From an optimization exercise on the open Yosys and OpenROAD flow, aimed at small area; shortcuts taken in it are not production practice.
Function was checked by simulation only, so behaviour that the tests miss may differ from the original.
Not every run is shown, and edits may drop behaviour that the tests do not exercise.
Power is estimated from default activity; no workload was simulated.

Fig. 1: run 1, routed clock nets over the placement
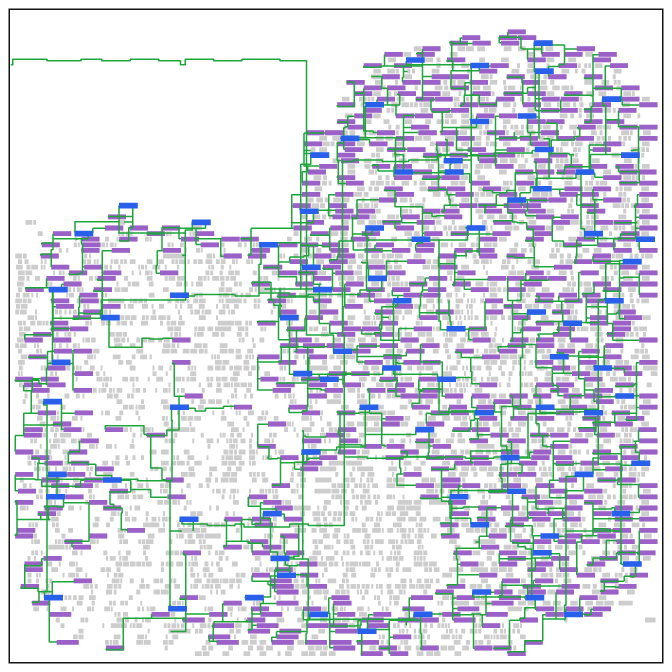
Fig. 2: run 1, logic cells by family
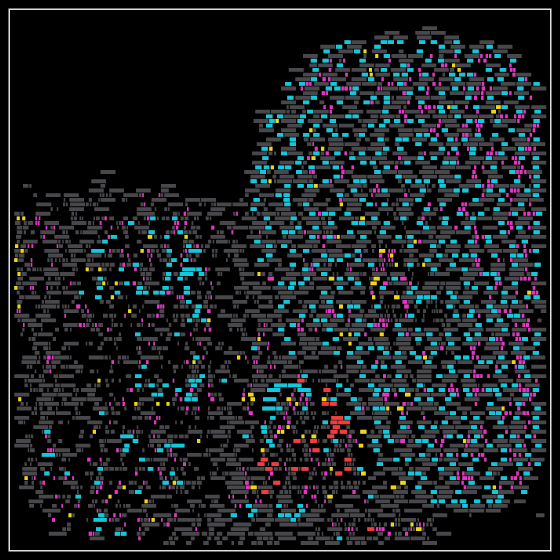
Fig. 3: run 1, routing view
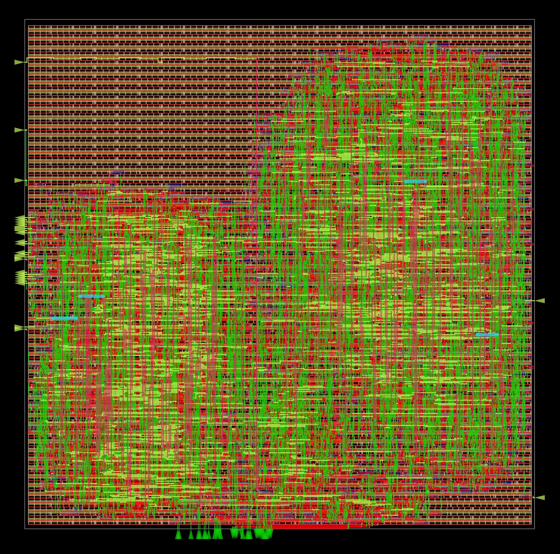
[design/flow/design.v]
module adder #(parameter WIDTH = 8) (
  input wire [WIDTH-1:0] a, b,
  output wire [WIDTH-1:0] sum,
  output wire co
);
  wire [WIDTH:0] result;
  assign result = a + b;
  assign co = result[WIDTH];
  assign sum = result[WIDTH-1:0];
endmodule
module subtractor #(parameter WIDTH = 8) (
  input wire [WIDTH-1:0] a, b,
  output wire [WIDTH-1:0] diff
);
  assign diff = a - b;
endmodule
module bitwise_and #(parameter WIDTH = 8) (
  input wire [WIDTH-1:0] a, b,
  output wire [WIDTH-1:0] b_and
);
  assign b_and = a & b;
endmodule
module bitwise_or #(parameter WIDTH = 8) (
  input wire [WIDTH-1:0] a, b,
  output wire [WIDTH-1:0] b_or
);
  assign b_or = a | b;
endmodule
module bitwise_not #(parameter WIDTH = 8) (
  input wire [WIDTH-1:0] a,
  output wire [WIDTH-1:0] a_not
);
  assign a_not = ~a;
endmodule
module comparator #(parameter WIDTH = 8) (
  input wire [WIDTH-1:0] a, b,
  output wire equal
);
  assign equal = (a == b);
endmodule
module left_shift #(parameter WIDTH = 8) (
  input wire [WIDTH-1:0] a,
  input wire [WIDTH-1:0] shift,
  output wire [WIDTH-1:0] left_shift
);
  assign left_shift = (a << shift);
endmodule
module right_shift #(parameter WIDTH = 8)(
  input wire [WIDTH-1:0] a,
  input wire [WIDTH-1:0] shift,
  output wire [WIDTH-1:0] right_shift
);
  assign right_shift = (a >> shift);
endmodule
module alu #(parameter WIDTH = 8, parameter OPCODE_WIDTH = 3) (
    input wire [WIDTH-1:0] a, b,
    input wire [OPCODE_WIDTH-1:0] opcode,
	output wire [WIDTH-1:0] result,
  	output wire equal_out, carry_out
);
    wire [WIDTH-1:0] result_add;
    wire [WIDTH-1:0] result_sub;
    wire [WIDTH-1:0] result_and;
    wire [WIDTH-1:0] result_or;
    wire [WIDTH-1:0] result_not;
    wire [WIDTH-1:0] result_l_shift;
    wire [WIDTH-1:0] result_r_shift;
  	 wire equal, carry;
  	adder #(WIDTH) u_adder (
      a, b, result_add, carry
    );
    subtractor #(WIDTH) u_subtractor (
      a, b, result_sub
    );
 	 bitwise_and #(WIDTH) u_bitwise_and (
      a, b, result_and
     );
  	bitwise_or #(WIDTH) u_bitwise_or (
      a, b, result_or
    );
    bitwise_not #(WIDTH) u_bitwise_not (
      a, result_not
    );
  comparator #(WIDTH) u_comparator (
      .a(a),
      .b(b),
      .equal(equal)
  	);
    left_shift #(WIDTH) u_left_shift (
      .a(a),
      .shift(b),
      .left_shift(result_l_shift)
    );
    right_shift #(WIDTH) u_right_shift (
      .a(a),
      .shift(b),
      .right_shift(result_r_shift)
    );
  assign  equal_out = (opcode == 3'b101) & equal ? 1'b1 : 1'b0;
  assign  carry_out = (opcode == 3'b000) & carry ? 1'b1 : 1'b0;
  assign result = (opcode == 3'b000) ? result_add :
                  (opcode == 3'b001) ? result_sub :
                  (opcode == 3'b010) ? result_and :
                  (opcode == 3'b011) ? result_or  :
                  (opcode == 3'b100) ? result_not :
                  (opcode == 3'b110) ? result_l_shift :
                  (opcode == 3'b111) ? result_r_shift :
                  {WIDTH{1'b0}};
endmodule
module flipflop (
    input wire clk,
    input wire en,
    input wire arst_n,
    input wire in,
    output reg out
);
    always @(posedge clk or negedge arst_n) begin
        if (!arst_n) out <= 1'b0;
        else if (en) out <= in;
    end
endmodule
module shift #(parameter DELAY = 4)(
    input clk,
    input en,
    input arst_n,
    input in,
    output out
); 
    wire [DELAY:0] wires;
    genvar i;
    generate
        for (i = 0; i < DELAY; i = i + 1) begin : FF
            flipflop ff (.clk(clk),
                         .en(en),
                         .arst_n(arst_n),
                         .in(wires[i]),
                         .out(wires[i+1]));
        end
    endgenerate
    assign wires[0]  = in;
    assign out = wires[DELAY];
endmodule
module bus_shift #(parameter DELAY=4, WIDTH=10)(
    input clk,
    input en,
    input arst_n,
    input [WIDTH-1:0] in,
    output [WIDTH-1:0] out
);
    genvar i;
    generate
        for (i = 0; i < WIDTH; i = i + 1) begin : SHIFT
            shift #(DELAY) shift_inst ( .clk(clk),
                                        .en(en),
                                        .arst_n(arst_n),
                                        .in(in[i]),
                                        .out(out[i]));
        end
    endgenerate
endmodule
module gpio_demux (
    input  wire [7:0] gpio_out,   
    input  wire       sel,        
    output reg  [7:0] port_a,    
    output reg  [7:0] port_b      
);
    always @(sel, gpio_out) begin
        case (sel)
            1'b0: begin
                port_a = gpio_out;
                port_b = 8'b0;
            end
            1'b1: begin
                port_a = 8'b0;
                port_b = gpio_out;
            end
        endcase
    end
endmodule
module program_counter #(parameter ADDR_WIDTH = 12)(
    input  wire clk,
	 input  wire clk_valid,
    input  wire arst_n,
    input  wire pc_inc,
    input  wire [ADDR_WIDTH-1:0] pc_next,  
    input  wire pc_load,
	 output wire bootstrapping,
    output reg [ADDR_WIDTH-1:0] pc_out
);
	 assign bootstrapping = (pc_out < 12'h200);  
    always @(posedge clk or negedge arst_n) begin
        if (!arst_n) begin
            pc_out <= 12'h000;
        end else begin
			if(clk_valid) begin
			   if (pc_load)     pc_out <= pc_next;
			   else if (pc_inc) pc_out <= pc_out + {{(ADDR_WIDTH-1){1'b0}}, 1'b1};
			end
		end
    end
endmodule
module sram_64x8 (
    input  wire        clk,
	input  wire        clk_valid,
    input  wire        arst_n,
    input  wire        sram_write_en,     
    input  wire [5:0]  sram_addr,
    input  wire [7:0]  sram_data_out,
    output wire  [7:0]  sram_data_in 
);
    reg [7:0] memory [0:63];
	assign sram_data_in = memory[sram_addr];
	integer i;
    always @(posedge clk or negedge arst_n) begin
        if (!arst_n) begin
            for (i = 0; i < 64; i = i + 1)
                memory[i] <= 8'b0;
        end else begin
            if(clk_valid && sram_write_en) memory[sram_addr] <= sram_data_out;
        end
    end
endmodule
module control_unit (
    input wire clk,
	input wire clk_valid,
    input wire arst_n,
    input wire [15:0] instruction,
    input wire [7:0] sram_read_data,
    input wire [7:0] alu_result,
    input wire equal, carry_out,
    input wire [7:0] in_gpio,
    input wire bootstrapping,
    output reg [2:0] alu_opcode,
    output reg [7:0] alu_a,
    output reg [7:0] alu_b,
    output reg sram_write_en,
    output reg [5:0] sram_addr,
    output reg [7:0] sram_write_data,
    output reg pc_load,
    output reg [11:0] pc_next,
    output reg [7:0] out_gpio,
    output wire pc_inc,
    output reg state,
	output reg out_port
);
    parameter FETCH   = 1'b0;
    parameter EXECUTE = 1'b1;
    assign pc_inc = (state == FETCH);
    reg [3:0] opcode, reg_dst, reg_a, reg_b;
    reg [7:0] registers [0:15];
	reg [7:0] in_gpio_reg;
    integer i;
    always @(posedge clk or negedge arst_n) begin
        if (!arst_n) begin
            state <= FETCH;
            out_gpio <= 8'b0;
            pc_load <= 1'b0;
            sram_write_en <= 1'b0;
            sram_write_data <= 8'b0;
            alu_a <= 8'b0;
            alu_b <= 8'b0;
            alu_opcode <= 3'b0;
            out_port <= 1'b0;
            for (i = 0; i < 16; i = i + 1)
                registers[i] <= 8'h00;
        end else begin
				if(clk_valid) begin
					case (state)
						FETCH: begin
							opcode          <= instruction[15:12];
							reg_dst         <= instruction[11:8];
							reg_a           <= instruction[7:4];
							reg_b           <= instruction[3:0];
							alu_a           <= registers[instruction[7:4]];
							alu_b           <= registers[instruction[3:0]];
							alu_opcode      <= instruction[14:12];
							sram_addr       <= instruction[5:0];
							sram_write_data <= registers[instruction[11:8]];
							in_gpio_reg     <= in_gpio;
							state           <= EXECUTE;
						end
						EXECUTE: begin
							pc_load         <= 1'b0;
							sram_write_en   <= 1'b0;
							case (opcode)
								4'b0000: ;  
								4'b0001: begin  
									registers[reg_dst] <= sram_read_data;
								end
								4'b0010: begin  
									sram_write_en   <= 1'b1;
									sram_write_data <= registers[reg_dst];
								end
								4'b0011: begin  
									pc_next <= {reg_dst, reg_a, reg_b};
									pc_load <= 1'b1;
								end
								4'b0100: begin  
									if (equal) begin
										pc_next <= {reg_dst, reg_a, reg_b};
										pc_load <= 1'b1;
									end
								end
								4'b0101: begin  
									if (carry_out) begin
										pc_next <= {reg_dst, reg_a, reg_b};
										pc_load <= 1'b1;
									end
								end
								4'b0110: begin  
									registers[reg_dst] <= bootstrapping ? {reg_a, reg_b} : in_gpio_reg;
								end
								4'b0111: begin  
									out_gpio <= registers[reg_dst];
									out_port <= reg_b[0];
								end
								default: begin  
									registers[reg_dst] <= alu_result;
								end
							endcase
							state <= FETCH;
						 end
					endcase
				end
        end
    end
endmodule
module uc_8bits (
    input wire        clk,
	input wire        clk_valid,
    input wire        arst_n,
    input wire [7:0]  in,
    input wire [15:0] flash_data,
    output wire [7:0]  out0, out1,
    output wire [11:0] pc_out,
    output wire        bootstrapping,
    output wire        cu_state,
    output wire        equal_flag, carry_flag,
	output wire        out_select
);
    wire        sram_write_en;
    wire [5:0]  sram_addr;
    wire [7:0]  sram_data_out;
	wire [7:0]  sram_data_in;
    wire [7:0]  alu_a, alu_b;
    wire [2:0]  alu_opcode;
    wire        equal, carry_out;
    wire [11:0] pc_next;
	wire [7:0]  out_gpio;
	wire [7:0]  alu_result;
	wire        pc_load;
	wire        pc_inc;
	 gpio_demux DEMUX (
        .gpio_out(out_gpio),   
        .sel(out_select),        
        .port_a(out0),    
        .port_b(out1)    
	 );
    program_counter #(.ADDR_WIDTH(12)) PC (
        .clk(clk),
		.clk_valid(clk_valid),
        .arst_n(arst_n),
        .pc_inc(pc_inc),
        .pc_next(pc_next),
        .pc_load(pc_load),
        .pc_out(pc_out),
        .bootstrapping(bootstrapping)
    );
    alu ALU (
        .a(alu_a),
        .b(alu_b),
        .opcode(alu_opcode),
        .result(alu_result),
        .equal_out(equal),
        .carry_out(carry_out)
    );
    bus_shift #(.DELAY(2), .WIDTH(2)) FLAGS (
        .clk(clk),
        .en(clk_valid),
        .arst_n(arst_n),
        .in({equal, carry_out}),
        .out({equal_flag, carry_flag})
    );
    control_unit CU (
        .clk(clk),
		.clk_valid(clk_valid),
        .arst_n(arst_n),
        .instruction(flash_data),
        .sram_read_data(sram_data_in),
        .alu_result(alu_result),
        .equal(equal_flag),
        .carry_out(carry_flag),
        .in_gpio(in),
        .bootstrapping(bootstrapping),
        .alu_opcode(alu_opcode),
        .alu_a(alu_a),
        .alu_b(alu_b),
        .sram_write_en(sram_write_en),
        .sram_addr(sram_addr),   
        .sram_write_data(sram_data_out),    
        .pc_load(pc_load),
        .pc_next(pc_next),
        .pc_inc(pc_inc),                 
        .out_gpio(out_gpio),
		.out_port(out_select),
        .state(cu_state)
    );
	sram_64x8 SRAM (
		.clk(clk),
		.clk_valid(clk_valid),
		.arst_n(arst_n),
		.sram_write_en(sram_write_en),
		.sram_addr(sram_addr),
		.sram_data_out(sram_data_out),
		.sram_data_in(sram_data_in)
	);
endmodule
[design/flow/run.sh]
#!/bin/bash
# synth_recipe.tcl (not shown) runs the flow's synth.tcl, then flattens the netlist and writes it again
# the make line also repeats each setting of config.mk as NAME=value (left out here)
make -C /OpenROAD-flow-scripts/flow DESIGN_CONFIG=/design/flow/config.mk WORK_HOME=/design/flow/orfs CLKGATE_MAP_FILE= SYNTH_SCRIPT=/design/flow/synth_recipe.tcl finish
[design/flow/config.mk]
export PLATFORM = sky130hd
export DESIGN_NAME = uc_8bits
export DESIGN_NICKNAME = uc_8bits
export VERILOG_FILES = /design/flow/design.v
export SDC_FILE = /design/flow/constraint.sdc
export NUM_CORES = 4
export LEC_CHECK = 0
export CAP_MARGIN = 20
export CORE_MARGIN = 2
export CORE_UTILIZATION = 40
export SLEW_MARGIN = 20
[design/flow/constraint.sdc]
create_clock -name core_clock -period 10.0 [get_ports {clk}]
set_input_delay 2.0000 -clock core_clock [delete_from_list [all_inputs] [get_ports {clk}]]
set_output_delay 2.0000 -clock core_clock [all_outputs]
set_load 0.01 [all_outputs]
==> results.cfg, run 1 <==
[outcome]
status = no timing/DRC/antenna violations

[setup_path]
required_ps = 10500
cp_max_fo = 38
crit_start = CU.reg_b[0]
reg2reg_depth = 10
critPathBufInv = 3

[cts]
cts_hold_buf = 0
root_buffer = clkbuf_16
post-cts-setup-buffers = 0

[synth]
synthMuxAreaShare_pct = 18.8
yosys-top-cells-count = 695 x dfrtp_1, 565 x mux2_2, 311 x nand3_1, 296 x nor2_1, 206 x clkbuf_1

[grt]
met2_usage_pct = 50.3
grt_pass1_vias = 32044
grt_pass1_wl_um = 244000

[final_layout]
largest_class = multi-input combinational cells
reg_top3 = SRAM.memory x512, CU.registers x128
area_growth_syn_to_layout_pct = 12.0
fin_area_mm2 = 0.0438
multi_input_comb_cells = 2601
final_layout_size_suffix_gt1_share_pct = 24.6
top_register = SRAM.memory

[pwr]
leakagePower_nw = 19.1
p_switching_w = 0.00427
power.internal_w = 0.00626
power_w = 0.0105
p_clk_w = 0.00316

[placement]
place_hpwl_um = 115000

[timing]
fin_crit_sh_pct = 50.1
layout_min_cycle_time_ps = 5010

[detailed_routing]
vias = 33753

[die]
die_h_um = 317
ios = 60
start_util_pct = 40.4

[run]
cap_violations = 0
Back to the opening pictures, Fig. 1:
legend:
  clock wires:
    color: green
    length: 10,400 µm
  clock-net drivers:
    color: blue
    count: 84
  flip-flops:
    color: purple
    count: 731
routed clock nets: 85
flops lie: all over the die

Back to the opening pictures, Fig. 2:
legend:
  and/or cells:
    color: yellow
    cells: 103
    where: all over the die
  fa/ha/maj cells:
    color: red
    cells: 26
    most_used: ha_1
    where: bottom center
  mux cells:
    color: cyan
    cells: 647
    most_used: mux2_2
    where: all over the die
  nand cells:
    color: magenta
    cells: 622
    most_used: nand3_1
    where: all over the die

Back to the opening pictures, Fig. 3:
DR WL met3: 16,300 µm
Routed WL per cell: 34.3 µm
gr usage total: 33.7%
met1 WL: 67,000 µm
final wirelength: 171,000 µm

==> run 2: a larger rewrite; changed files in full <==
==> design/flow/design.v <==
module alu (
    input  wire [7:0] a,
    input  wire [7:0] b,
    input  wire [2:0] op,
    output reg  [7:0] result,
    output wire       equal_out,
    output wire       carry_out
);
    wire       sub = (op == 3'd1);
    wire [8:0] sum = {1'b0, a} + {1'b0, sub ? ~b : b} + {8'd0, sub};
    wire       big = |b[7:3];
    wire [7:0] shl = big ? 8'd0 : (a << b[2:0]);
    wire [7:0] shr = big ? 8'd0 : (a >> b[2:0]);
    assign equal_out = (op == 3'd5) & (a == b);
    assign carry_out = (op == 3'd0) & sum[8];
    always @(*) begin
        case (op)
            3'd0, 3'd1: result = sum[7:0];
            3'd2:       result = a & b;
            3'd3:       result = a | b;
            3'd4:       result = ~a;
            3'd6:       result = shl;
            3'd7:       result = shr;
            default:    result = 8'd0;
        endcase
    end
endmodule
module sram_64x8 (
    input  wire       clk,
    input  wire       arst_n,
    input  wire       wr_req,     
    input  wire [5:0] addr,       
    input  wire [7:0] wdata,      
    output wire [7:0] rdata
);
    reg  [5:0] tau;
    reg        swept;
    reg        wr_late;
    reg  [7:0] wbuf;              
    reg  [7:0] ring_e [0:31];     
    reg  [7:0] ring_o [0:31];     
    wire [5:0] pos = addr + tau;           
    wire       now = wr_req & ~pos[0];     
    wire       wr  = now | wr_late;
    wire [4:0] port = pos[5:1];            
    wire [7:0] wd  = swept ? (wr_late ? wbuf : wdata) : 8'd0;
    assign rdata = pos[0] ? ring_o[pos[5:1]] : ring_e[pos[5:1]];
    always @(posedge clk or negedge arst_n) begin
        if (!arst_n) begin
            tau     <= 6'd0;
            swept   <= 1'b0;
            wr_late <= 1'b0;
        end else begin
            tau     <= tau + 6'd1;
            swept   <= 1'b1;
            wr_late <= wr_req & pos[0];
        end
    end
    integer q;
    always @(posedge clk) begin
        wbuf <= wdata;
        ring_e[0] <= ring_o[31];
        for (q = 1; q < 32; q = q + 1)
            ring_e[q] <= ring_o[q-1];
    end
    always @(posedge clk or negedge arst_n) begin
        if (!arst_n) begin
            for (q = 0; q < 32; q = q + 1)
                ring_o[q] <= 8'd0;
        end else begin
            for (q = 0; q < 32; q = q + 1)
                ring_o[q] <= ((wr & (port == q)) | ~swept) ? wd : ring_e[q];
        end
    end
endmodule
module uc_8bits (
    input  wire        clk,
    input  wire        clk_valid,
    input  wire        arst_n,
    input  wire [7:0]  in,
    input  wire [15:0] flash_data,
    output wire [7:0]  out0, out1,
    output wire [11:0] pc_out,
    output wire        bootstrapping,
    output wire        cu_state,
    output wire        equal_flag, carry_flag,
    output wire        out_select
);
    reg        state;
    reg [11:0] pc;
    reg [3:0]  op;           
    reg [3:0]  rd;           
    reg [7:0]  ab;           
    reg [7:0]  a_q;          
    reg [1:0]  fl_src;       
    reg [1:0]  fl;           
    reg [7:0]  out_gpio;
    reg        out_sel;
    reg [7:0]  regs [0:15];
    wire [3:0] f_op = flash_data[15:12];
    wire [3:0] ra   = ab[7:4];
    wire [3:0] rb   = ab[3:0];
    wire [3:0] rp_addr = state ? rb : flash_data[7:4];
    wire [7:0] rp = regs[rp_addr];
    wire [7:0] rq = regs[rd];
    wire [7:0] alu_y;
    wire       alu_eq, alu_c;
    alu ALU (.a(a_q), .b(rp), .op(op[2:0]), .result(alu_y),
             .equal_out(alu_eq), .carry_out(alu_c));
    wire       ex_v = clk_valid & state;
    reg        st_prev;      
    wire [7:0] sram_q;
    sram_64x8 SRAM (.clk(clk), .arst_n(arst_n),
                    .wr_req(ex_v & ((op == 4'd2) | st_prev)),
                    .addr({ra[1:0], rb}), .wdata(rq), .rdata(sram_q));
    wire        taken = (op == 4'd3) | ((op == 4'd4) & fl[1]) | ((op == 4'd5) & fl[0]);
    wire [11:0] pc_d  = taken ? {rd, ab} : pc + 12'd1;
    wire [7:0]  in_val = (pc_d[11:9] == 3'd0) ? flash_data[7:0] : in;
    always @(posedge clk or negedge arst_n) begin
        if (!arst_n) begin
            state <= 1'b0;
            pc    <= 12'd0;
            op    <= 4'd0;
            st_prev <= 1'b0;
        end else if (clk_valid) begin
            state <= ~state;
            if (!state) begin
                pc <= pc_d;
                op <= f_op;
                st_prev <= (op == 4'd2);
            end
        end
    end
    always @(posedge clk) begin
        if (clk_valid & ~state) begin
            rd <= flash_data[11:8];
            ab <= flash_data[7:0];
        end
        if (!state)
            a_q <= (f_op == 4'd6) ? in_val : rp;
    end
    always @(posedge clk or negedge arst_n) begin
        if (!arst_n) begin
            fl_src   <= 2'b00;
            fl       <= 2'b00;
            out_gpio <= 8'd0;
            out_sel  <= 1'b0;
        end else if (clk_valid) begin
            if (state) begin
                fl_src <= {alu_eq, alu_c};
                if (op == 4'd7) begin
                    out_gpio <= rq;
                    out_sel  <= rb[0];
                end
            end else begin
                fl <= fl_src;
            end
        end
    end
    wire       rf_we = ex_v & (op[3] | (op == 4'd1) | (op == 4'd6));
    wire [7:0] rf_wd = op[3] ? alu_y : (op[1] ? a_q : sram_q);
    integer i;
    always @(posedge clk or negedge arst_n) begin
        if (!arst_n) begin
            for (i = 0; i < 16; i = i + 1)
                regs[i] <= 8'd0;
        end else if (rf_we) begin
            regs[rd] <= rf_wd;
        end
    end
    assign pc_out        = pc;
    assign bootstrapping = (pc[11:9] == 3'd0);
    assign cu_state      = state;
    assign equal_flag    = fl[1];
    assign carry_flag    = fl[0];
    assign out_select    = out_sel;
    assign out0          = out_sel ? 8'd0 : out_gpio;
    assign out1          = out_sel ? out_gpio : 8'd0;
endmodule
==> design/flow/config.mk <==
export PLATFORM = sky130hd
export DESIGN_NAME = uc_8bits
export DESIGN_NICKNAME = uc_8bits
export VERILOG_FILES = /design/flow/design.v
export SDC_FILE = /design/flow/constraint.sdc
export NUM_CORES = 4
export LEC_CHECK = 0
export ABC_AREA = 1
export CAP_MARGIN = 20
export CORE_MARGIN = 2
export CORE_UTILIZATION = 40
export SLEW_MARGIN = 20
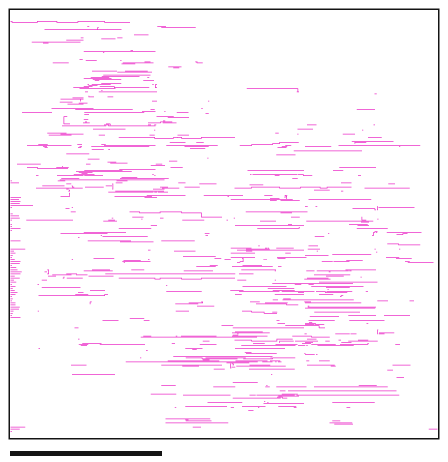
Fig. 4. Signal wires on met3 (run 2).
Scale bar: 100 µm.
share of all routed wire: 6.7%
main direction: horizontal
wire length on this layer: 7,330 µm
longest straight run: 86.5 µm
nets with wire on the layer: 392

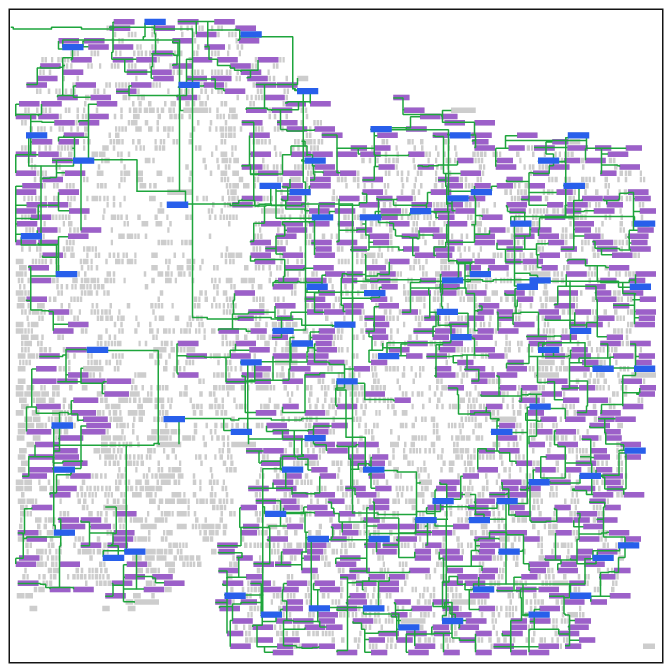
Fig. 5. Routed clock nets over the placement (run 2).
legend:
  clock-net drivers:
    color: blue
    count: 79
  flip-flops:
    color: purple
    count: 707
  clock wires:
    color: green
    length: 9,170 µm
routed clock nets: 80
flops lie: all over the die

==> run 2 against run 1 <==
Compared with the run above: largest cell class is now sequential cells; sequential share of layout area up 4.5 points; largest power group unchanged; critical endpoint is now regs[3][6]; worst setup slack got worse by 980 ps; combinational power fell by 55%; cell area is 19% lower; non-clock buffer count shrank 66; register-to-register slack lost 30 ps.
==> results.cfg, run 2 <==
[outcome]
status = no timing/DRC/antenna violations

[setup_path]
critPathBufInv = 3
reg2reg_depth = 30
cp_max_fo = 16
crit_start = flash_data[6]
r2r_setup_slack_ps = 4960
required_ps = 10580
crit_cells = 31

[synth]
synthMuxAreaShare_pct = 0.0326
synth_fa_ha_area_share_pct = 1.43
synthArstFlopShare_pct = 59.8
yosys-top-cells-count = 1,774 x nand2_1, 423 x dfrtp_1, 342 x nor2_1, 289 x o21ai_0, 264 x dfxtp_1

[pwr]
power.internal_w = 0.00565
p_switching_w = 0.00267
p_clk_w = 0.00314
power_w = 0.00832
leakagePower_nw = 17.5

[timing]
layout_min_cycle_time_ps = 5990
maxSlewViolCount = 0
worstMarginPinSlew_ps = 1110
fin_crit_sh_pct = 59.9

[die]
ios = 60
die_x_um = 281
start_util_pct = 40.5
die_h_um = 281

[detailed_routing]
drt_wl_total_um = 110000
wl_met1_um = 49500
vias = 26683

[final_layout]
reg_top3 = SRAM.ring_e x256, SRAM.ring_o x256, regs x128
mostFrequentLayoutCell = nand2_1
clk_share_pct = 8.06
multi_input_comb_cells = 2922
clkbuf_count = 116
seq_cell_count = 707
fin_area_mm2 = 0.0353
largest_class = sequential cells
area_growth_syn_to_layout_pct = 14.8
seq_share_pct = 46.7

[placement]
place_hpwl_um = 79800

[cts]
post_cts_resized = 0
post-cts-setup-buffers = 0
root_buffer = clkbuf_16
cts_hold_buf = 0

[grt]
grt_pass1_wl_um = 165000
met2_usage_pct = 43.7
grt_pass1_vias = 25214

[run]
cap_violations = 0
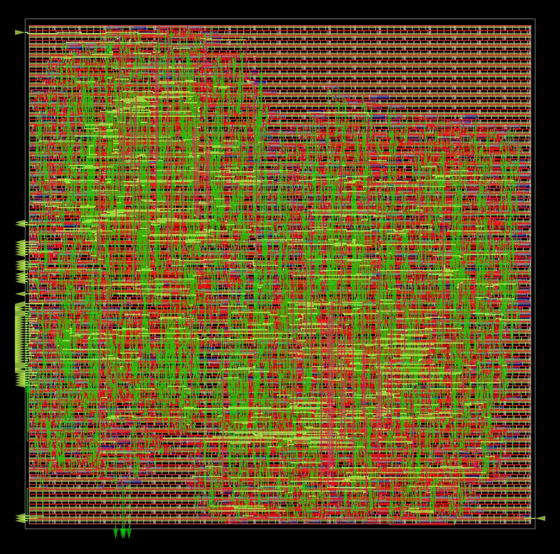
Fig. 6. Routing view (run 2).
met2 routed WL: 49,300 µm
Routed WL per cell: 21.5 µm
gr usage total: 28.0%

==> run 3, diff against run 2 <==
--- a/design/flow/config.mk
+++ b/design/flow/config.mk
@@ -6,7 +6,8 @@
 export NUM_CORES = 4
 export LEC_CHECK = 0
 export ABC_AREA = 1
-export CAP_MARGIN = 20
+export CAP_MARGIN = 10
 export CORE_MARGIN = 2
-export CORE_UTILIZATION = 40
-export SLEW_MARGIN = 20
+export CORE_UTILIZATION = 55
+export CTS_BUF_LIST = sky130_fd_sc_hd__clkbuf_4
+export SLEW_MARGIN = 10
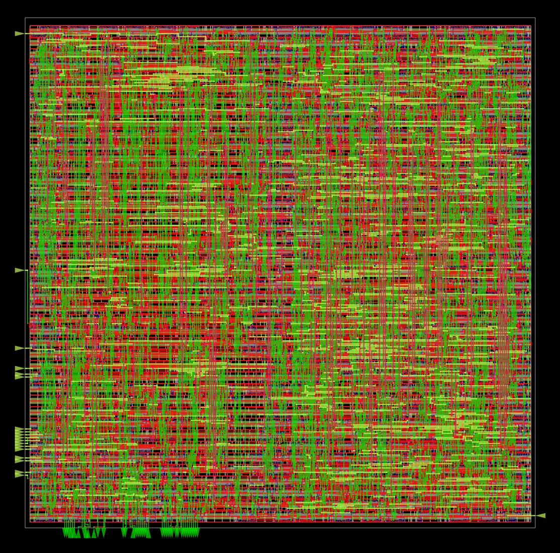
Fig. 7. Routing view (run 3).
Routed WL per cell: 22.2 µm
Max Used Layer: met4

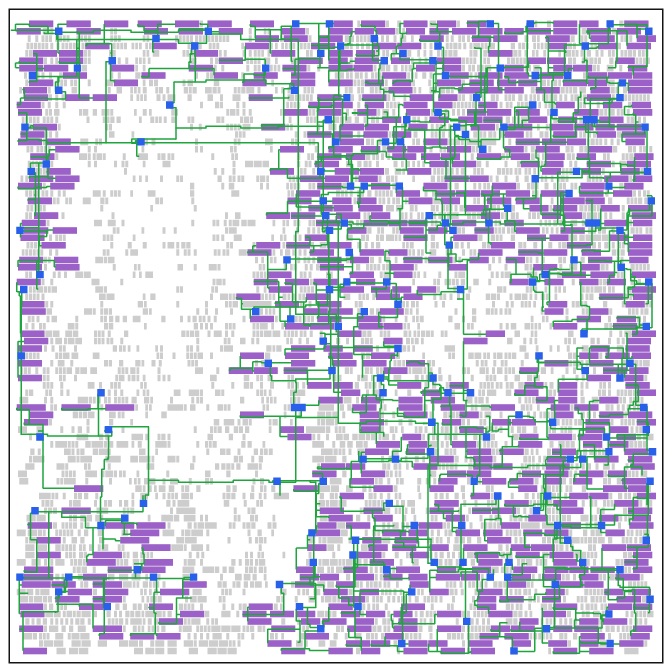
Fig. 8. Routed clock nets over the placement (run 3).
legend:
  flip-flops:
    color: purple
    count: 707
  clock-net drivers:
    color: blue
    count: 179
  clock wires:
    color: green
    length: 9,730 µm
flops lie: all over the die
routed clock nets: 180

==> run 3 against run 2 <==
Compared with the run above: utilization increased by 16 points; clock power down 17%; flip-flop and latch count unchanged; non-clock buffer count decreased by 9; still clean on timing, DRC and antenna; critical endpoint is now regs[10][6]; cell count decreased by 1.9%; critical path depth unchanged; cell area shrank 2.4%; largest cell class unchanged; first-iteration DRC count increased by 18%.
==> results.cfg, run 3 <==
[final_layout]
fin_area_mm2 = 0.0344
multi_input_comb_cells = 2922
reg_top3 = SRAM.ring_e x256, SRAM.ring_o x256, regs x128
seq_cell_count = 707
mostFrequentLayoutCell = nand2_1
final_layout_size_suffix_gt1_share_pct = 10.0
clkbuf_count = 282
largest_class = sequential cells
clk_share_pct = 7.08
area_growth_syn_to_layout_pct = 12.0
seq_share_pct = 47.8
layout_common_cells = 1,773 x nand2_1, 423 x dfrtp_1, 340 x nor2_1

[timing]
setup_viol = 0
fin_crit_sh_pct = 59.3
rsz0062_at_grt = false
worstMarginPinSlew_ps = 1270
layout_min_cycle_time_ps = 5930

[die]
die_h_um = 240
die_x_um = 240
ios = 60
start_util_pct = 55.7
dieArea_mm2 = 0.0578

[cts]
cts_hold_buf = 0
post-cts-setup-buffers = 0
cts.sinks = 707
root_buffer = clkbuf_4
tritoncts = done
post_cts_resized = 0

[detailed_routing]
vias = 28396
dr_wl_met2_um = 50800
wl_met3_um = 9100
drt_wl_total_um = 112000
wl_met1_um = 44600
drc = 0

[setup_path]
r2r_setup_slack_ps = 4810
required_ps = 10940
reg2reg_depth = 30
crit_start = flash_data[5]
critPathBufInv = 3
cp_slowest_cell = clkdlybuf4s50_1
crit_cells = 31

[synth]
synth_cell_types = 52
synthCells = 3979
ys_seq_area_share_pct = 53.6
synth_fa_ha_area_share_pct = 1.43
synthMuxAreaShare_pct = 0.0326
yosys-top-cells-count = 1,774 x nand2_1, 423 x dfrtp_1, 342 x nor2_1, 289 x o21ai_0, 264 x dfxtp_1
synthArstFlopShare_pct = 59.8

[grt]
met2_usage_pct = 61.0
grt_pass1_wl_um = 167000
track_usage_pct = 39.3

[pwr]
p_switching_w = 0.00271
power.internal_w = 0.00510
p_clk_w = 0.00260
power_w = 0.00781
leakagePower_nw = 17.5

[placement]
place_hpwl_um = 80800

[outcome]
status = no timing/DRC/antenna violations

[run]
cap_violations = 0
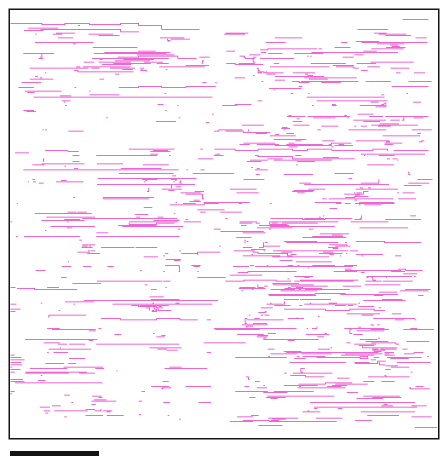
Fig. 9. Signal wires on met3 (run 3).
Scale bar: 50 µm.
wire length on this layer: 9,100 µm
share of all routed wire: 8.1%
longest straight run: 100 µm
main direction: horizontal

==> run 4, diff against run 3 <==
--- a/design/flow/design.v
+++ b/design/flow/design.v
@@ -36,14 +36,13 @@
     reg  [5:0] tau;
     reg        swept;
     reg        wr_late;
-    reg  [7:0] wbuf;              
     reg  [7:0] ring_e [0:31];     
     reg  [7:0] ring_o [0:31];     
     wire [5:0] pos = addr + tau;           
     wire       now = wr_req & ~pos[0];     
     wire       wr  = now | wr_late;
     wire [4:0] port = pos[5:1];            
-    wire [7:0] wd  = swept ? (wr_late ? wbuf : wdata) : 8'd0;
+    wire [7:0] wd  = swept ? wdata : 8'd0;
     assign rdata = pos[0] ? ring_o[pos[5:1]] : ring_e[pos[5:1]];
     always @(posedge clk or negedge arst_n) begin
         if (!arst_n) begin
@@ -58,7 +57,6 @@
     end
     integer q;
     always @(posedge clk) begin
-        wbuf <= wdata;
         ring_e[0] <= ring_o[31];
         for (q = 1; q < 32; q = q + 1)
             ring_e[q] <= ring_o[q-1];
@@ -100,19 +98,23 @@
     wire [3:0] f_op = flash_data[15:12];
     wire [3:0] ra   = ab[7:4];
     wire [3:0] rb   = ab[3:0];
-    wire [3:0] rp_addr = state ? rb : flash_data[7:4];
+    wire       f_rd_d  = (f_op == 4'd2) | (f_op == 4'd7);
+    wire       ex_st   = (op == 4'd2);
+    wire [3:0] rp_addr = state ? (ex_st ? flash_data[11:8] : rb)
+                               : (f_rd_d ? flash_data[11:8] : flash_data[7:4]);
     wire [7:0] rp = regs[rp_addr];
-    wire [7:0] rq = regs[rd];
     wire [7:0] alu_y;
     wire       alu_eq, alu_c;
     alu ALU (.a(a_q), .b(rp), .op(op[2:0]), .result(alu_y),
              .equal_out(alu_eq), .carry_out(alu_c));
     wire       ex_v = clk_valid & state;
     reg        st_prev;      
+    reg  [7:0] st_next;      
     wire [7:0] sram_q;
     sram_64x8 SRAM (.clk(clk), .arst_n(arst_n),
-                    .wr_req(ex_v & ((op == 4'd2) | st_prev)),
-                    .addr({ra[1:0], rb}), .wdata(rq), .rdata(sram_q));
+                    .wr_req(ex_v & (ex_st | st_prev)),
+                    .addr({ra[1:0], rb}), .wdata(ex_st ? a_q : st_next),
+                    .rdata(sram_q));
     wire        taken = (op == 4'd3) | ((op == 4'd4) & fl[1]) | ((op == 4'd5) & fl[0]);
     wire [11:0] pc_d  = taken ? {rd, ab} : pc + 12'd1;
     wire [7:0]  in_val = (pc_d[11:9] == 3'd0) ? flash_data[7:0] : in;
@@ -138,6 +140,8 @@
         end
         if (!state)
             a_q <= (f_op == 4'd6) ? in_val : rp;
+        if (state & ex_st)
+            st_next <= rp;
     end
     always @(posedge clk or negedge arst_n) begin
         if (!arst_n) begin
@@ -149,7 +153,7 @@
             if (state) begin
                 fl_src <= {alu_eq, alu_c};
                 if (op == 4'd7) begin
-                    out_gpio <= rq;
+                    out_gpio <= a_q;
                     out_sel  <= rb[0];
                 end
             end else begin
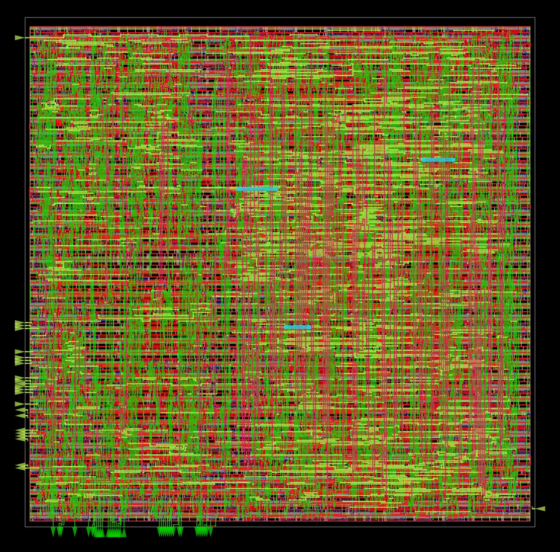
Fig. 10. Routing view (run 4).
met2 routed WL: 54,200 µm
final wirelength: 121,000 µm
Max Used Layer: met5
Routed WL per cell: 24.9 µm
gr usage total: 43.1%

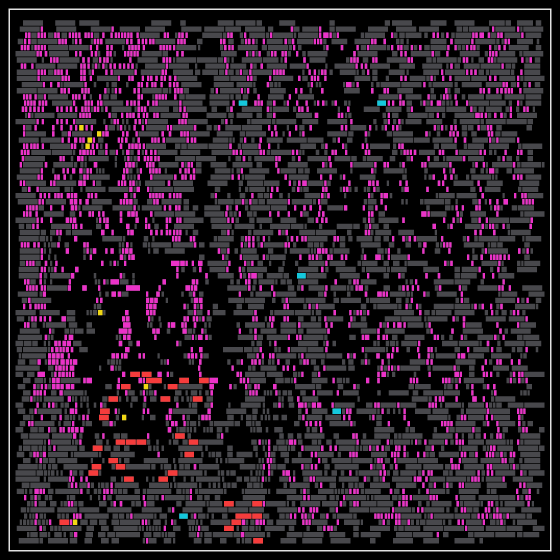
Fig. 11. Logic cells by family (run 4).
legend:
  fa/ha/maj cells:
    color: red
    cells: 34
    most_used: ha_1
  nand cells:
    color: magenta
    cells: 1,851
    most_used: nand2_1
    where: all over the die
  and/or cells:
    color: yellow
    cells: 8
    most_used: and2_1
  mux cells:
    color: cyan
    cells: 5
    most_used: mux2_2

==> run 4 against run 3 <==
Compared with the run above: clock power hardly changed; sequential share of layout area is 0.97 points higher; die area is 1.7% lower; flip-flop and latch count stayed put; wire length is 8.1% higher; global-route usage is 3.8 points higher; critical endpoint is now regs[11][6]; largest cell class unchanged; largest power group unchanged.
==> results.cfg, run 4 <==
[outcome]
status = no timing/DRC/antenna violations

[detailed_routing]
vias = 28331
wl_met3_um = 12800
wl_met1_um = 43400
drc = 0

[final_layout]
final_layout_size_suffix_gt1_share_pct = 11.1
clkbuf_count = 281
fin_area_mm2 = 0.0339
largest_class = sequential cells
seq_share_pct = 48.8
clk_share_pct = 7.05
reg_top3 = SRAM.ring_e x256, SRAM.ring_o x256, regs x128
area_growth_syn_to_layout_pct = 12.3
multi_input_comb_cells = 2749

[setup_path]
critPathBufInv = 3
cp_max_fo = 16
required_ps = 11010
cp_slowest_cell = clkdlybuf4s50_1
crit_start = flash_data[13]
reg2reg_depth = 31
r2r_setup_slack_ps = 4300
crit_cells = 32

[timing]
layout_min_cycle_time_ps = 5840
worstMarginPinSlew_ps = 1330
setup_viol = 0
maxSlewViolCount = 0
rsz0062_at_grt = false

[synth]
synth_fa_ha_area_share_pct = 1.46
ys_seq_area_share_pct = 54.8
synthCells = 3822
yosys-top-cells-count = 1,673 x nand2_1, 423 x dfrtp_1, 335 x o21ai_0, 299 x nor2_1, 256 x dfxtp_1
synthArstFlopShare_pct = 59.8
synthMuxAreaShare_pct = 0.187
synth_cell_types = 55

[run]
cap_violations = 0

[grt]
grt_pass1_wl_um = 177000
grt_pass1_vias = 27742
met2_usage_pct = 67.2

[cts]
cts_hold_buf = 0
post-cts-setup-buffers = 0
cts.sinks = 707

[die]
start_util_pct = 55.9
die_h_um = 238
die_x_um = 238
ios = 60
dieArea_mm2 = 0.0568

[pwr]
power.internal_w = 0.00521
p_clk_w = 0.00260

[placement]
place_hpwl_um = 84100
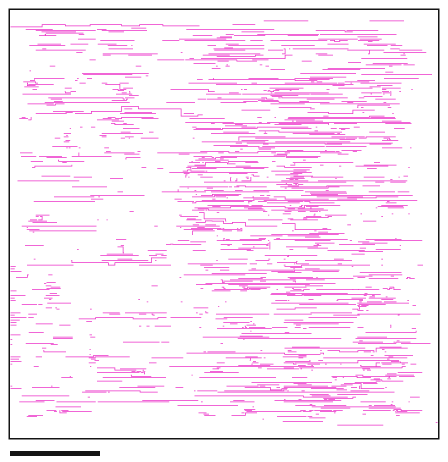
Fig. 12. Signal wires on met3 (run 4).
Scale bar: 50 µm.
wire length on this layer: 12,800 µm
nets with wire on the layer: 535

==> run 5, diff against run 4 <==
==> design/flow/flow/run.sh (new file) <==
#!/bin/bash
# The standard layout (standard.sh), with two changes to what it builds:
# clock tree synthesis without dummy loads, and plain buf_1 port buffers.
set -euo pipefail
export CTS_ARGS="-sink_clustering_enable -repair_clock_nets -dont_use_dummy_load -buf_list sky130_fd_sc_hd__clkbuf_4"
export BUFFER_PORTS_ARGS="-buffer_cell sky130_fd_sc_hd__buf_1"
bash standard.sh > standard_flow.log 2>&1
==> design/flow/standard.sh (new file) <==
#!/bin/bash
# synth_recipe.tcl (not shown) runs the flow's synth.tcl, then flattens the netlist and writes it again
# the make line also repeats each setting of config.mk as NAME=value (left out here)
make -C /OpenROAD-flow-scripts/flow DESIGN_CONFIG=/design/flow/config.mk WORK_HOME=/design/flow/orfs CLKGATE_MAP_FILE= SYNTH_SCRIPT=/design/flow/synth_recipe.tcl "${@:-finish}"
removed: design/flow/run.sh
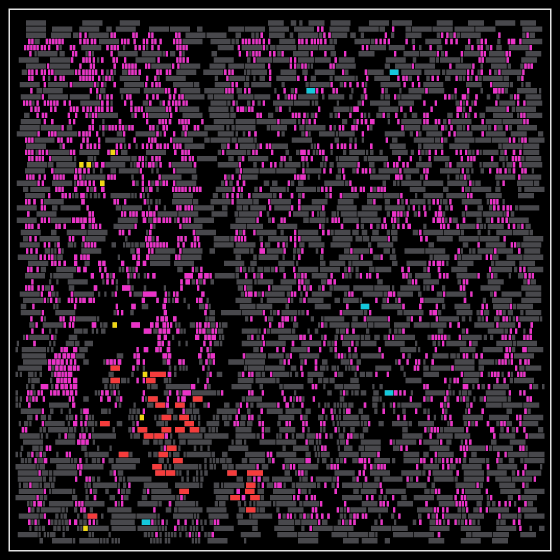
Fig. 13. Logic cells by family (run 5).
legend:
  fa/ha/maj cells:
    color: red
    cells: 34
    most_used: ha_1
  mux cells:
    color: cyan
    cells: 5
    most_used: mux2_2
  and/or cells:
    color: yellow
    cells: 8
    most_used: and2_1
  nand cells:
    color: magenta
    cells: 1,851
    most_used: nand2_1
    where: all over the die

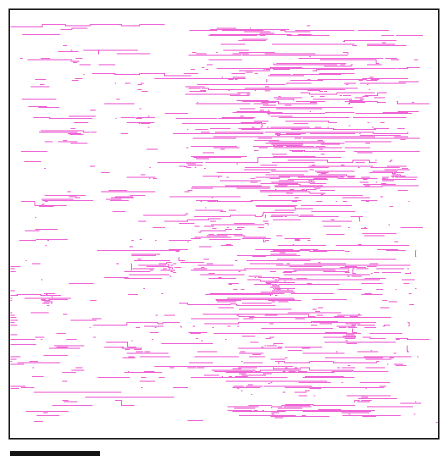
Fig. 14. Signal wires on met3 (run 5).
Scale bar: 50 µm.
main direction: horizontal
share of all routed wire: 10%
wire length on this layer: 11,500 µm
nets with wire on the layer: 452
longest straight run: 89.7 µm

==> run 5 against run 4 <==
Compared with the run above: critical path depth increased by 1; die area unchanged; wire length decreased by 5.5%; cell count decreased by 2.9%; non-clock buffer count increased by 11; still clean on timing, DRC and antenna; clock power decreased by 28%.
==> results.cfg, run 5 <==
[grt]
grt_pass1_vias = 27075

[setup_path]
crit_start = op[1]
reg2reg_depth = 33
r2r_setup_slack_ps = 4600
cp_max_fo = 20

[final_layout]
clk_share_pct = 4.15
final_layout_size_suffix_gt1_share_pct = 8.82
area_growth_syn_to_layout_pct = 7.84
largest_class = sequential cells
seq_cell_count = 707

[pwr]
p_clk_w = 0.00188
power_w = 0.00734
leakagePower_nw = 16.3
power.internal_w = 0.00466

[placement]
place_hpwl_um = 80200

[timing]
maxSlewViolCount = 0
setup_viol = 0
rsz0062_at_grt = false
layout_min_cycle_time_ps = 5400

[die]
ios = 60
start_util_pct = 55.9
dieArea_mm2 = 0.0568

[outcome]
status = no timing/DRC/antenna violations

[synth]
synthArstFlopShare_pct = 59.8
synth_fa_ha_area_share_pct = 1.46
synthMuxAreaShare_pct = 0.187

[detailed_routing]
vias = 27292

[cts]
tritoncts = done
post-cts-setup-buffers = 0

[run]
cap_violations = 0
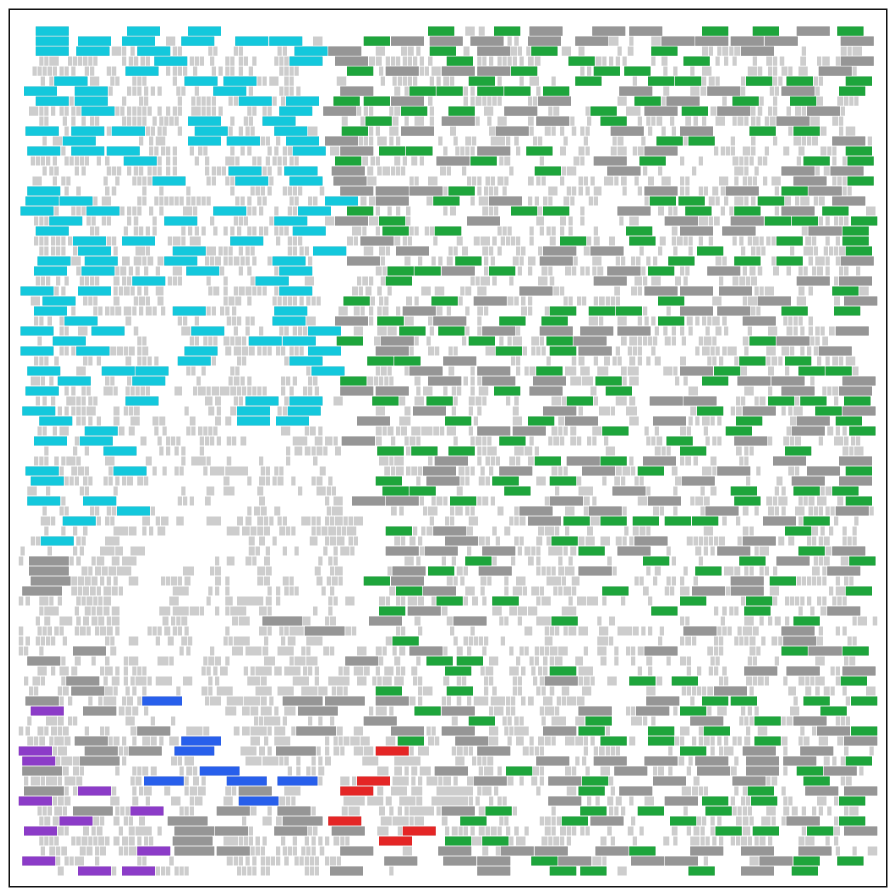
Fig. 15. Sequential cells colored by netlist name (run 5).
legend:
  `SRAM.ring_e`:
    color: green
    placed_flops: 256
  `a_q`:
    color: blue
    placed_flops: 8
    where: lower left
  `SRAM.tau`:
    color: red
    placed_flops: 6
    where: bottom center
  `regs`:
    color: cyan
    placed_flops: 128
  `pc`:
    color: purple
    placed_flops: 12
    where: lower left

==> run 6, diff against run 5 <==
--- a/design/flow/design.v
+++ b/design/flow/design.v
@@ -28,13 +28,13 @@
 module sram_64x8 (
     input  wire       clk,
     input  wire       arst_n,
+    input  wire [5:0] tau,        
+    input  wire       swept,      
     input  wire       wr_req,     
     input  wire [5:0] addr,       
     input  wire [7:0] wdata,      
     output wire [7:0] rdata
 );
-    reg  [5:0] tau;
-    reg        swept;
     reg        wr_late;
     reg  [7:0] ring_e [0:31];     
     reg  [7:0] ring_o [0:31];     
@@ -46,12 +46,8 @@
     assign rdata = pos[0] ? ring_o[pos[5:1]] : ring_e[pos[5:1]];
     always @(posedge clk or negedge arst_n) begin
         if (!arst_n) begin
-            tau     <= 6'd0;
-            swept   <= 1'b0;
             wr_late <= 1'b0;
         end else begin
-            tau     <= tau + 6'd1;
-            swept   <= 1'b1;
             wr_late <= wr_req & pos[0];
         end
     end
@@ -94,7 +90,8 @@
     reg [1:0]  fl;           
     reg [7:0]  out_gpio;
     reg        out_sel;
-    reg [7:0]  regs [0:15];
+    reg [5:0]  tau;
+    reg        swept;        
     wire [3:0] f_op = flash_data[15:12];
     wire [3:0] ra   = ab[7:4];
     wire [3:0] rb   = ab[3:0];
@@ -102,7 +99,7 @@
     wire       ex_st   = (op == 4'd2);
     wire [3:0] rp_addr = state ? (ex_st ? flash_data[11:8] : rb)
                                : (f_rd_d ? flash_data[11:8] : flash_data[7:4]);
-    wire [7:0] rp = regs[rp_addr];
+    wire [7:0] rp;
     wire [7:0] alu_y;
     wire       alu_eq, alu_c;
     alu ALU (.a(a_q), .b(rp), .op(op[2:0]), .result(alu_y),
@@ -111,7 +108,7 @@
     reg        st_prev;      
     reg  [7:0] st_next;      
     wire [7:0] sram_q;
-    sram_64x8 SRAM (.clk(clk), .arst_n(arst_n),
+    sram_64x8 SRAM (.clk(clk), .arst_n(arst_n), .tau(tau), .swept(swept),
                     .wr_req(ex_v & (ex_st | st_prev)),
                     .addr({ra[1:0], rb}), .wdata(ex_st ? a_q : st_next),
                     .rdata(sram_q));
@@ -161,17 +158,20 @@
             end
         end
     end
+    always @(posedge clk or negedge arst_n) begin
+        if (!arst_n) begin
+            tau   <= 6'd0;
+            swept <= 1'b0;
+        end else begin
+            tau   <= tau + 6'd1;
+            swept <= 1'b1;
+        end
+    end
     wire       rf_we = ex_v & (op[3] | (op == 4'd1) | (op == 4'd6));
     wire [7:0] rf_wd = op[3] ? alu_y : (op[1] ? a_q : sram_q);
-    integer i;
-    always @(posedge clk or negedge arst_n) begin
-        if (!arst_n) begin
-            for (i = 0; i < 16; i = i + 1)
-                regs[i] <= 8'd0;
-        end else if (rf_we) begin
-            regs[rd] <= rf_wd;
-        end
-    end
+    regfile_ring RF (.clk(clk), .arst_n(arst_n), .tau(tau[3:0]), .swept(swept),
+                     .wr_req(rf_we), .waddr(rd), .wdata(rf_wd),
+                     .raddr(rp_addr), .rdata(rp));
     assign pc_out        = pc;
     assign bootstrapping = (pc[11:9] == 3'd0);
     assign cu_state      = state;
@@ -181,3 +181,47 @@
     assign out0          = out_sel ? 8'd0 : out_gpio;
     assign out1          = out_sel ? out_gpio : 8'd0;
 endmodule
+module regfile_ring (
+    input  wire       clk,
+    input  wire       arst_n,
+    input  wire [3:0] tau,
+    input  wire       swept,
+    input  wire       wr_req,
+    input  wire [3:0] waddr,      
+    input  wire [7:0] wdata,      
+    input  wire [3:0] raddr,
+    output wire [7:0] rdata
+);
+    reg        wr_late;
+    reg  [7:0] wbuf;
+    reg  [7:0] ring_e [0:7];
+    reg  [7:0] ring_o [0:7];
+    wire [3:0] wpos = waddr + tau;
+    wire       now  = wr_req & ~wpos[0];
+    wire       wr   = now | wr_late;
+    wire [2:0] port = wpos[3:1];
+    wire [7:0] wd   = swept ? (wr_late ? wbuf : wdata) : 8'd0;
+    wire [3:0] rpos = raddr + tau;
+    wire [7:0] ring_q = rpos[0] ? ring_o[rpos[3:1]] : ring_e[rpos[3:1]];
+    assign rdata = (wr_late & (raddr == waddr)) ? wbuf : (swept ? ring_q : 8'd0);
+    always @(posedge clk or negedge arst_n) begin
+        if (!arst_n) wr_late <= 1'b0;
+        else         wr_late <= wr_req & wpos[0];
+    end
+    integer q;
+    always @(posedge clk) begin
+        wbuf <= wdata;
+        ring_e[0] <= ring_o[7];
+        for (q = 1; q < 8; q = q + 1)
+            ring_e[q] <= ring_o[q-1];
+    end
+    always @(posedge clk or negedge arst_n) begin
+        if (!arst_n) begin
+            for (q = 0; q < 8; q = q + 1)
+                ring_o[q] <= 8'd0;
+        end else begin
+            for (q = 0; q < 8; q = q + 1)
+                ring_o[q] <= ((wr & (port == q)) | ~swept) ? wd : ring_e[q];
+        end
+    end
+endmodule
==> design/flow/run.sh (new file) <==
#!/bin/bash
# synth_recipe.tcl (not shown) runs the flow's synth.tcl, then flattens the netlist and writes it again
# the make line also repeats each setting of config.mk as NAME=value (left out here)
make -C /OpenROAD-flow-scripts/flow DESIGN_CONFIG=/design/flow/config.mk WORK_HOME=/design/flow/orfs CLKGATE_MAP_FILE= SYNTH_SCRIPT=/design/flow/synth_recipe.tcl finish
removed: design/flow/flow/run.sh
removed: design/flow/standard.sh
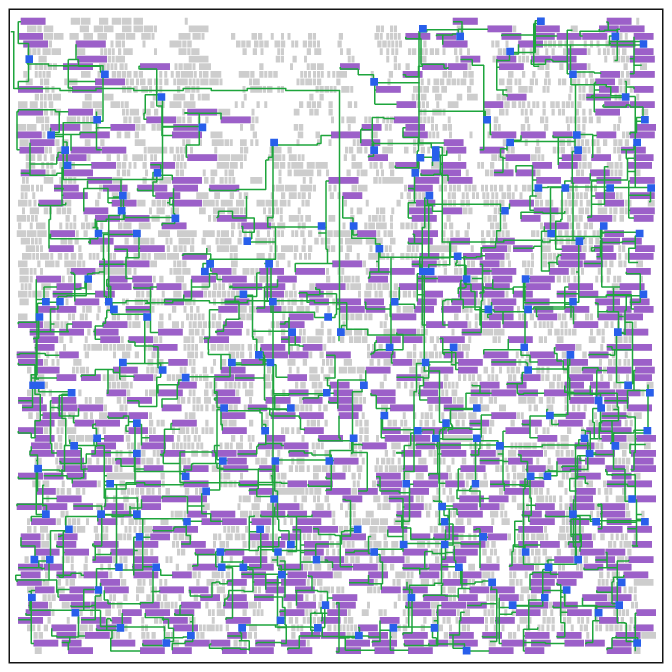
Fig. 16. Routed clock nets over the placement (run 6).
legend:
  flip-flops:
    color: purple
    count: 716
  clock wires:
    color: green
    length: 9,990 µm
  clock-net drivers:
    color: blue
    count: 184
routed clock nets: 185
flops lie: all over the die

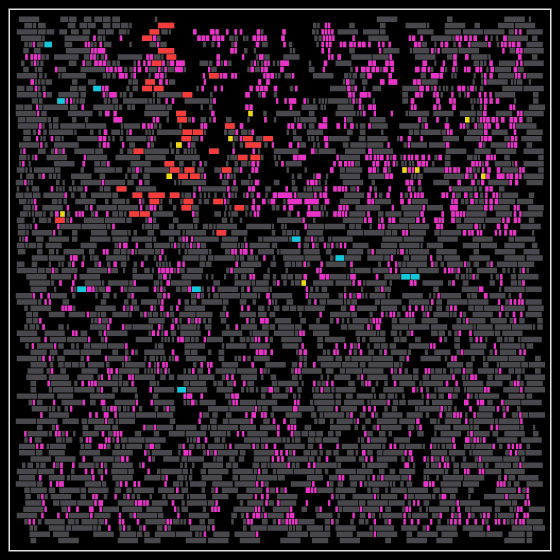
Fig. 17. Logic cells by family (run 6).
legend:
  and/or cells:
    color: yellow
    cells: 10
    most_used: or2_2
  fa/ha/maj cells:
    color: red
    cells: 43
    most_used: ha_1
  nand cells:
    color: magenta
    cells: 1,293
    most_used: nand2_1
    where: all over the die
  mux cells:
    color: cyan
    cells: 10
    most_used: mux2_2

==> run 6 against run 5 <==
Compared with the run above: flip-flop and latch count up 9; highest routed layer is now met4; cell area up 1.4%; total power increased by 11%; worst setup slack got worse by 1900 ps; synthesized cell count fell by 12%; critical path depth is 6 higher; maximum frequency shrank 26%; combinational power is 3% lower; largest power group unchanged; non-clock buffer count is 10 lower; global-route usage decreased by 1.8 points; via count fell by 5.1%; cell count decreased by 7.1%.
==> results.cfg, run 6 <==
[timing]
layout_min_cycle_time_ps = 7350
worstMarginPinSlew_ps = 1380
maxSlewViolCount = 0

[final_layout]
clkbuf_count = 293
layout_common_cells = 949 x nand2_1, 360 x dfrtp_1, 339 x o21ai_0
largest_class = sequential cells
final_layout_size_suffix_gt1_share_pct = 12.5
fin_area_mm2 = 0.0330
reg_top3 = SRAM.ring_e x256, SRAM.ring_o x256
clk_share_pct = 7.67
seq_cell_count = 716

[setup_path]
critPathBufInv = 4
cp_slowest_cell = nand2_1
cp_max_fo = 38
reg2reg_depth = 41
required_ps = 10870
crit_cells = 39

[synth]
synthMuxAreaShare_pct = 0.375
synth_fa_ha_area_share_pct = 1.95
yosys-top-cells-count = 949 x nand2_1, 360 x dfrtp_1, 339 x o21ai_0, 328 x dfxtp_1, 257 x nand3_1
ys_seq_area_share_pct = 56.5
synthCells = 3355

[die]
ios = 60
die_h_um = 234
die_x_um = 234

[detailed_routing]
wl_met1_um = 43300
vias = 25892
top_layer_used = met4
dr_wl_met2_um = 46300
drt_wl_total_um = 107000
wl_per_cell_um = 24.4

[grt]
grt_pass1_wl_um = 157000
met2_usage_pct = 58.2

[cts]
post-cts-setup-buffers = 0
cts.sinks = 716
tritoncts = done

[pwr]
p_clk_w = 0.00272
power_w = 0.00814
leakagePower_nw = 15.4

[placement]
place_hpwl_um = 71700

[outcome]
status = no timing/DRC/antenna violations
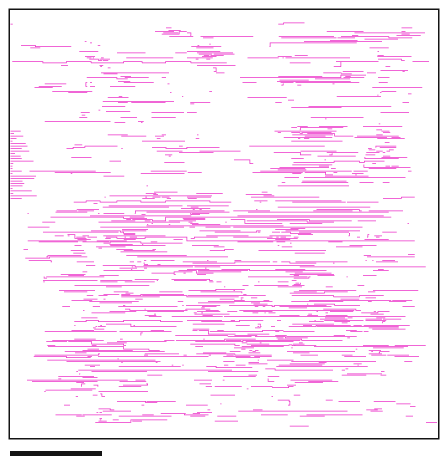
Fig. 18. Signal wires on met3 (run 6).
Scale bar: 50 µm.
wire length on this layer: 12,200 µm
share of all routed wire: 11%
longest straight run: 124 µm

==> run 7, diff against run 6 <==
--- a/design/flow/design.v
+++ b/design/flow/design.v
@@ -7,20 +7,32 @@
     output wire       carry_out
 );
     wire       sub = (op == 3'd1);
-    wire [8:0] sum = {1'b0, a} + {1'b0, sub ? ~b : b} + {8'd0, sub};
+    wire [7:0] bx  = b ^ {8{sub}};
+    wire [8:0] c;
+    wire [7:0] s;
+    assign c[0] = sub;
+    genvar i;
+    generate
+        for (i = 0; i < 8; i = i + 1) begin : FA
+            assign s[i]   = a[i] ^ bx[i] ^ c[i];
+            assign c[i+1] = (a[i] & bx[i]) | (c[i] & (a[i] ^ bx[i]));
+        end
+    endgenerate
     wire       big = |b[7:3];
-    wire [7:0] shl = big ? 8'd0 : (a << b[2:0]);
-    wire [7:0] shr = big ? 8'd0 : (a >> b[2:0]);
+    wire       rt  = op[0];
+    wire [7:0] ar  = {a[0], a[1], a[2], a[3], a[4], a[5], a[6], a[7]};
+    wire [7:0] sh  = (rt ? ar : a) << b[2:0];
+    wire [7:0] shr = {sh[0], sh[1], sh[2], sh[3], sh[4], sh[5], sh[6], sh[7]};
+    wire [7:0] shv = big ? 8'd0 : (rt ? shr : sh);
     assign equal_out = (op == 3'd5) & (a == b);
-    assign carry_out = (op == 3'd0) & sum[8];
+    assign carry_out = (op == 3'd0) & c[8];
     always @(*) begin
         case (op)
-            3'd0, 3'd1: result = sum[7:0];
+            3'd0, 3'd1: result = s;
             3'd2:       result = a & b;
             3'd3:       result = a | b;
             3'd4:       result = ~a;
-            3'd6:       result = shl;
-            3'd7:       result = shr;
+            3'd6, 3'd7: result = shv;
             default:    result = 8'd0;
         endcase
     end
==> design/flow/flow/run.sh (new file) <==
#!/bin/bash
# The standard layout (standard.sh), with two changes to what it builds:
# clock tree synthesis without dummy loads, and plain buf_1 port buffers.
set -euo pipefail
export CTS_ARGS="-sink_clustering_enable -repair_clock_nets -dont_use_dummy_load -buf_list sky130_fd_sc_hd__clkbuf_8 -sink_clustering_size 16 -sink_clustering_max_diameter 60"
export BUFFER_PORTS_ARGS="-buffer_cell sky130_fd_sc_hd__buf_1"
bash standard.sh > standard_flow.log 2>&1
==> design/flow/standard.sh (new file) <==
#!/bin/bash
# synth_recipe.tcl (not shown) runs the flow's synth.tcl, then flattens the netlist and writes it again
# the make line also repeats each setting of config.mk as NAME=value (left out here)
make -C /OpenROAD-flow-scripts/flow DESIGN_CONFIG=/design/flow/config.mk WORK_HOME=/design/flow/orfs CLKGATE_MAP_FILE= SYNTH_SCRIPT=/design/flow/synth_recipe.tcl "${@:-finish}"
removed: design/flow/run.sh
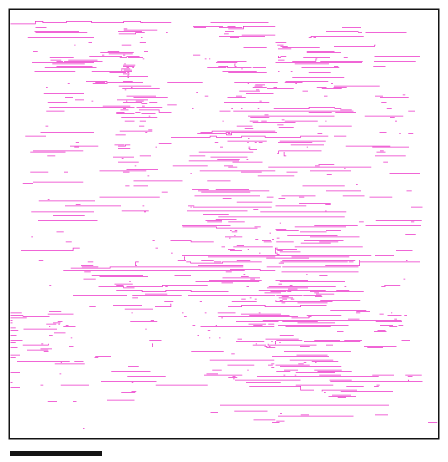
Fig. 19. Signal wires on met3 (run 7).
Scale bar: 50 µm.
wire length on this layer: 8,200 µm
nets with wire on the layer: 391
longest straight run: 103 µm
main direction: horizontal
share of all routed wire: 8.0%

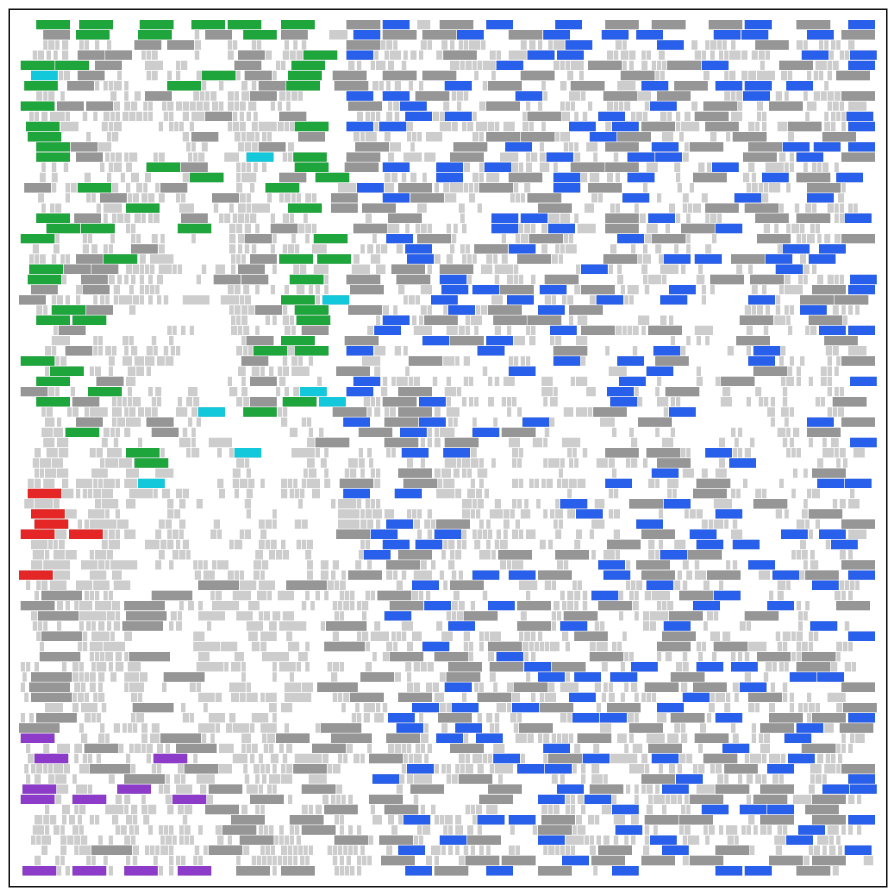
Fig. 20. Sequential cells colored by netlist name (run 7).
legend:
  `pc`:
    color: purple
    placed_flops: 12
    where: lower left
  `tau`:
    color: red
    placed_flops: 6
    where: middle left
  `RF.ring_o`:
    color: green
    placed_flops: 64
  `RF.wbuf`:
    color: cyan
    placed_flops: 8
  `SRAM.ring_e`:
    color: blue
    placed_flops: 256
not colored: 370

==> run 7 against run 6 <==
Compared with the run above: flip-flop and latch count is the same; cell count is 7.0% lower; global-route usage decreased by 1.4 points; synthesized cell count down 0.18%; combinational power down 9%; sequential power about the same; utilization fell by 4.2 points; worst setup slack got worse by 880 ps; maximum frequency decreased by 11%.
==> results.cfg, run 7 <==
[cts]
cts.sinks = 716
cts_hold_buf = 0
post_cts_resized = 0
post-cts-setup-buffers = 0
tritoncts = done
root_buffer = clkbuf_8

[setup_path]
cp_max_fo = 10
reg2reg_depth = 38
required_ps = 10660
critPathBufInv = 7
crit_cells = 39
cp_slowest_cell = fa_1
r2r_setup_slack_ps = 2200

[final_layout]
clkbuf_count = 56
mostFrequentLayoutCell = nand2_1
reg_top3 = SRAM.ring_e x256, SRAM.ring_o x256
multi_input_comb_cells = 2266
largest_class = sequential cells
area_growth_syn_to_layout_pct = 5.93
fin_area_mm2 = 0.0307
layout_common_cells = 1,044 x nand2_1, 360 x dfrtp_1, 328 x dfxtp_1, 328 x o21ai_0, 260 x nand3_1
seq_share_pct = 53.4

[grt]
track_usage_pct = 38.0
grt_pass1_vias = 23343
grt_pass1_wl_um = 151000

[die]
ios = 60
die_x_um = 234

[timing]
maxSlewViolCount = 0
fin_crit_sh_pct = 82.3
rsz0062_at_grt = false
layout_min_cycle_time_ps = 8230
worstMarginPinSlew_ps = 1230

[pwr]
leakagePower_nw = 14.2
p_switching_w = 0.00239
power_w = 0.00672
power.internal_w = 0.00433
p_clk_w = 0.00143

[detailed_routing]
wl_met1_um = 40400
vias = 24320
drc = 0
drt_wl_total_um = 103000
wl_met3_um = 8200

[synth]
synth_cell_types = 59
synthArstFlopShare_pct = 50.3
synth_fa_ha_area_share_pct = 1.98
ys_seq_area_share_pct = 56.6
synthMuxAreaShare_pct = 0.112
synthCells = 3349

[placement]
place_hpwl_um = 72400

[outcome]
status = no timing/DRC/antenna violations
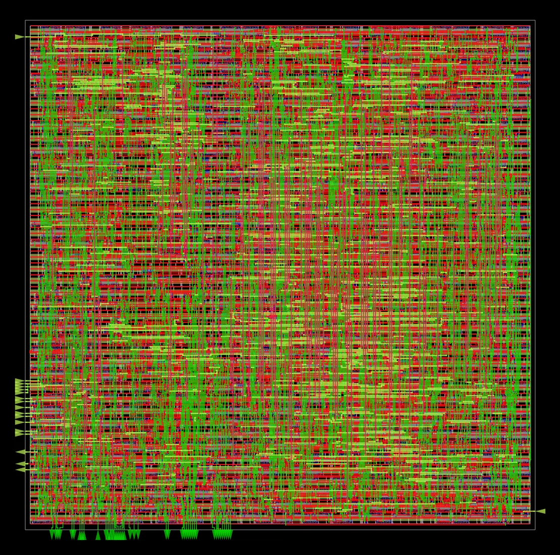
Fig. 21. Routing view (run 7).
Routed WL per cell: 25.3 µm
Max Used Layer: met4

==> run 8, diff against run 7 <==
==> design/flow/flow/run.sh (replaced) <==
#!/bin/bash
# The standard layout (standard.sh), with two changes to what it builds:
# clock tree synthesis without dummy loads and with larger sink clusters
# (clkbuf_8), and plain buf_1 port buffers.
set -euo pipefail
export CTS_ARGS="-sink_clustering_enable -repair_clock_nets -dont_use_dummy_load -buf_list sky130_fd_sc_hd__clkbuf_8 -sink_clustering_size 16 -sink_clustering_max_diameter 60"
export BUFFER_PORTS_ARGS="-buffer_cell sky130_fd_sc_hd__buf_1"
bash standard.sh > standard_flow.log 2>&1
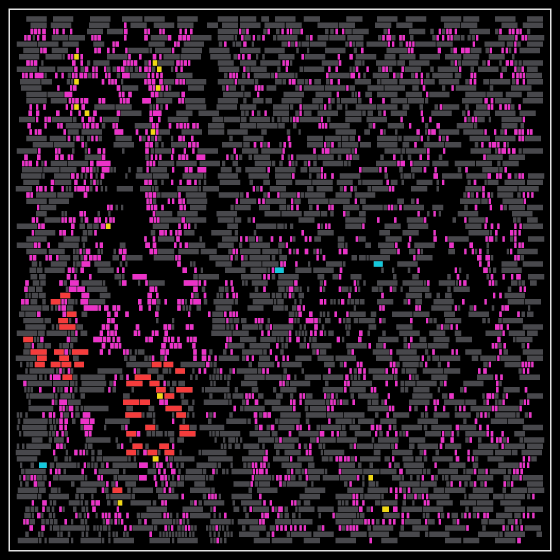
Fig. 22. Logic cells by family (run 8).
legend:
  nand cells:
    color: magenta
    cells: 1,387
    most_used: nand2_1
    where: all over the die
  fa/ha/maj cells:
    color: red
    cells: 40
    most_used: ha_1
  and/or cells:
    color: yellow
    cells: 14
    most_used: and3_1
  mux cells:
    color: cyan
    cells: 3
    most_used: mux2_2

==> run 8 against run 7 <==
Compared with the run above: wire length did not move; still clean; highest routed layer unchanged; area after synthesis did not move; critical endpoint unchanged; cell area did not move; sequential power barely moved; clock skew did not move; combinational power barely moved; via count did not move; flip-flop and latch count did not move; worst hold slack did not move; non-clock buffer count did not move; cell count did not move; clock power barely moved.
==> results.cfg, run 8 <==
[cts]
cts.sinks = 716
tritoncts = done
post-cts-setup-buffers = 0
post_cts_resized = 0
root_buffer = clkbuf_8
cts_hold_buf = 0

[final_layout]
reg_top3 = SRAM.ring_e x256, SRAM.ring_o x256
clk_share_pct = 2.51
fin_area_mm2 = 0.0307
multi_input_comb_cells = 2266
clkbuf_count = 56
n_all_buffers = 111
layout_common_cells = 1,044 x nand2_1, 360 x dfrtp_1, 328 x dfxtp_1, 328 x o21ai_0, 260 x nand3_1
largest_class = sequential cells
area_growth_syn_to_layout_pct = 5.93
mostFrequentLayoutCell = nand2_1
final_layout_size_suffix_gt1_share_pct = 6.60

[timing]
setup_viol = 0
rsz0062_at_grt = false
layout_min_cycle_time_ps = 8230
fin_crit_sh_pct = 82.3

[detailed_routing]
drc = 0
top_layer_used = met4
wl_met3_um = 8200
vias = 24320
drt_wl_total_um = 103000
dr_wl_met2_um = 46900

[die]
dieArea_mm2 = 0.0546
start_util_pct = 55.5
ios = 60
die_x_um = 234
die_h_um = 234

[pwr]
power_w = 0.00672
power.internal_w = 0.00433
p_clk_w = 0.00143

[synth]
synthMuxAreaShare_pct = 0.112
ys_seq_area_share_pct = 56.6
netlist_top_cells_area = dfrtp_1 31%, dfxtp_1 23%, nand2_1 14%, o21ai_0 5.7%, nand3_1 4.5%
synth_fa_ha_area_share_pct = 1.98
synthArstFlopShare_pct = 50.3
yosys-top-cells-count = 1,044 x nand2_1, 360 x dfrtp_1, 329 x o21ai_0, 328 x dfxtp_1, 260 x nand3_1
synth_cell_types = 59

[setup_path]
cp_slowest_cell = fa_1
r2r_setup_slack_ps = 2200
crit_start = flash_data[14]
required_ps = 10660

[run]
cap_violations = 0

[grt]
met2_usage_pct = 59.4
grt_pass1_vias = 23343
track_usage_pct = 38.0

[placement]
place_hpwl_um = 72400

[outcome]
status = no timing/DRC/antenna violations
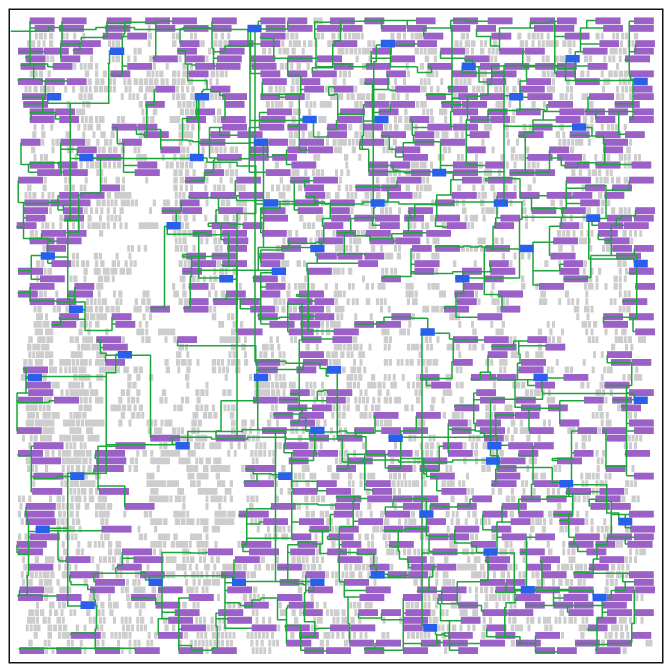
Fig. 23. Routed clock nets over the placement (run 8).
legend:
  flip-flops:
    color: purple
    count: 716
  clock wires:
    color: green
    length: 8,140 µm
  clock-net drivers:
    color: blue
    count: 56
routed clock nets: 57
flops lie: all over the die

==> run 9, diff against run 8 <==
==> design/flow/config.mk (replaced) <==
export PLATFORM = sky130hd
export DESIGN_NAME = uc_8bits
export DESIGN_NICKNAME = uc_8bits
export VERILOG_FILES = /design/flow/design.v
export SDC_FILE = /design/flow/constraint.sdc
export NUM_CORES = 4
export LEC_CHECK = 0
export ABC_AREA = 1
export CAP_MARGIN = 0
export CORE_MARGIN = 2
export CORE_UTILIZATION = 70
export SLEW_MARGIN = 0
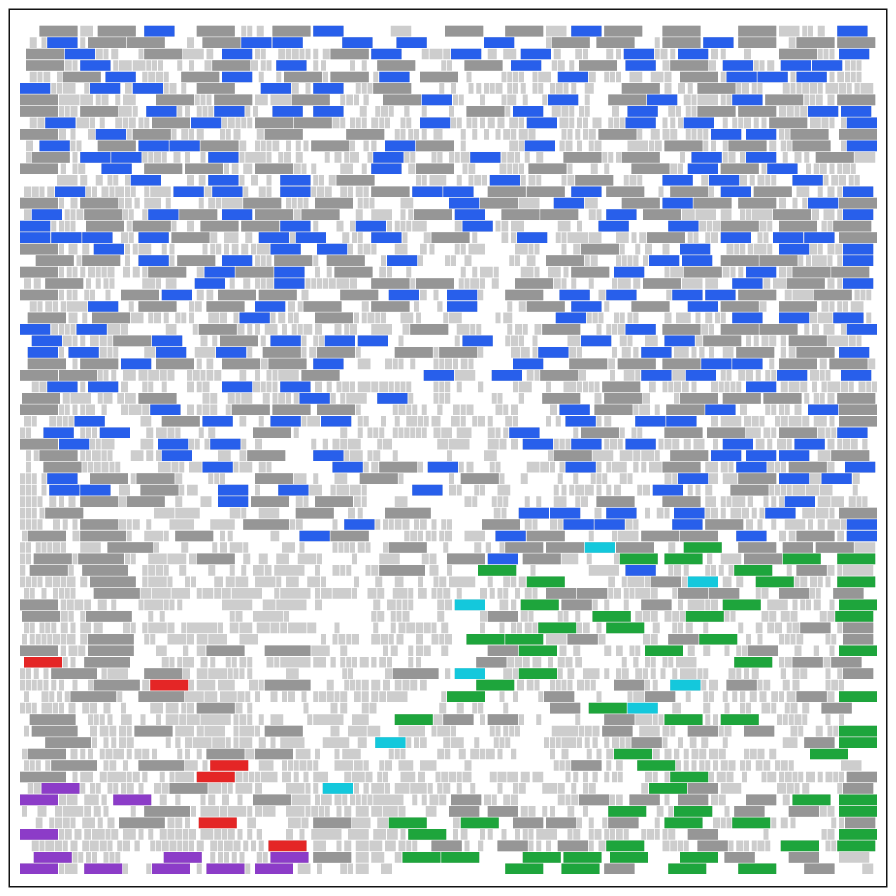
Fig. 24. Sequential cells colored by netlist name (run 9).
legend:
  `pc`:
    color: purple
    placed_flops: 12
    where: lower left
  `tau`:
    color: red
    placed_flops: 6
    where: lower left
  `RF.ring_o`:
    color: green
    placed_flops: 64
  `SRAM.ring_e`:
    color: blue
    placed_flops: 256
  `RF.wbuf`:
    color: cyan
    placed_flops: 8
not colored: 370

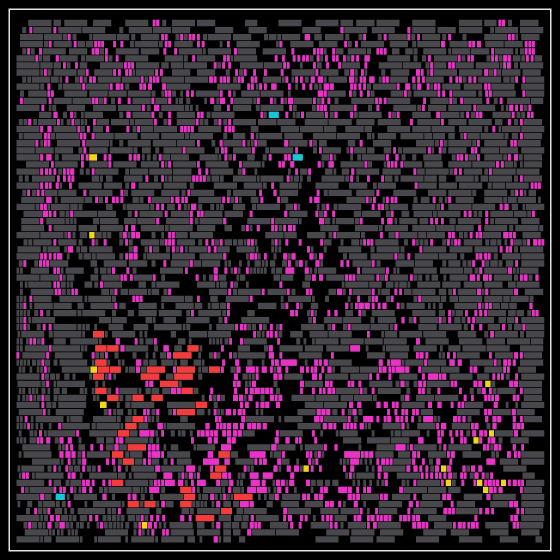
Fig. 25. Logic cells by family (run 9).
legend:
  fa/ha/maj cells:
    color: red
    cells: 40
    most_used: ha_1
  and/or cells:
    color: yellow
    cells: 14
    most_used: and3_1
  mux cells:
    color: cyan
    cells: 3
    most_used: mux2_2
  nand cells:
    color: magenta
    cells: 1,387
    most_used: nand2_1
    where: all over the die

==> run 9 against run 8 <==
Compared with the run above: utilization up 16 points; register-to-register slack got worse by 310 ps; area after synthesis stayed put; via count increased by 3.6%; clock skew about the same; critical path depth down 3; cell area is 0.99% lower; largest power group unchanged; die area decreased by 21%; first-iteration DRC count grew 65%; largest cell class unchanged; sequential power hardly changed; maximum frequency fell by 3.3%.
==> results.cfg, run 9 <==
[final_layout]
area_growth_syn_to_layout_pct = 4.88
multi_input_comb_cells = 2266
clk_share_pct = 2.40
reg_top3 = SRAM.ring_e x256, SRAM.ring_o x256
seq_share_pct = 53.9
fin_area_mm2 = 0.0304
layout_common_cells = 1,044 x nand2_1, 360 x dfrtp_1, 328 x dfxtp_1, 328 x o21ai_0, 260 x nand3_1

[timing]
setup_viol = 0
fin_crit_sh_pct = 85.2

[grt]
grt_pass1_vias = 23867
track_usage_pct = 44.8

[pwr]
p_switching_w = 0.00237
power.internal_w = 0.00430

[setup_path]
cp_slowest_cell = nor2_1
r2r_setup_slack_ps = 1890
crit_cells = 36

[placement]
place_hpwl_um = 66300

[synth]
synthArstFlopShare_pct = 50.3

[detailed_routing]
drt_wl_total_um = 97000
dr_wl_met2_um = 39200
wl_met3_um = 15900
vias = 25192
drc = 0

[run]
cap_violations = 0

[cts]
tritoncts = done
root_buffer = clkbuf_8

[outcome]
status = no timing/DRC/antenna violations

[die]
die_h_um = 208
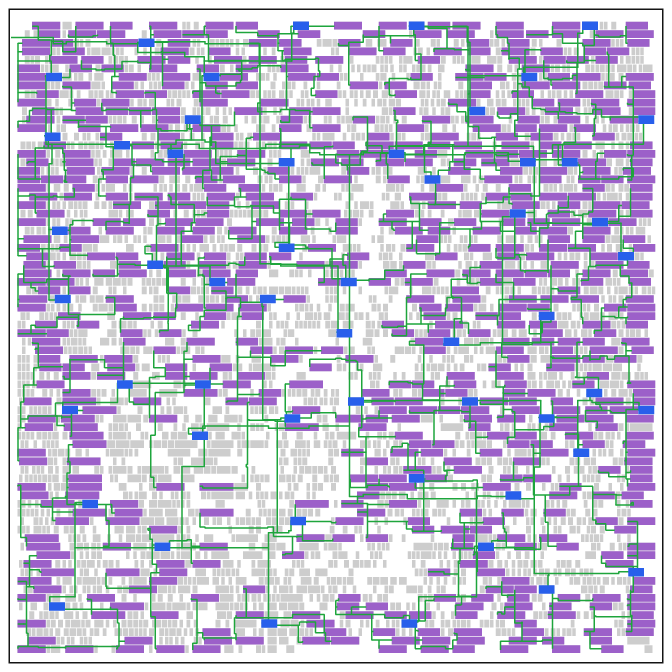
Fig. 26. Routed clock nets over the placement (run 9).
legend:
  clock-net drivers:
    color: blue
    count: 53
  clock wires:
    color: green
    length: 7,380 µm
  flip-flops:
    color: purple
    count: 716
routed clock nets: 54

==> run 10, diff against run 9 <==
==> design/flow/flow/run.sh (replaced) <==
#!/bin/bash
# The standard layout (standard.sh), with two changes to what it builds:
# clock tree synthesis without dummy loads, and plain buf_1 port buffers.
set -euo pipefail
export CTS_ARGS="-sink_clustering_enable -repair_clock_nets -dont_use_dummy_load -buf_list sky130_fd_sc_hd__clkbuf_4 -sink_clustering_size 9 -sink_clustering_max_diameter 50"
export BUFFER_PORTS_ARGS="-buffer_cell sky130_fd_sc_hd__buf_1"
bash standard.sh > standard_flow.log 2>&1
--- a/design/flow/config.mk
+++ b/design/flow/config.mk
@@ -6,7 +6,8 @@
 export NUM_CORES = 4
 export LEC_CHECK = 0
 export ABC_AREA = 1
-export CAP_MARGIN = 0
+export CAP_MARGIN = 10
 export CORE_MARGIN = 2
-export CORE_UTILIZATION = 70
-export SLEW_MARGIN = 0
+export CORE_UTILIZATION = 55
+export CTS_BUF_LIST = sky130_fd_sc_hd__clkbuf_4
+export SLEW_MARGIN = 10
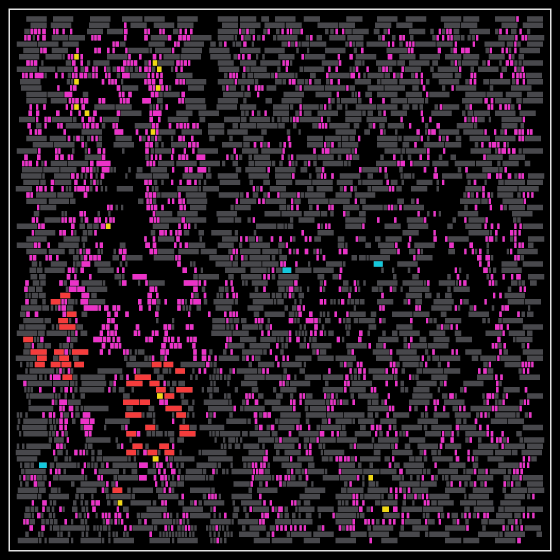
Fig. 27. Logic cells by family (run 10).
legend:
  mux cells:
    color: cyan
    cells: 3
    most_used: mux2_2
  and/or cells:
    color: yellow
    cells: 14
    most_used: and3_1
  fa/ha/maj cells:
    color: red
    cells: 40
    most_used: ha_1
  nand cells:
    color: magenta
    cells: 1,387
    most_used: nand2_1
    where: all over the die

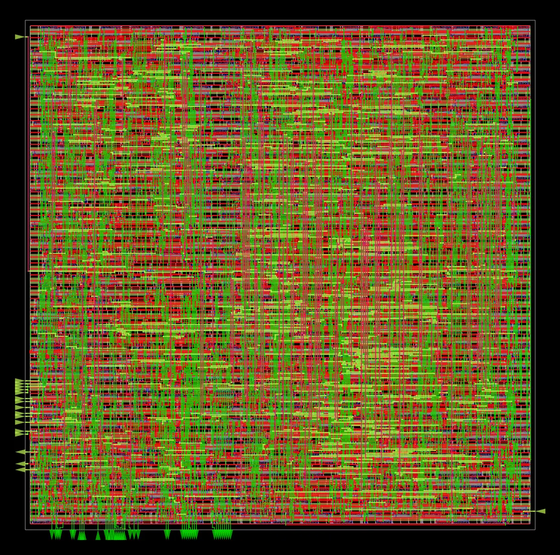
Fig. 28. Routing view (run 10).
met1 WL: 40,900 µm
Routed WL per cell: 25.3 µm
DR vias: 24,580
gr usage total: 38.4%

==> run 10 against run 9 <==
Compared with the run above: non-clock buffer count grew 14; register-to-register slack better by 330 ps; clock skew grew 5.9 ps; wire length rose by 7.2%; flip-flop and latch count unchanged; worst hold slack worse by 24 ps; count of clock-buffer cells in the layout is 42 higher; global-route usage decreased by 6.4 points; die area rose by 27%; largest cell class unchanged; critical path depth grew 4.
==> results.cfg, run 10 <==
[outcome]
status = no timing/DRC/antenna violations

[synth]
netlist_top_cells_area = dfrtp_1 31%, dfxtp_1 23%, nand2_1 14%, o21ai_0 5.7%, nand3_1 4.5%
synth_fa_ha_area_share_pct = 1.98
synth_cell_types = 59
synthCells = 3349
yosys-top-cells-count = 1,044 x nand2_1, 360 x dfrtp_1, 329 x o21ai_0, 328 x dfxtp_1, 260 x nand3_1
ys_seq_area_share_pct = 56.6
synthMuxAreaShare_pct = 0.112

[pwr]
p_switching_w = 0.00242
power.internal_w = 0.00427
p_clk_w = 0.00139
power_w = 0.00669
leakagePower_nw = 14.2

[timing]
relSlewSlack_pct = 16.4
layout_min_cycle_time_ps = 8050
worstMarginPinSlew_ps = 1250
maxSlewViolCount = 0
setup_viol = 0

[die]
die_h_um = 234
start_util_pct = 55.5
dieArea_mm2 = 0.0546
die_x_um = 234

[detailed_routing]
drt_wl_total_um = 104000
wl_met3_um = 8340
top_layer_used = met4
drc = 0
dr_wl_met2_um = 47400

[placement]
place_hpwl_um = 72400

[grt]
grt_pass1_wl_um = 152000
grt_pass1_vias = 23644
grt_use_met1_pct = 49.8
met2_usage_pct = 60.3

[final_layout]
seq_share_pct = 53.5
largest_class = sequential cells
final_layout_size_suffix_gt1_share_pct = 7.66
layout_common_cells = 1,044 x nand2_1, 360 x dfrtp_1, 328 x dfxtp_1, 328 x o21ai_0, 260 x nand3_1
clk_share_pct = 2.32
area_growth_syn_to_layout_pct = 5.75
fin_area_mm2 = 0.0307
multi_input_comb_cells = 2266
reg_top3 = SRAM.ring_e x256, SRAM.ring_o x256
clkbuf_count = 95

[setup_path]
required_ps = 10830
critPathBufInv = 8
reg2reg_depth = 39
r2r_setup_slack_ps = 2220
crit_start = flash_data[13]
crit_end = RF.ring_o[0][7]
cp_slowest_cell = fa_1
crit_cells = 40
cp_max_fo = 14

[cts]
root_buffer = clkbuf_4
post-cts-setup-buffers = 0
clk_pin_slew_ps = 100
cts.sinks = 716
tritoncts = done

[run]
cap_violations = 0
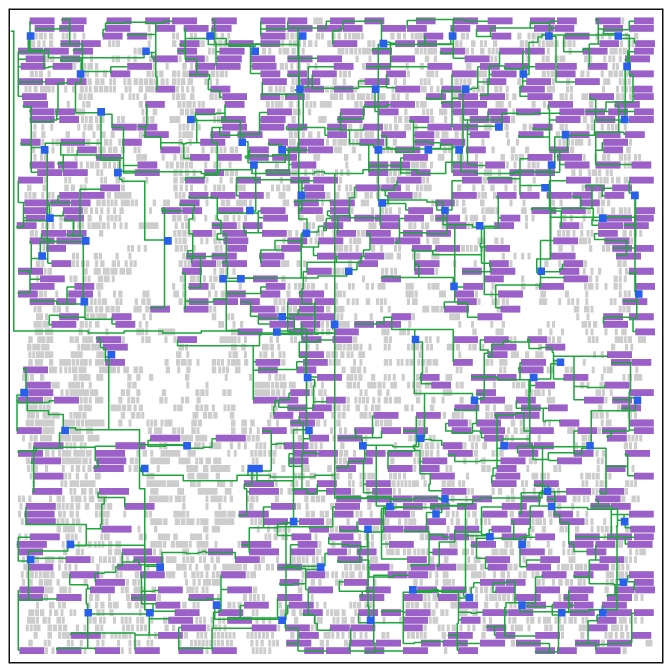
Fig. 29. Routed clock nets over the placement (run 10).
legend:
  flip-flops:
    color: purple
    count: 716
  clock wires:
    color: green
    length: 8,530 µm
  clock-net drivers:
    color: blue
    count: 95
flops lie: all over the die
routed clock nets: 96

==> run 11, diff against run 10 <==
--- a/design/flow/design.v
+++ b/design/flow/design.v
@@ -55,7 +55,8 @@
     wire       wr  = now | wr_late;
     wire [4:0] port = pos[5:1];            
     wire [7:0] wd  = swept ? wdata : 8'd0;
-    assign rdata = pos[0] ? ring_o[pos[5:1]] : ring_e[pos[5:1]];
+    wire [7:0] ring_q = pos[0] ? ring_o[pos[5:1]] : ring_e[pos[5:1]];
+    assign rdata = ring_q ^ {8{pos[1] ^ pos[0]}};
     always @(posedge clk or negedge arst_n) begin
         if (!arst_n) begin
             wr_late <= 1'b0;
@@ -72,10 +73,10 @@
     always @(posedge clk or negedge arst_n) begin
         if (!arst_n) begin
             for (q = 0; q < 32; q = q + 1)
-                ring_o[q] <= 8'd0;
+                ring_o[q] <= (q % 2 == 0) ? 8'hff : 8'h00;
         end else begin
             for (q = 0; q < 32; q = q + 1)
-                ring_o[q] <= ((wr & (port == q)) | ~swept) ? wd : ring_e[q];
+                ring_o[q] <= ~(((wr & (port == q)) | ~swept) ? (wd ^ {8{q[0]}}) : ring_e[q]);
         end
     end
 endmodule
@@ -214,7 +215,8 @@
     wire [2:0] port = wpos[3:1];
     wire [7:0] wd   = swept ? (wr_late ? wbuf : wdata) : 8'd0;
     wire [3:0] rpos = raddr + tau;
-    wire [7:0] ring_q = rpos[0] ? ring_o[rpos[3:1]] : ring_e[rpos[3:1]];
+    wire [7:0] ring_q = (rpos[0] ? ring_o[rpos[3:1]] : ring_e[rpos[3:1]])
+                        ^ {8{rpos[1] ^ rpos[0]}};
     assign rdata = (wr_late & (raddr == waddr)) ? wbuf : (swept ? ring_q : 8'd0);
     always @(posedge clk or negedge arst_n) begin
         if (!arst_n) wr_late <= 1'b0;
@@ -230,10 +232,10 @@
     always @(posedge clk or negedge arst_n) begin
         if (!arst_n) begin
             for (q = 0; q < 8; q = q + 1)
-                ring_o[q] <= 8'd0;
+                ring_o[q] <= (q % 2 == 0) ? 8'hff : 8'h00;
         end else begin
             for (q = 0; q < 8; q = q + 1)
-                ring_o[q] <= ((wr & (port == q)) | ~swept) ? wd : ring_e[q];
-        end
-    end
-endmodule
+                ring_o[q] <= ~(((wr & (port == q)) | ~swept) ? (wd ^ {8{q[0]}}) : ring_e[q]);
+        end
+    end
+endmodule
==> design/flow/flow/run.sh (replaced) <==
#!/bin/bash
# The standard layout (standard.sh) with these changes to how it is made:
# - clock tree synthesis without dummy loads and with larger sink clusters
# - plain buf_1 port buffers
set -euo pipefail
here=$(pwd)
sed "s|^source \$::env(SCRIPTS_DIR)/synth.tcl|proc abc {args} { set i [lsearch \$args -script]; lset args [expr {\$i+1}] $here/flow/abc_area.script; yosys abc {*}\$args }\nsource \$::env(SCRIPTS_DIR)/synth.tcl|" synth_recipe.tcl > flow_synth.tcl
sed "s|SYNTH_SCRIPT=[^ ]*|SYNTH_SCRIPT=$here/flow_synth.tcl|" standard.sh > flow_standard.sh
export CTS_ARGS="-sink_clustering_enable -repair_clock_nets -dont_use_dummy_load -buf_list sky130_fd_sc_hd__clkbuf_8 -sink_clustering_size 16 -sink_clustering_max_diameter 60"
export BUFFER_PORTS_ARGS="-buffer_cell sky130_fd_sc_hd__buf_1"
bash flow_standard.sh > standard_flow.log 2>&1
==> design/flow/flow/abc_area.script (new file) <==
strash
dch -f
amap
strash
dch -f
amap
topo
stime -c
upsize -c
dnsize -c
==> design/flow/config.mk (replaced) <==
export PLATFORM = sky130hd
export DESIGN_NAME = uc_8bits
export DESIGN_NICKNAME = uc_8bits
export VERILOG_FILES = /design/flow/design.v
export SDC_FILE = /design/flow/constraint.sdc
export NUM_CORES = 4
export LEC_CHECK = 0
export ABC_AREA = 1
export CAP_MARGIN = 0
export CORE_MARGIN = 2
export CORE_UTILIZATION = 70
export SLEW_MARGIN = 0
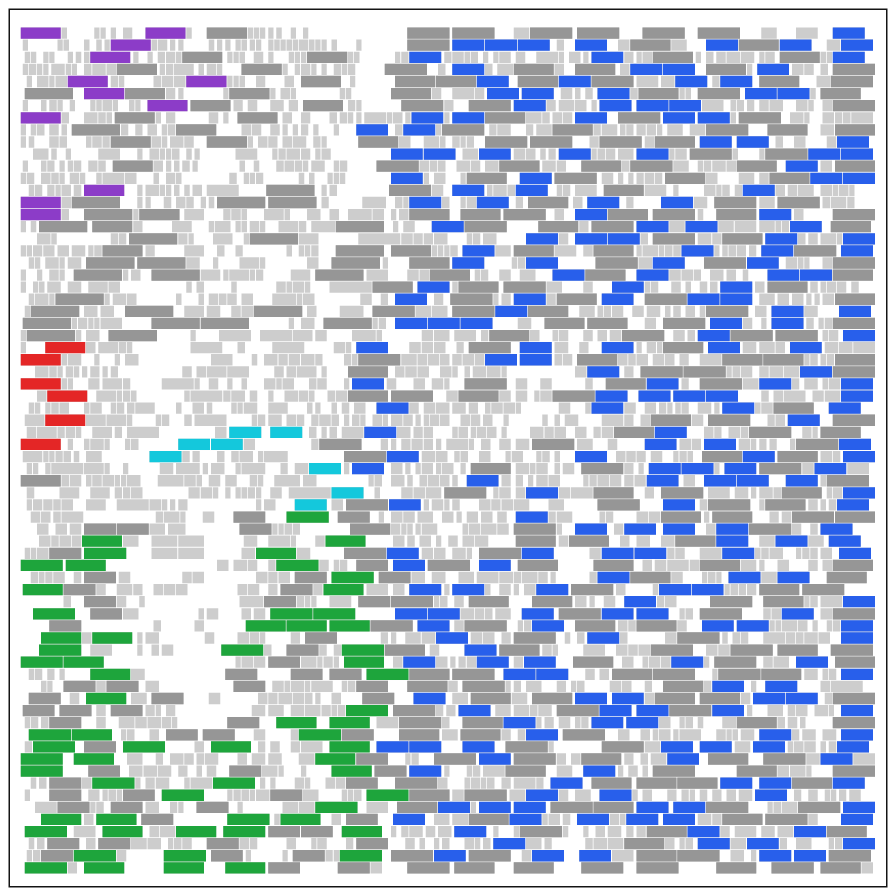
Fig. 30. Sequential cells colored by netlist name (run 11).
legend:
  `pc`:
    color: purple
    placed_flops: 12
    where: upper left
  `RF.wbuf`:
    color: cyan
    placed_flops: 8
  `RF.ring_o`:
    color: green
    placed_flops: 64
  `tau`:
    color: red
    placed_flops: 6
    where: middle left
  `SRAM.ring_e`:
    color: blue
    placed_flops: 256

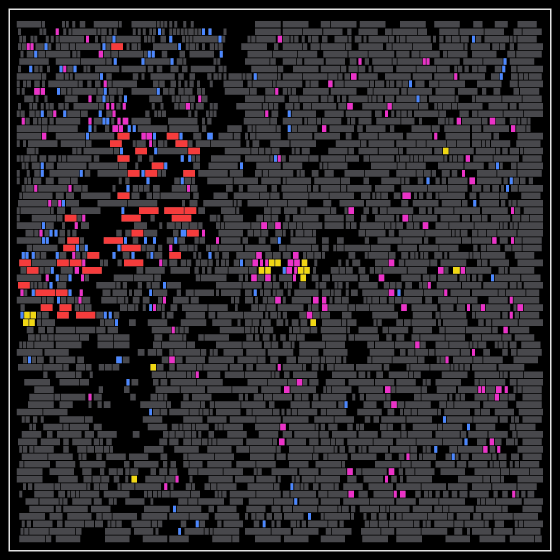
Fig. 31. Logic cells by family (run 11).
legend:
  fa/ha/maj cells:
    color: red
    cells: 40
    most_used: ha_1
    where: middle left
  and/or cells:
    color: yellow
    cells: 17
    most_used: or3_1
  inv cells:
    color: blue
    cells: 125
    most_used: clkinv_1
    where: all over the die
  nand cells:
    color: magenta
    cells: 142
    most_used: nand2_1
    where: all over the die

==> run 11 against run 10 <==
Compared with the run above: the layout now fails its checks (max-slew violations); largest cell class unchanged; sequential share of layout area increased by 5.1 points; non-clock buffer count grew 40; total power up 1.8%; maximum frequency down 15%; register-to-register slack worse by 1500 ps; first-iteration DRC count rose by 62%; largest power group unchanged; sequential power hardly changed; global-route usage rose by 9.4 points; critical endpoint is now RF.ring_o[3][7]; die area fell by 29%; cell count fell by 28%; via count down 9.3%.
==> results.cfg, run 11 <==
[synth]
netlist_top_cells_area = dfxtp_1 25%, dfrtp_1 19%, dfstp_2 16%, o22ai_1 5.5%, nor2_1 4.5%
synthArstFlopShare_pct = 50.3
yosys-top-cells-count = 328 x dfxtp_1, 313 x nor2_1, 231 x o22ai_1, 220 x a21oi_1, 200 x dfrtp_1
synth_cell_types = 66
synth_fa_ha_area_share_pct = 2.21
synthCells = 2276
synthMuxAreaShare_pct = 0

[grt]
grt_use_met1_pct = 58.3
grt_pass1_wl_um = 137000
track_usage_pct = 47.8

[setup_path]
required_ps = 10560
crit_start = flash_data[12]
r2r_setup_slack_ps = 730
reg2reg_depth = 35
critPathBufInv = 9
cp_slowest_cell = a21oi_1

[final_layout]
largest_class = sequential cells
area_growth_syn_to_layout_pct = 8.91
multi_input_comb_cells = 1435
clkbuf_count = 52
layout_common_cells = 328 x dfxtp_1, 310 x nor2_1, 231 x o22ai_1
reg_top3 = SRAM.ring_e x256, SRAM.ring_o x256
final_layout_size_suffix_gt1_share_pct = 14.1
seq_share_pct = 58.5
mostFrequentLayoutCell = dfxtp_1

[outcome]
status = finished with violations
violations = max-slew violations

[die]
start_util_pct = 71.2

[detailed_routing]
dr_wl_met2_um = 40600
vias = 22296
drc = 0
drt_wl_total_um = 91600

[timing]
layout_min_cycle_time_ps = 9440
fin_crit_sh_pct = 94.4
maxSlewViolCount = 1
rsz0062_at_grt = false
setup_viol = 0
worstMarginPinSlew_ps = 1710

[cts]
post-cts-setup-buffers = 0
tritoncts = done
clk_pin_slew_ps = 100
cts.sinks = 716
root_buffer = clkbuf_8
post_cts_resized = 0

[pwr]
p_clk_w = 0.00136

[placement]
place_hpwl_um = 60900
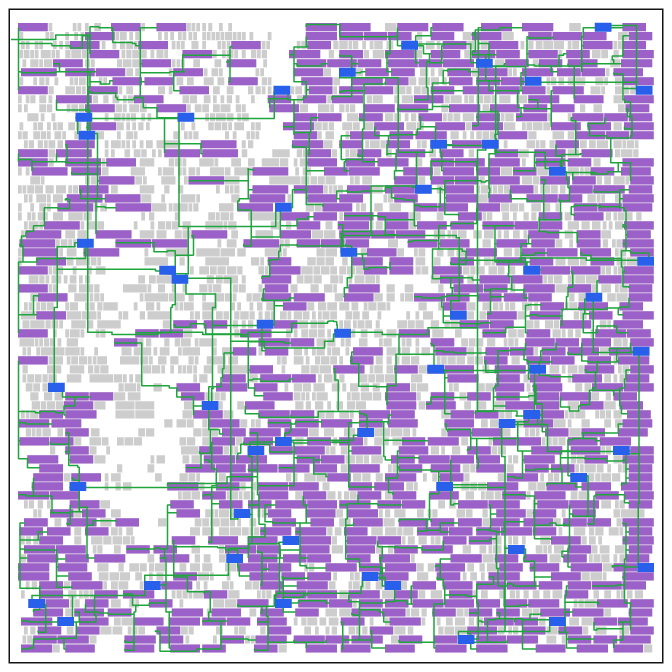
Fig. 32. Routed clock nets over the placement (run 11).
legend:
  clock wires:
    color: green
    length: 6,950 µm
  flip-flops:
    color: purple
    count: 716
  clock-net drivers:
    color: blue
    count: 52
routed clock nets: 53

==> run 12, diff against run 11 <==
==> design/flow/flow/abc_area.script (replaced) <==
strash
dch -f
amap
strash
dch -f
amap
topo
stime -c
buffer -c
upsize -c
dnsize -c
--- a/design/flow/config.mk
+++ b/design/flow/config.mk
@@ -9,4 +9,5 @@
 export CAP_MARGIN = 0
 export CORE_MARGIN = 2
 export CORE_UTILIZATION = 70
+export GPL_TIMING_DRIVEN = 0
 export SLEW_MARGIN = 0
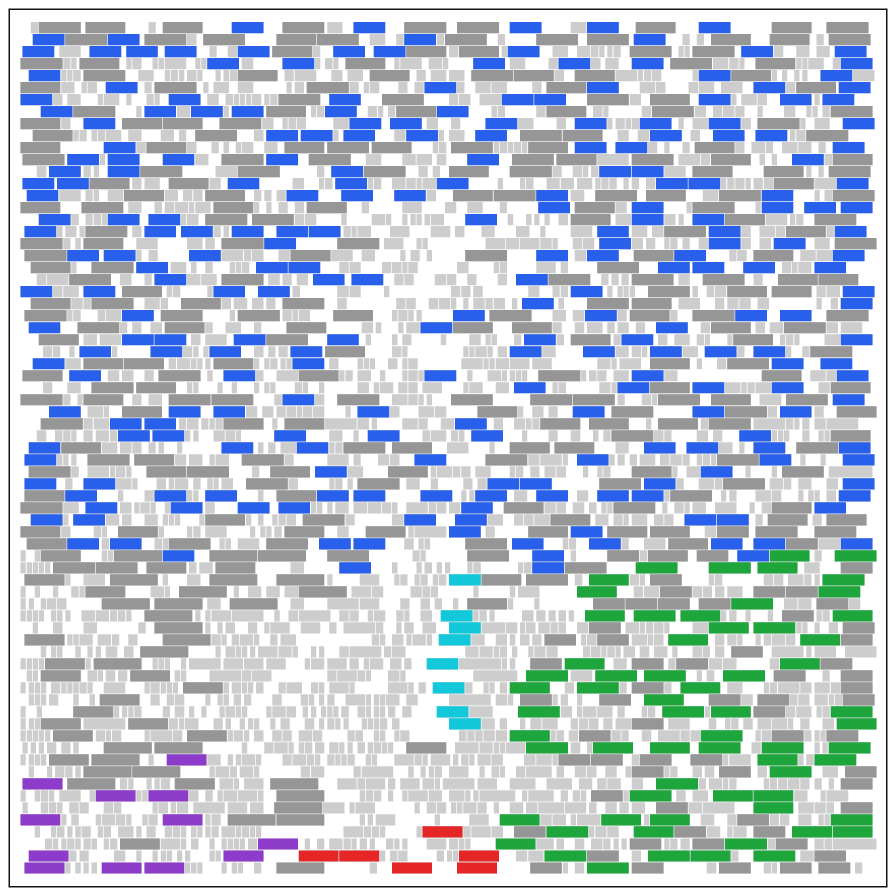
Fig. 33. Sequential cells colored by netlist name (run 12).
legend:
  `tau`:
    color: red
    placed_flops: 6
    where: bottom center
  `SRAM.ring_e`:
    color: blue
    placed_flops: 256
  `RF.wbuf`:
    color: cyan
    placed_flops: 8
    where: bottom center
  `pc`:
    color: purple
    placed_flops: 12
    where: lower left
  `RF.ring_o`:
    color: green
    placed_flops: 64
    where: lower right

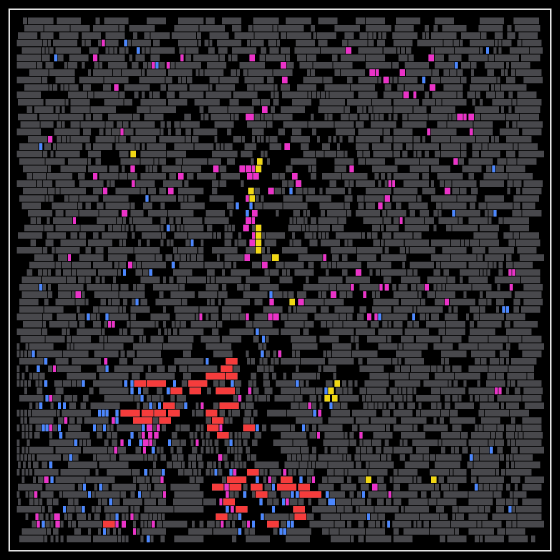
Fig. 34. Logic cells by family (run 12).
legend:
  inv cells:
    color: blue
    cells: 125
    most_used: inv_1
  nand cells:
    color: magenta
    cells: 142
    most_used: nand2_1
    where: all over the die
  fa/ha/maj cells:
    color: red
    cells: 40
    most_used: ha_1
    where: bottom center
  and/or cells:
    color: yellow
    cells: 17
    most_used: or3_1

==> run 12 against run 11 <==
Compared with the run above: the layout fails its checks (max-capacitance violations, max-slew violations); flip-flop and latch count unchanged; clock power about the same; worst hold slack improved by 2.9 ps; die area increased by 1.5%; global-route usage increased by 3.1 points; synthesized cell count increased by 5.5%; clock skew decreased by 39 ps; first-iteration DRC count increased by 6.7%; worst setup slack got worse by 200 ps; wire length increased by 9.1%; highest routed layer unchanged.
==> results.cfg, run 12 <==
[outcome]
status = finished with violations
violations = max-capacitance violations, max-slew violations

[pwr]
power_w = 0.00689
power.internal_w = 0.00445
p_clk_w = 0.00137
leakagePower_nw = 11.3

[run]
cap_violations = 2

[timing]
setup_viol = 0
maxSlewViolCount = 11
fin_crit_sh_pct = 96.4
worstMarginPinSlew_ps = 1710

[setup_path]
crit_start = flash_data[12]
crit_end = RF.ring_o[0][6]
reg2reg_depth = 36
r2r_setup_slack_ps = 1070
cp_slowest_cell = a2111oi_1

[cts]
tritoncts = done

[synth]
synth_fa_ha_area_share_pct = 2.17
netlist_top_cells_area = dfxtp_1 25%, dfrtp_1 19%, dfstp_2 16%, o22ai_1 5.5%, nor2_1 4.4%
synthMuxAreaShare_pct = 0
yosys-top-cells-count = 328 x dfxtp_1, 313 x nor2_1, 231 x o22ai_1, 219 x a21oi_1, 200 x dfrtp_1
synthArstFlopShare_pct = 50.3

[detailed_routing]
drt_wl_total_um = 99900
drc = 0

[final_layout]
mostFrequentLayoutCell = dfxtp_1
multi_input_comb_cells = 1435
n_all_buffers = 211
layout_common_cells = 328 x dfxtp_1, 313 x nor2_1, 230 x o22ai_1
largest_class = sequential cells

[die]
dieArea_mm2 = 0.0394
die_x_um = 198
die_h_um = 198

[grt]
met2_usage_pct = 66.6
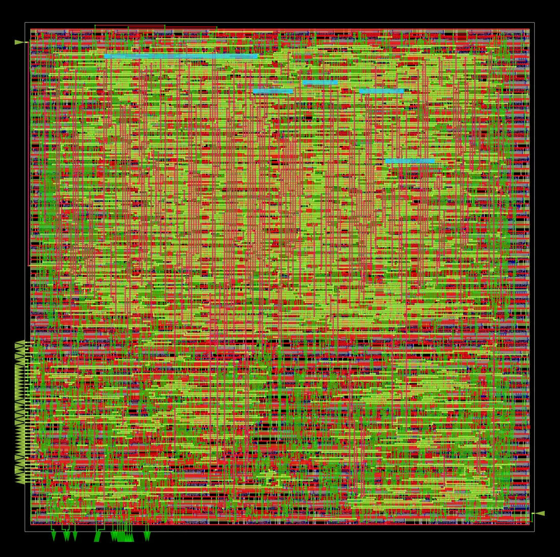
Fig. 35. Routing view (run 12).
Routed WL per cell: 32.8 µm
DR WL met3: 18,600 µm
met2 routed WL: 38,400 µm
met1 WL: 35,100 µm

==> run 13, diff against run 12 <==
==> design/flow/config.mk (replaced) <==
export PLATFORM = sky130hd
export DESIGN_NAME = uc_8bits
export DESIGN_NICKNAME = uc_8bits
export VERILOG_FILES = /design/flow/design.v
export SDC_FILE = /design/flow/constraint.sdc
export NUM_CORES = 4
export LEC_CHECK = 0
export ABC_AREA = 1
export CAP_MARGIN = 10
export CORE_MARGIN = 2
export CORE_UTILIZATION = 55
export SLEW_MARGIN = 10
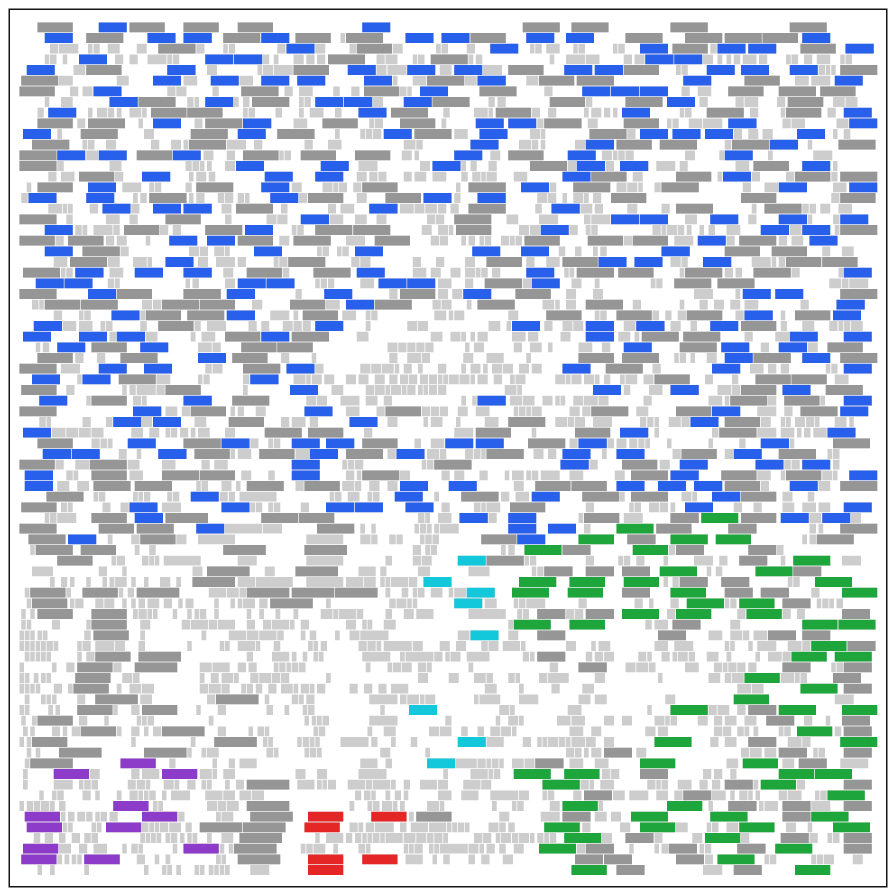
Fig. 36. Sequential cells colored by netlist name (run 13).
legend:
  `RF.wbuf`:
    color: cyan
    placed_flops: 8
  `tau`:
    color: red
    placed_flops: 6
  `pc`:
    color: purple
    placed_flops: 12
    where: lower left
  `RF.ring_o`:
    color: green
    placed_flops: 64
    where: lower right
  `SRAM.ring_e`:
    color: blue
    placed_flops: 256
not colored: 370

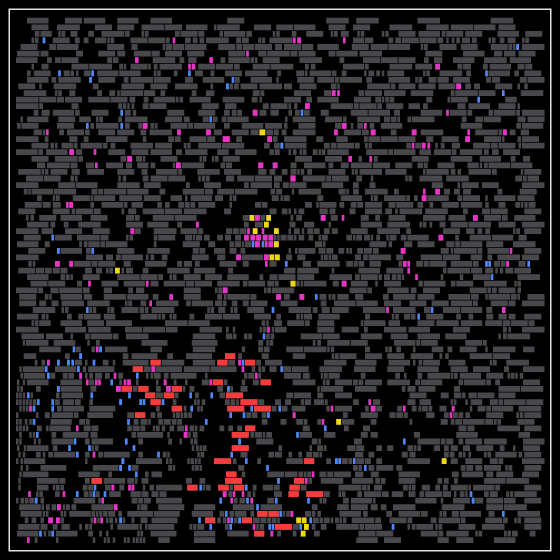
Fig. 37. Logic cells by family (run 13).
legend:
  inv cells:
    color: blue
    cells: 125
    most_used: inv_1
    where: all over the die
  fa/ha/maj cells:
    color: red
    cells: 40
    most_used: ha_1
    where: bottom center
  and/or cells:
    color: yellow
    cells: 17
    most_used: or3_1
  nand cells:
    color: magenta
    cells: 142
    most_used: nand2_1
    where: all over the die

==> run 13 against run 12 <==
Compared with the run above: now clean on timing, DRC and antenna; via count shrank 8.6%; cell count grew 1.7%; first-iteration DRC count shrank 19%; worst setup slack gained 290 ps; clock skew grew 17 ps.
==> results.cfg, run 13 <==
[final_layout]
fin_area_mm2 = 0.0287
mostFrequentLayoutCell = dfxtp_1
n_all_buffers = 156
final_layout_size_suffix_gt1_share_pct = 14.8
seq_share_pct = 58.0
multi_input_comb_cells = 1435
clk_share_pct = 2.59
largest_class = sequential cells
clkbuf_count = 54
seq_cell_count = 716
reg_top3 = SRAM.ring_e x256, SRAM.ring_o x256

[outcome]
status = no timing/DRC/antenna violations

[die]
dieArea_mm2 = 0.0499
start_util_pct = 55.6
die_h_um = 223
die_x_um = 223
ios = 60

[timing]
relSlewSlack_pct = 10.5
setup_viol = 0
fin_crit_sh_pct = 93.5
worstMarginPinSlew_ps = 1340

[pwr]
power_w = 0.00687
p_switching_w = 0.00238
leakagePower_nw = 11.4
power.internal_w = 0.00449
p_clk_w = 0.00139

[setup_path]
r2r_setup_slack_ps = 900
critPathBufInv = 9
reg2reg_depth = 35
required_ps = 10600
cp_max_fo = 11
crit_cells = 39
cp_slowest_cell = fa_1
crit_end = RF.ring_o[7][7]

[detailed_routing]
wl_per_cell_um = 30.8
vias = 21368
wl_met3_um = 13700
wl_met1_um = 39400
drt_wl_total_um = 95600
top_layer_used = met5

[cts]
root_buffer = clkbuf_8
clk_pin_slew_ps = 100
tritoncts = done
cts.sinks = 716
post-cts-setup-buffers = 0

[grt]
grt_use_met1_pct = 55.9
track_usage_pct = 38.3
grt_pass1_vias = 20598
met2_usage_pct = 52.7

[synth]
synth_cell_types = 64
synthMuxAreaShare_pct = 0

[run]
cap_violations = 0
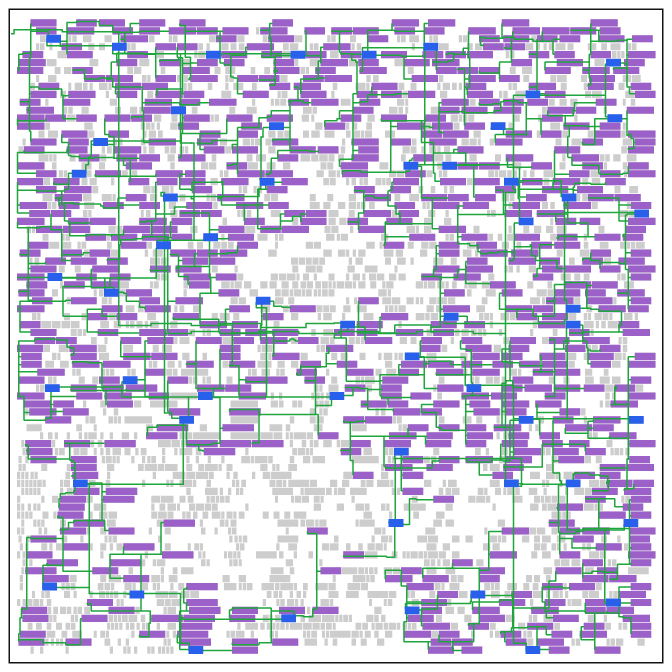
Fig. 38. Routed clock nets over the placement (run 13).
legend:
  flip-flops:
    color: purple
    count: 716
  clock-net drivers:
    color: blue
    count: 54
  clock wires:
    color: green
    length: 7,590 µm
flops lie: all over the die
routed clock nets: 55

==> run 14, diff against run 13 <==
==> design/flow/flow/abc_area.script (replaced) <==
strash
dch -f
amap
strash
dch -f
amap
topo
--- a/design/flow/config.mk
+++ b/design/flow/config.mk
@@ -8,5 +8,5 @@
 export ABC_AREA = 1
 export CAP_MARGIN = 10
 export CORE_MARGIN = 2
-export CORE_UTILIZATION = 55
+export CORE_UTILIZATION = 60
 export SLEW_MARGIN = 10
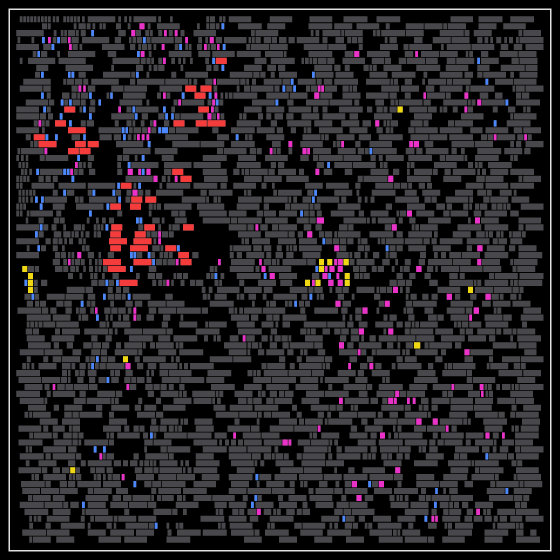
Fig. 39. Logic cells by family (run 14).
legend:
  fa/ha/maj cells:
    color: red
    cells: 40
    most_used: ha_1
  nand cells:
    color: magenta
    cells: 142
    most_used: nand2_1
    where: all over the die
  inv cells:
    color: blue
    cells: 125
    most_used: clkinv_1
  and/or cells:
    color: yellow
    cells: 17
    most_used: or3_1

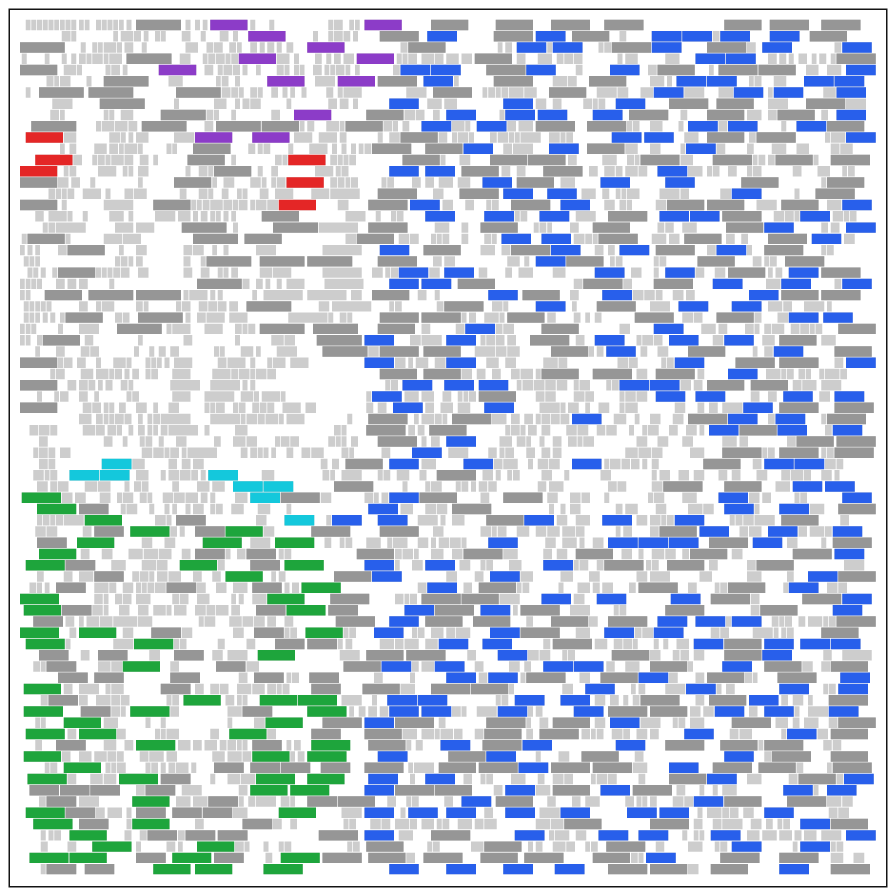
Fig. 40. Sequential cells colored by netlist name (run 14).
legend:
  `RF.ring_o`:
    color: green
    placed_flops: 64
    where: lower left
  `pc`:
    color: purple
    placed_flops: 12
  `RF.wbuf`:
    color: cyan
    placed_flops: 8
    where: middle left
  `tau`:
    color: red
    placed_flops: 6
    where: upper left
  `SRAM.ring_e`:
    color: blue
    placed_flops: 256

==> run 14 against run 13 <==
Compared with the run above: count of clock-buffer cells in the layout shrank 1; synthesized cell count down 5.2%; worst hold slack lost 17 ps; global-route usage rose by 3.0 points; area after synthesis is 2.2% lower; cell area down 0.63%; critical path type is now flip-flop to flip-flop; highest routed layer unchanged.
==> results.cfg, run 14 <==
[cts]
tritoncts = done
root_buffer = clkbuf_8
post-cts-setup-buffers = 0
post_cts_resized = 0
cts.sinks = 716
clk_pin_slew_ps = 100
cts_hold_buf = 0

[pwr]
power.internal_w = 0.00447
p_switching_w = 0.00233
power_w = 0.00680
p_clk_w = 0.00136
leakagePower_nw = 11.0

[timing]
worstMarginPinSlew_ps = 1280
fin_crit_sh_pct = 93.0
maxSlewViolCount = 0
layout_min_cycle_time_ps = 9300
fmax_mhz = 107
relSlewSlack_pct = 14.7
setup_viol = 0
rsz0062_at_grt = false

[grt]
grt_pass1_vias = 20679
met2_usage_pct = 60.5
grt_pass1_wl_um = 135000

[final_layout]
seq_share_pct = 58.3
mostFrequentLayoutCell = dfxtp_1
seq_cell_count = 716
area_growth_syn_to_layout_pct = 10.0
reg_top3 = SRAM.ring_e x256, SRAM.ring_o x256
clkbuf_count = 53
clk_share_pct = 2.56
layout_common_cells = 328 x dfxtp_1, 308 x nor2_1, 233 x o22ai_1
final_layout_size_suffix_gt1_share_pct = 13.6

[die]
ios = 60
start_util_pct = 60.5
die_h_um = 212
die_x_um = 212

[setup_path]
crit_start = op[1]
cp_max_fo = 14
cp_slowest_cell = fa_1
r2r_setup_slack_ps = 700
reg2reg_depth = 38
crit_end = RF.ring_o[0][7]

[synth]
synth_cell_types = 48
synthCells = 2276
synthArstFlopShare_pct = 50.3
netlist_top_cells_area = dfxtp_1 25%, dfrtp_1 19%, dfstp_2 16%, o22ai_1 5.6%, nor2_1 4.6%
yosys-top-cells-count = 328 x dfxtp_1, 316 x nor2_1, 233 x o22ai_1, 221 x a21oi_1, 200 x dfrtp_1
ys_seq_area_share_pct = 64.2
synthMuxAreaShare_pct = 0
synth_fa_ha_area_share_pct = 2.22

[detailed_routing]
vias = 21591
drc = 0
dr_wl_met2_um = 39800

[outcome]
status = no timing/DRC/antenna violations

[run]
cap_violations = 0

[placement]
place_hpwl_um = 63400
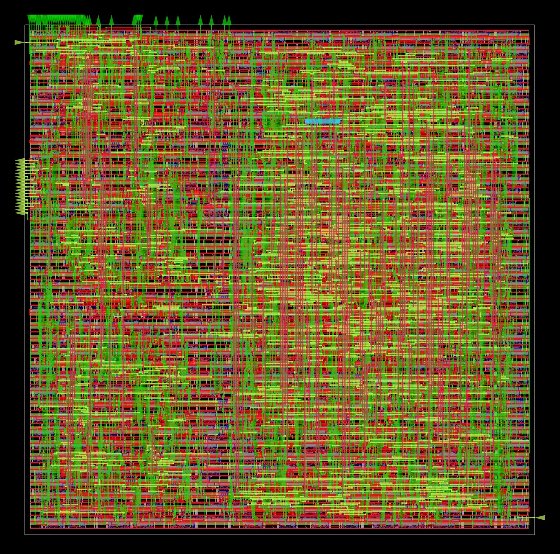
Fig. 41. Routing view (run 14).
final wirelength: 92,100 µm
Routed WL per cell: 30.4 µm
Max Used Layer: met5
met1 WL: 34,500 µm
gr usage total: 41.3%


==> gallery <==
Signal wires on met3.
panel A
Scale bar: 50 µm.
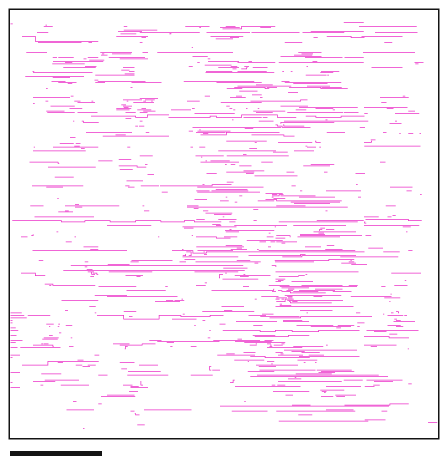
panel B
Scale bar: 100 µm.
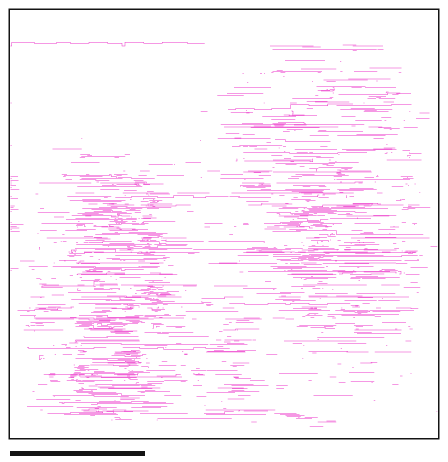
panel C
Scale bar: 50 µm.
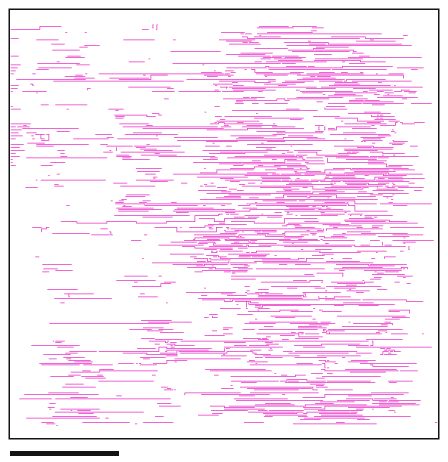
panel D
Scale bar: 50 µm.
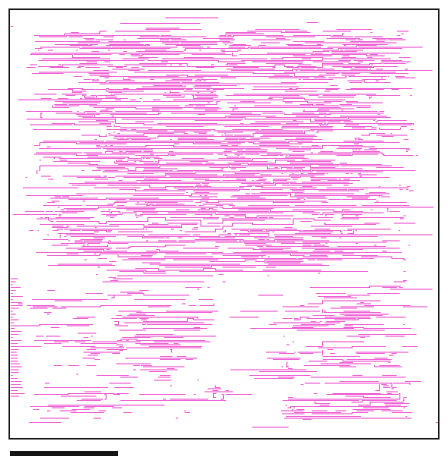
| picture | from |
|---|---|
| panel B | run 1 |
| panel A | run 10 |
| panel D | run 12 |
| panel C | run 11 |
- largest die: panel B


## Gallery

Routing view.
picture 1
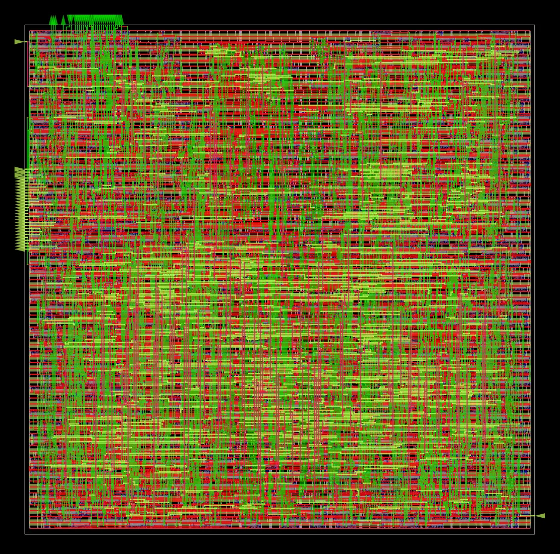
picture 2
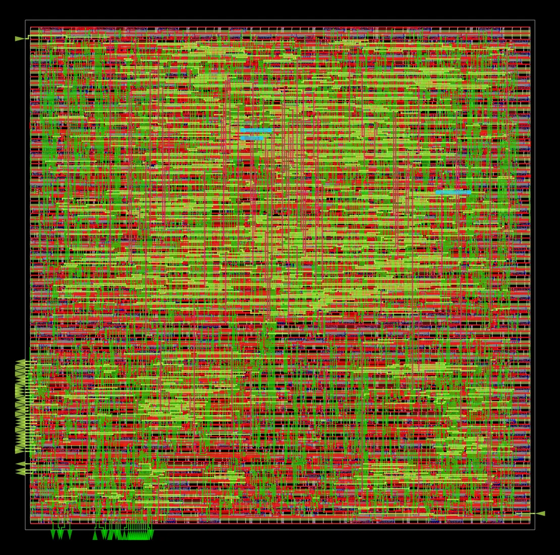
picture 3
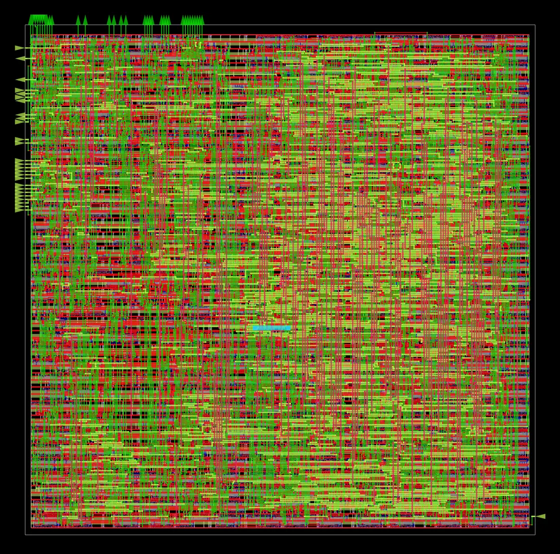
- least wire per cell: picture 1
- highest track usage: picture 3
| from | picture |
|---|---|
| run 11 | picture 3 |
| run 13 | picture 2 |
| run 6 | picture 1 |

[what the ideal ports hide]
The results above use ideal ports. As a check the final layouts listed here were re-extracted and re-timed, cells and wires unchanged. Step 1 sets driving cells, clkbuf_16 on the clock port and buf_2 on the other inputs (assumed; they add their load-dependent delay and slew). Step 2 adds t to the input delays and takes it off the output delays; t is the mean of the earliest and latest rising clock arrival at the registers after step 1. Input paths then give back, and output paths get back, about the clock's delay inside the block. Slacks: no drivers / after step 1 / after step 2; pairs: no drivers / after step 1.
run	t (ns)	setup slack, ns	hold slack, ns	slew at the worst register clock pin (ns)	worst slew at a driven data input, ns
run 1	0.738	4.989 / 4.989 / 4.574	0.491 / 0.491 / 0.491	0.07 / 0.07	0.05
run 2	0.702	4.008 / 4.049 / 3.347	0.341 / 0.341 / 0.341	0.07 / 0.07	0.05
run 3	1.058	4.069 / 4.109 / 3.050	0.303 / 0.303 / 0.303	0.08 / 0.08	0.05
run 4	1.131	4.163 / 4.200 / 3.069	0.332 / 0.332 / 0.332	0.08 / 0.08	0.05
run 5	1.089	4.597 / 4.597 / 3.634	0.309 / 0.309 / 0.309	0.07 / 0.07	0.04
run 6	1.060	2.649 / 2.688 / 1.628	0.329 / 0.329 / 0.329	0.08 / 0.08	0.05
run 7	0.753	1.765 / 1.802 / 1.049	0.304 / 0.304 / 0.304	0.11 / 0.11	0.03
run 8	0.753	1.765 / 1.802 / 1.049	0.304 / 0.304 / 0.304	0.11 / 0.11	0.03
run 9	0.754	1.482 / 1.514 / 0.760	0.322 / 0.322 / 0.322	0.11 / 0.11	0.04
run 10	0.903	1.947 / 1.972 / 1.069	0.298 / 0.298 / 0.298	0.12 / 0.12	0.03
run 11	0.731	0.557 / 0.588 / -0.143	0.334 / 0.334 / 0.334	0.11 / 0.11	0.04
run 12	0.723	0.359 / 0.380 / -0.343	0.337 / 0.337 / 0.337	0.12 / 0.12	0.04
run 13	0.736	0.654 / 0.688 / -0.048	0.337 / 0.337 / 0.337	0.11 / 0.11	0.05
run 14	0.739	0.697 / 0.697 / -0.001	0.320 / 0.320 / 0.320	0.11 / 0.11	0.04
The setup slack of run 4, which loses most, moves by +0.037 ns with the drivers and by -1.094 ns with both steps.
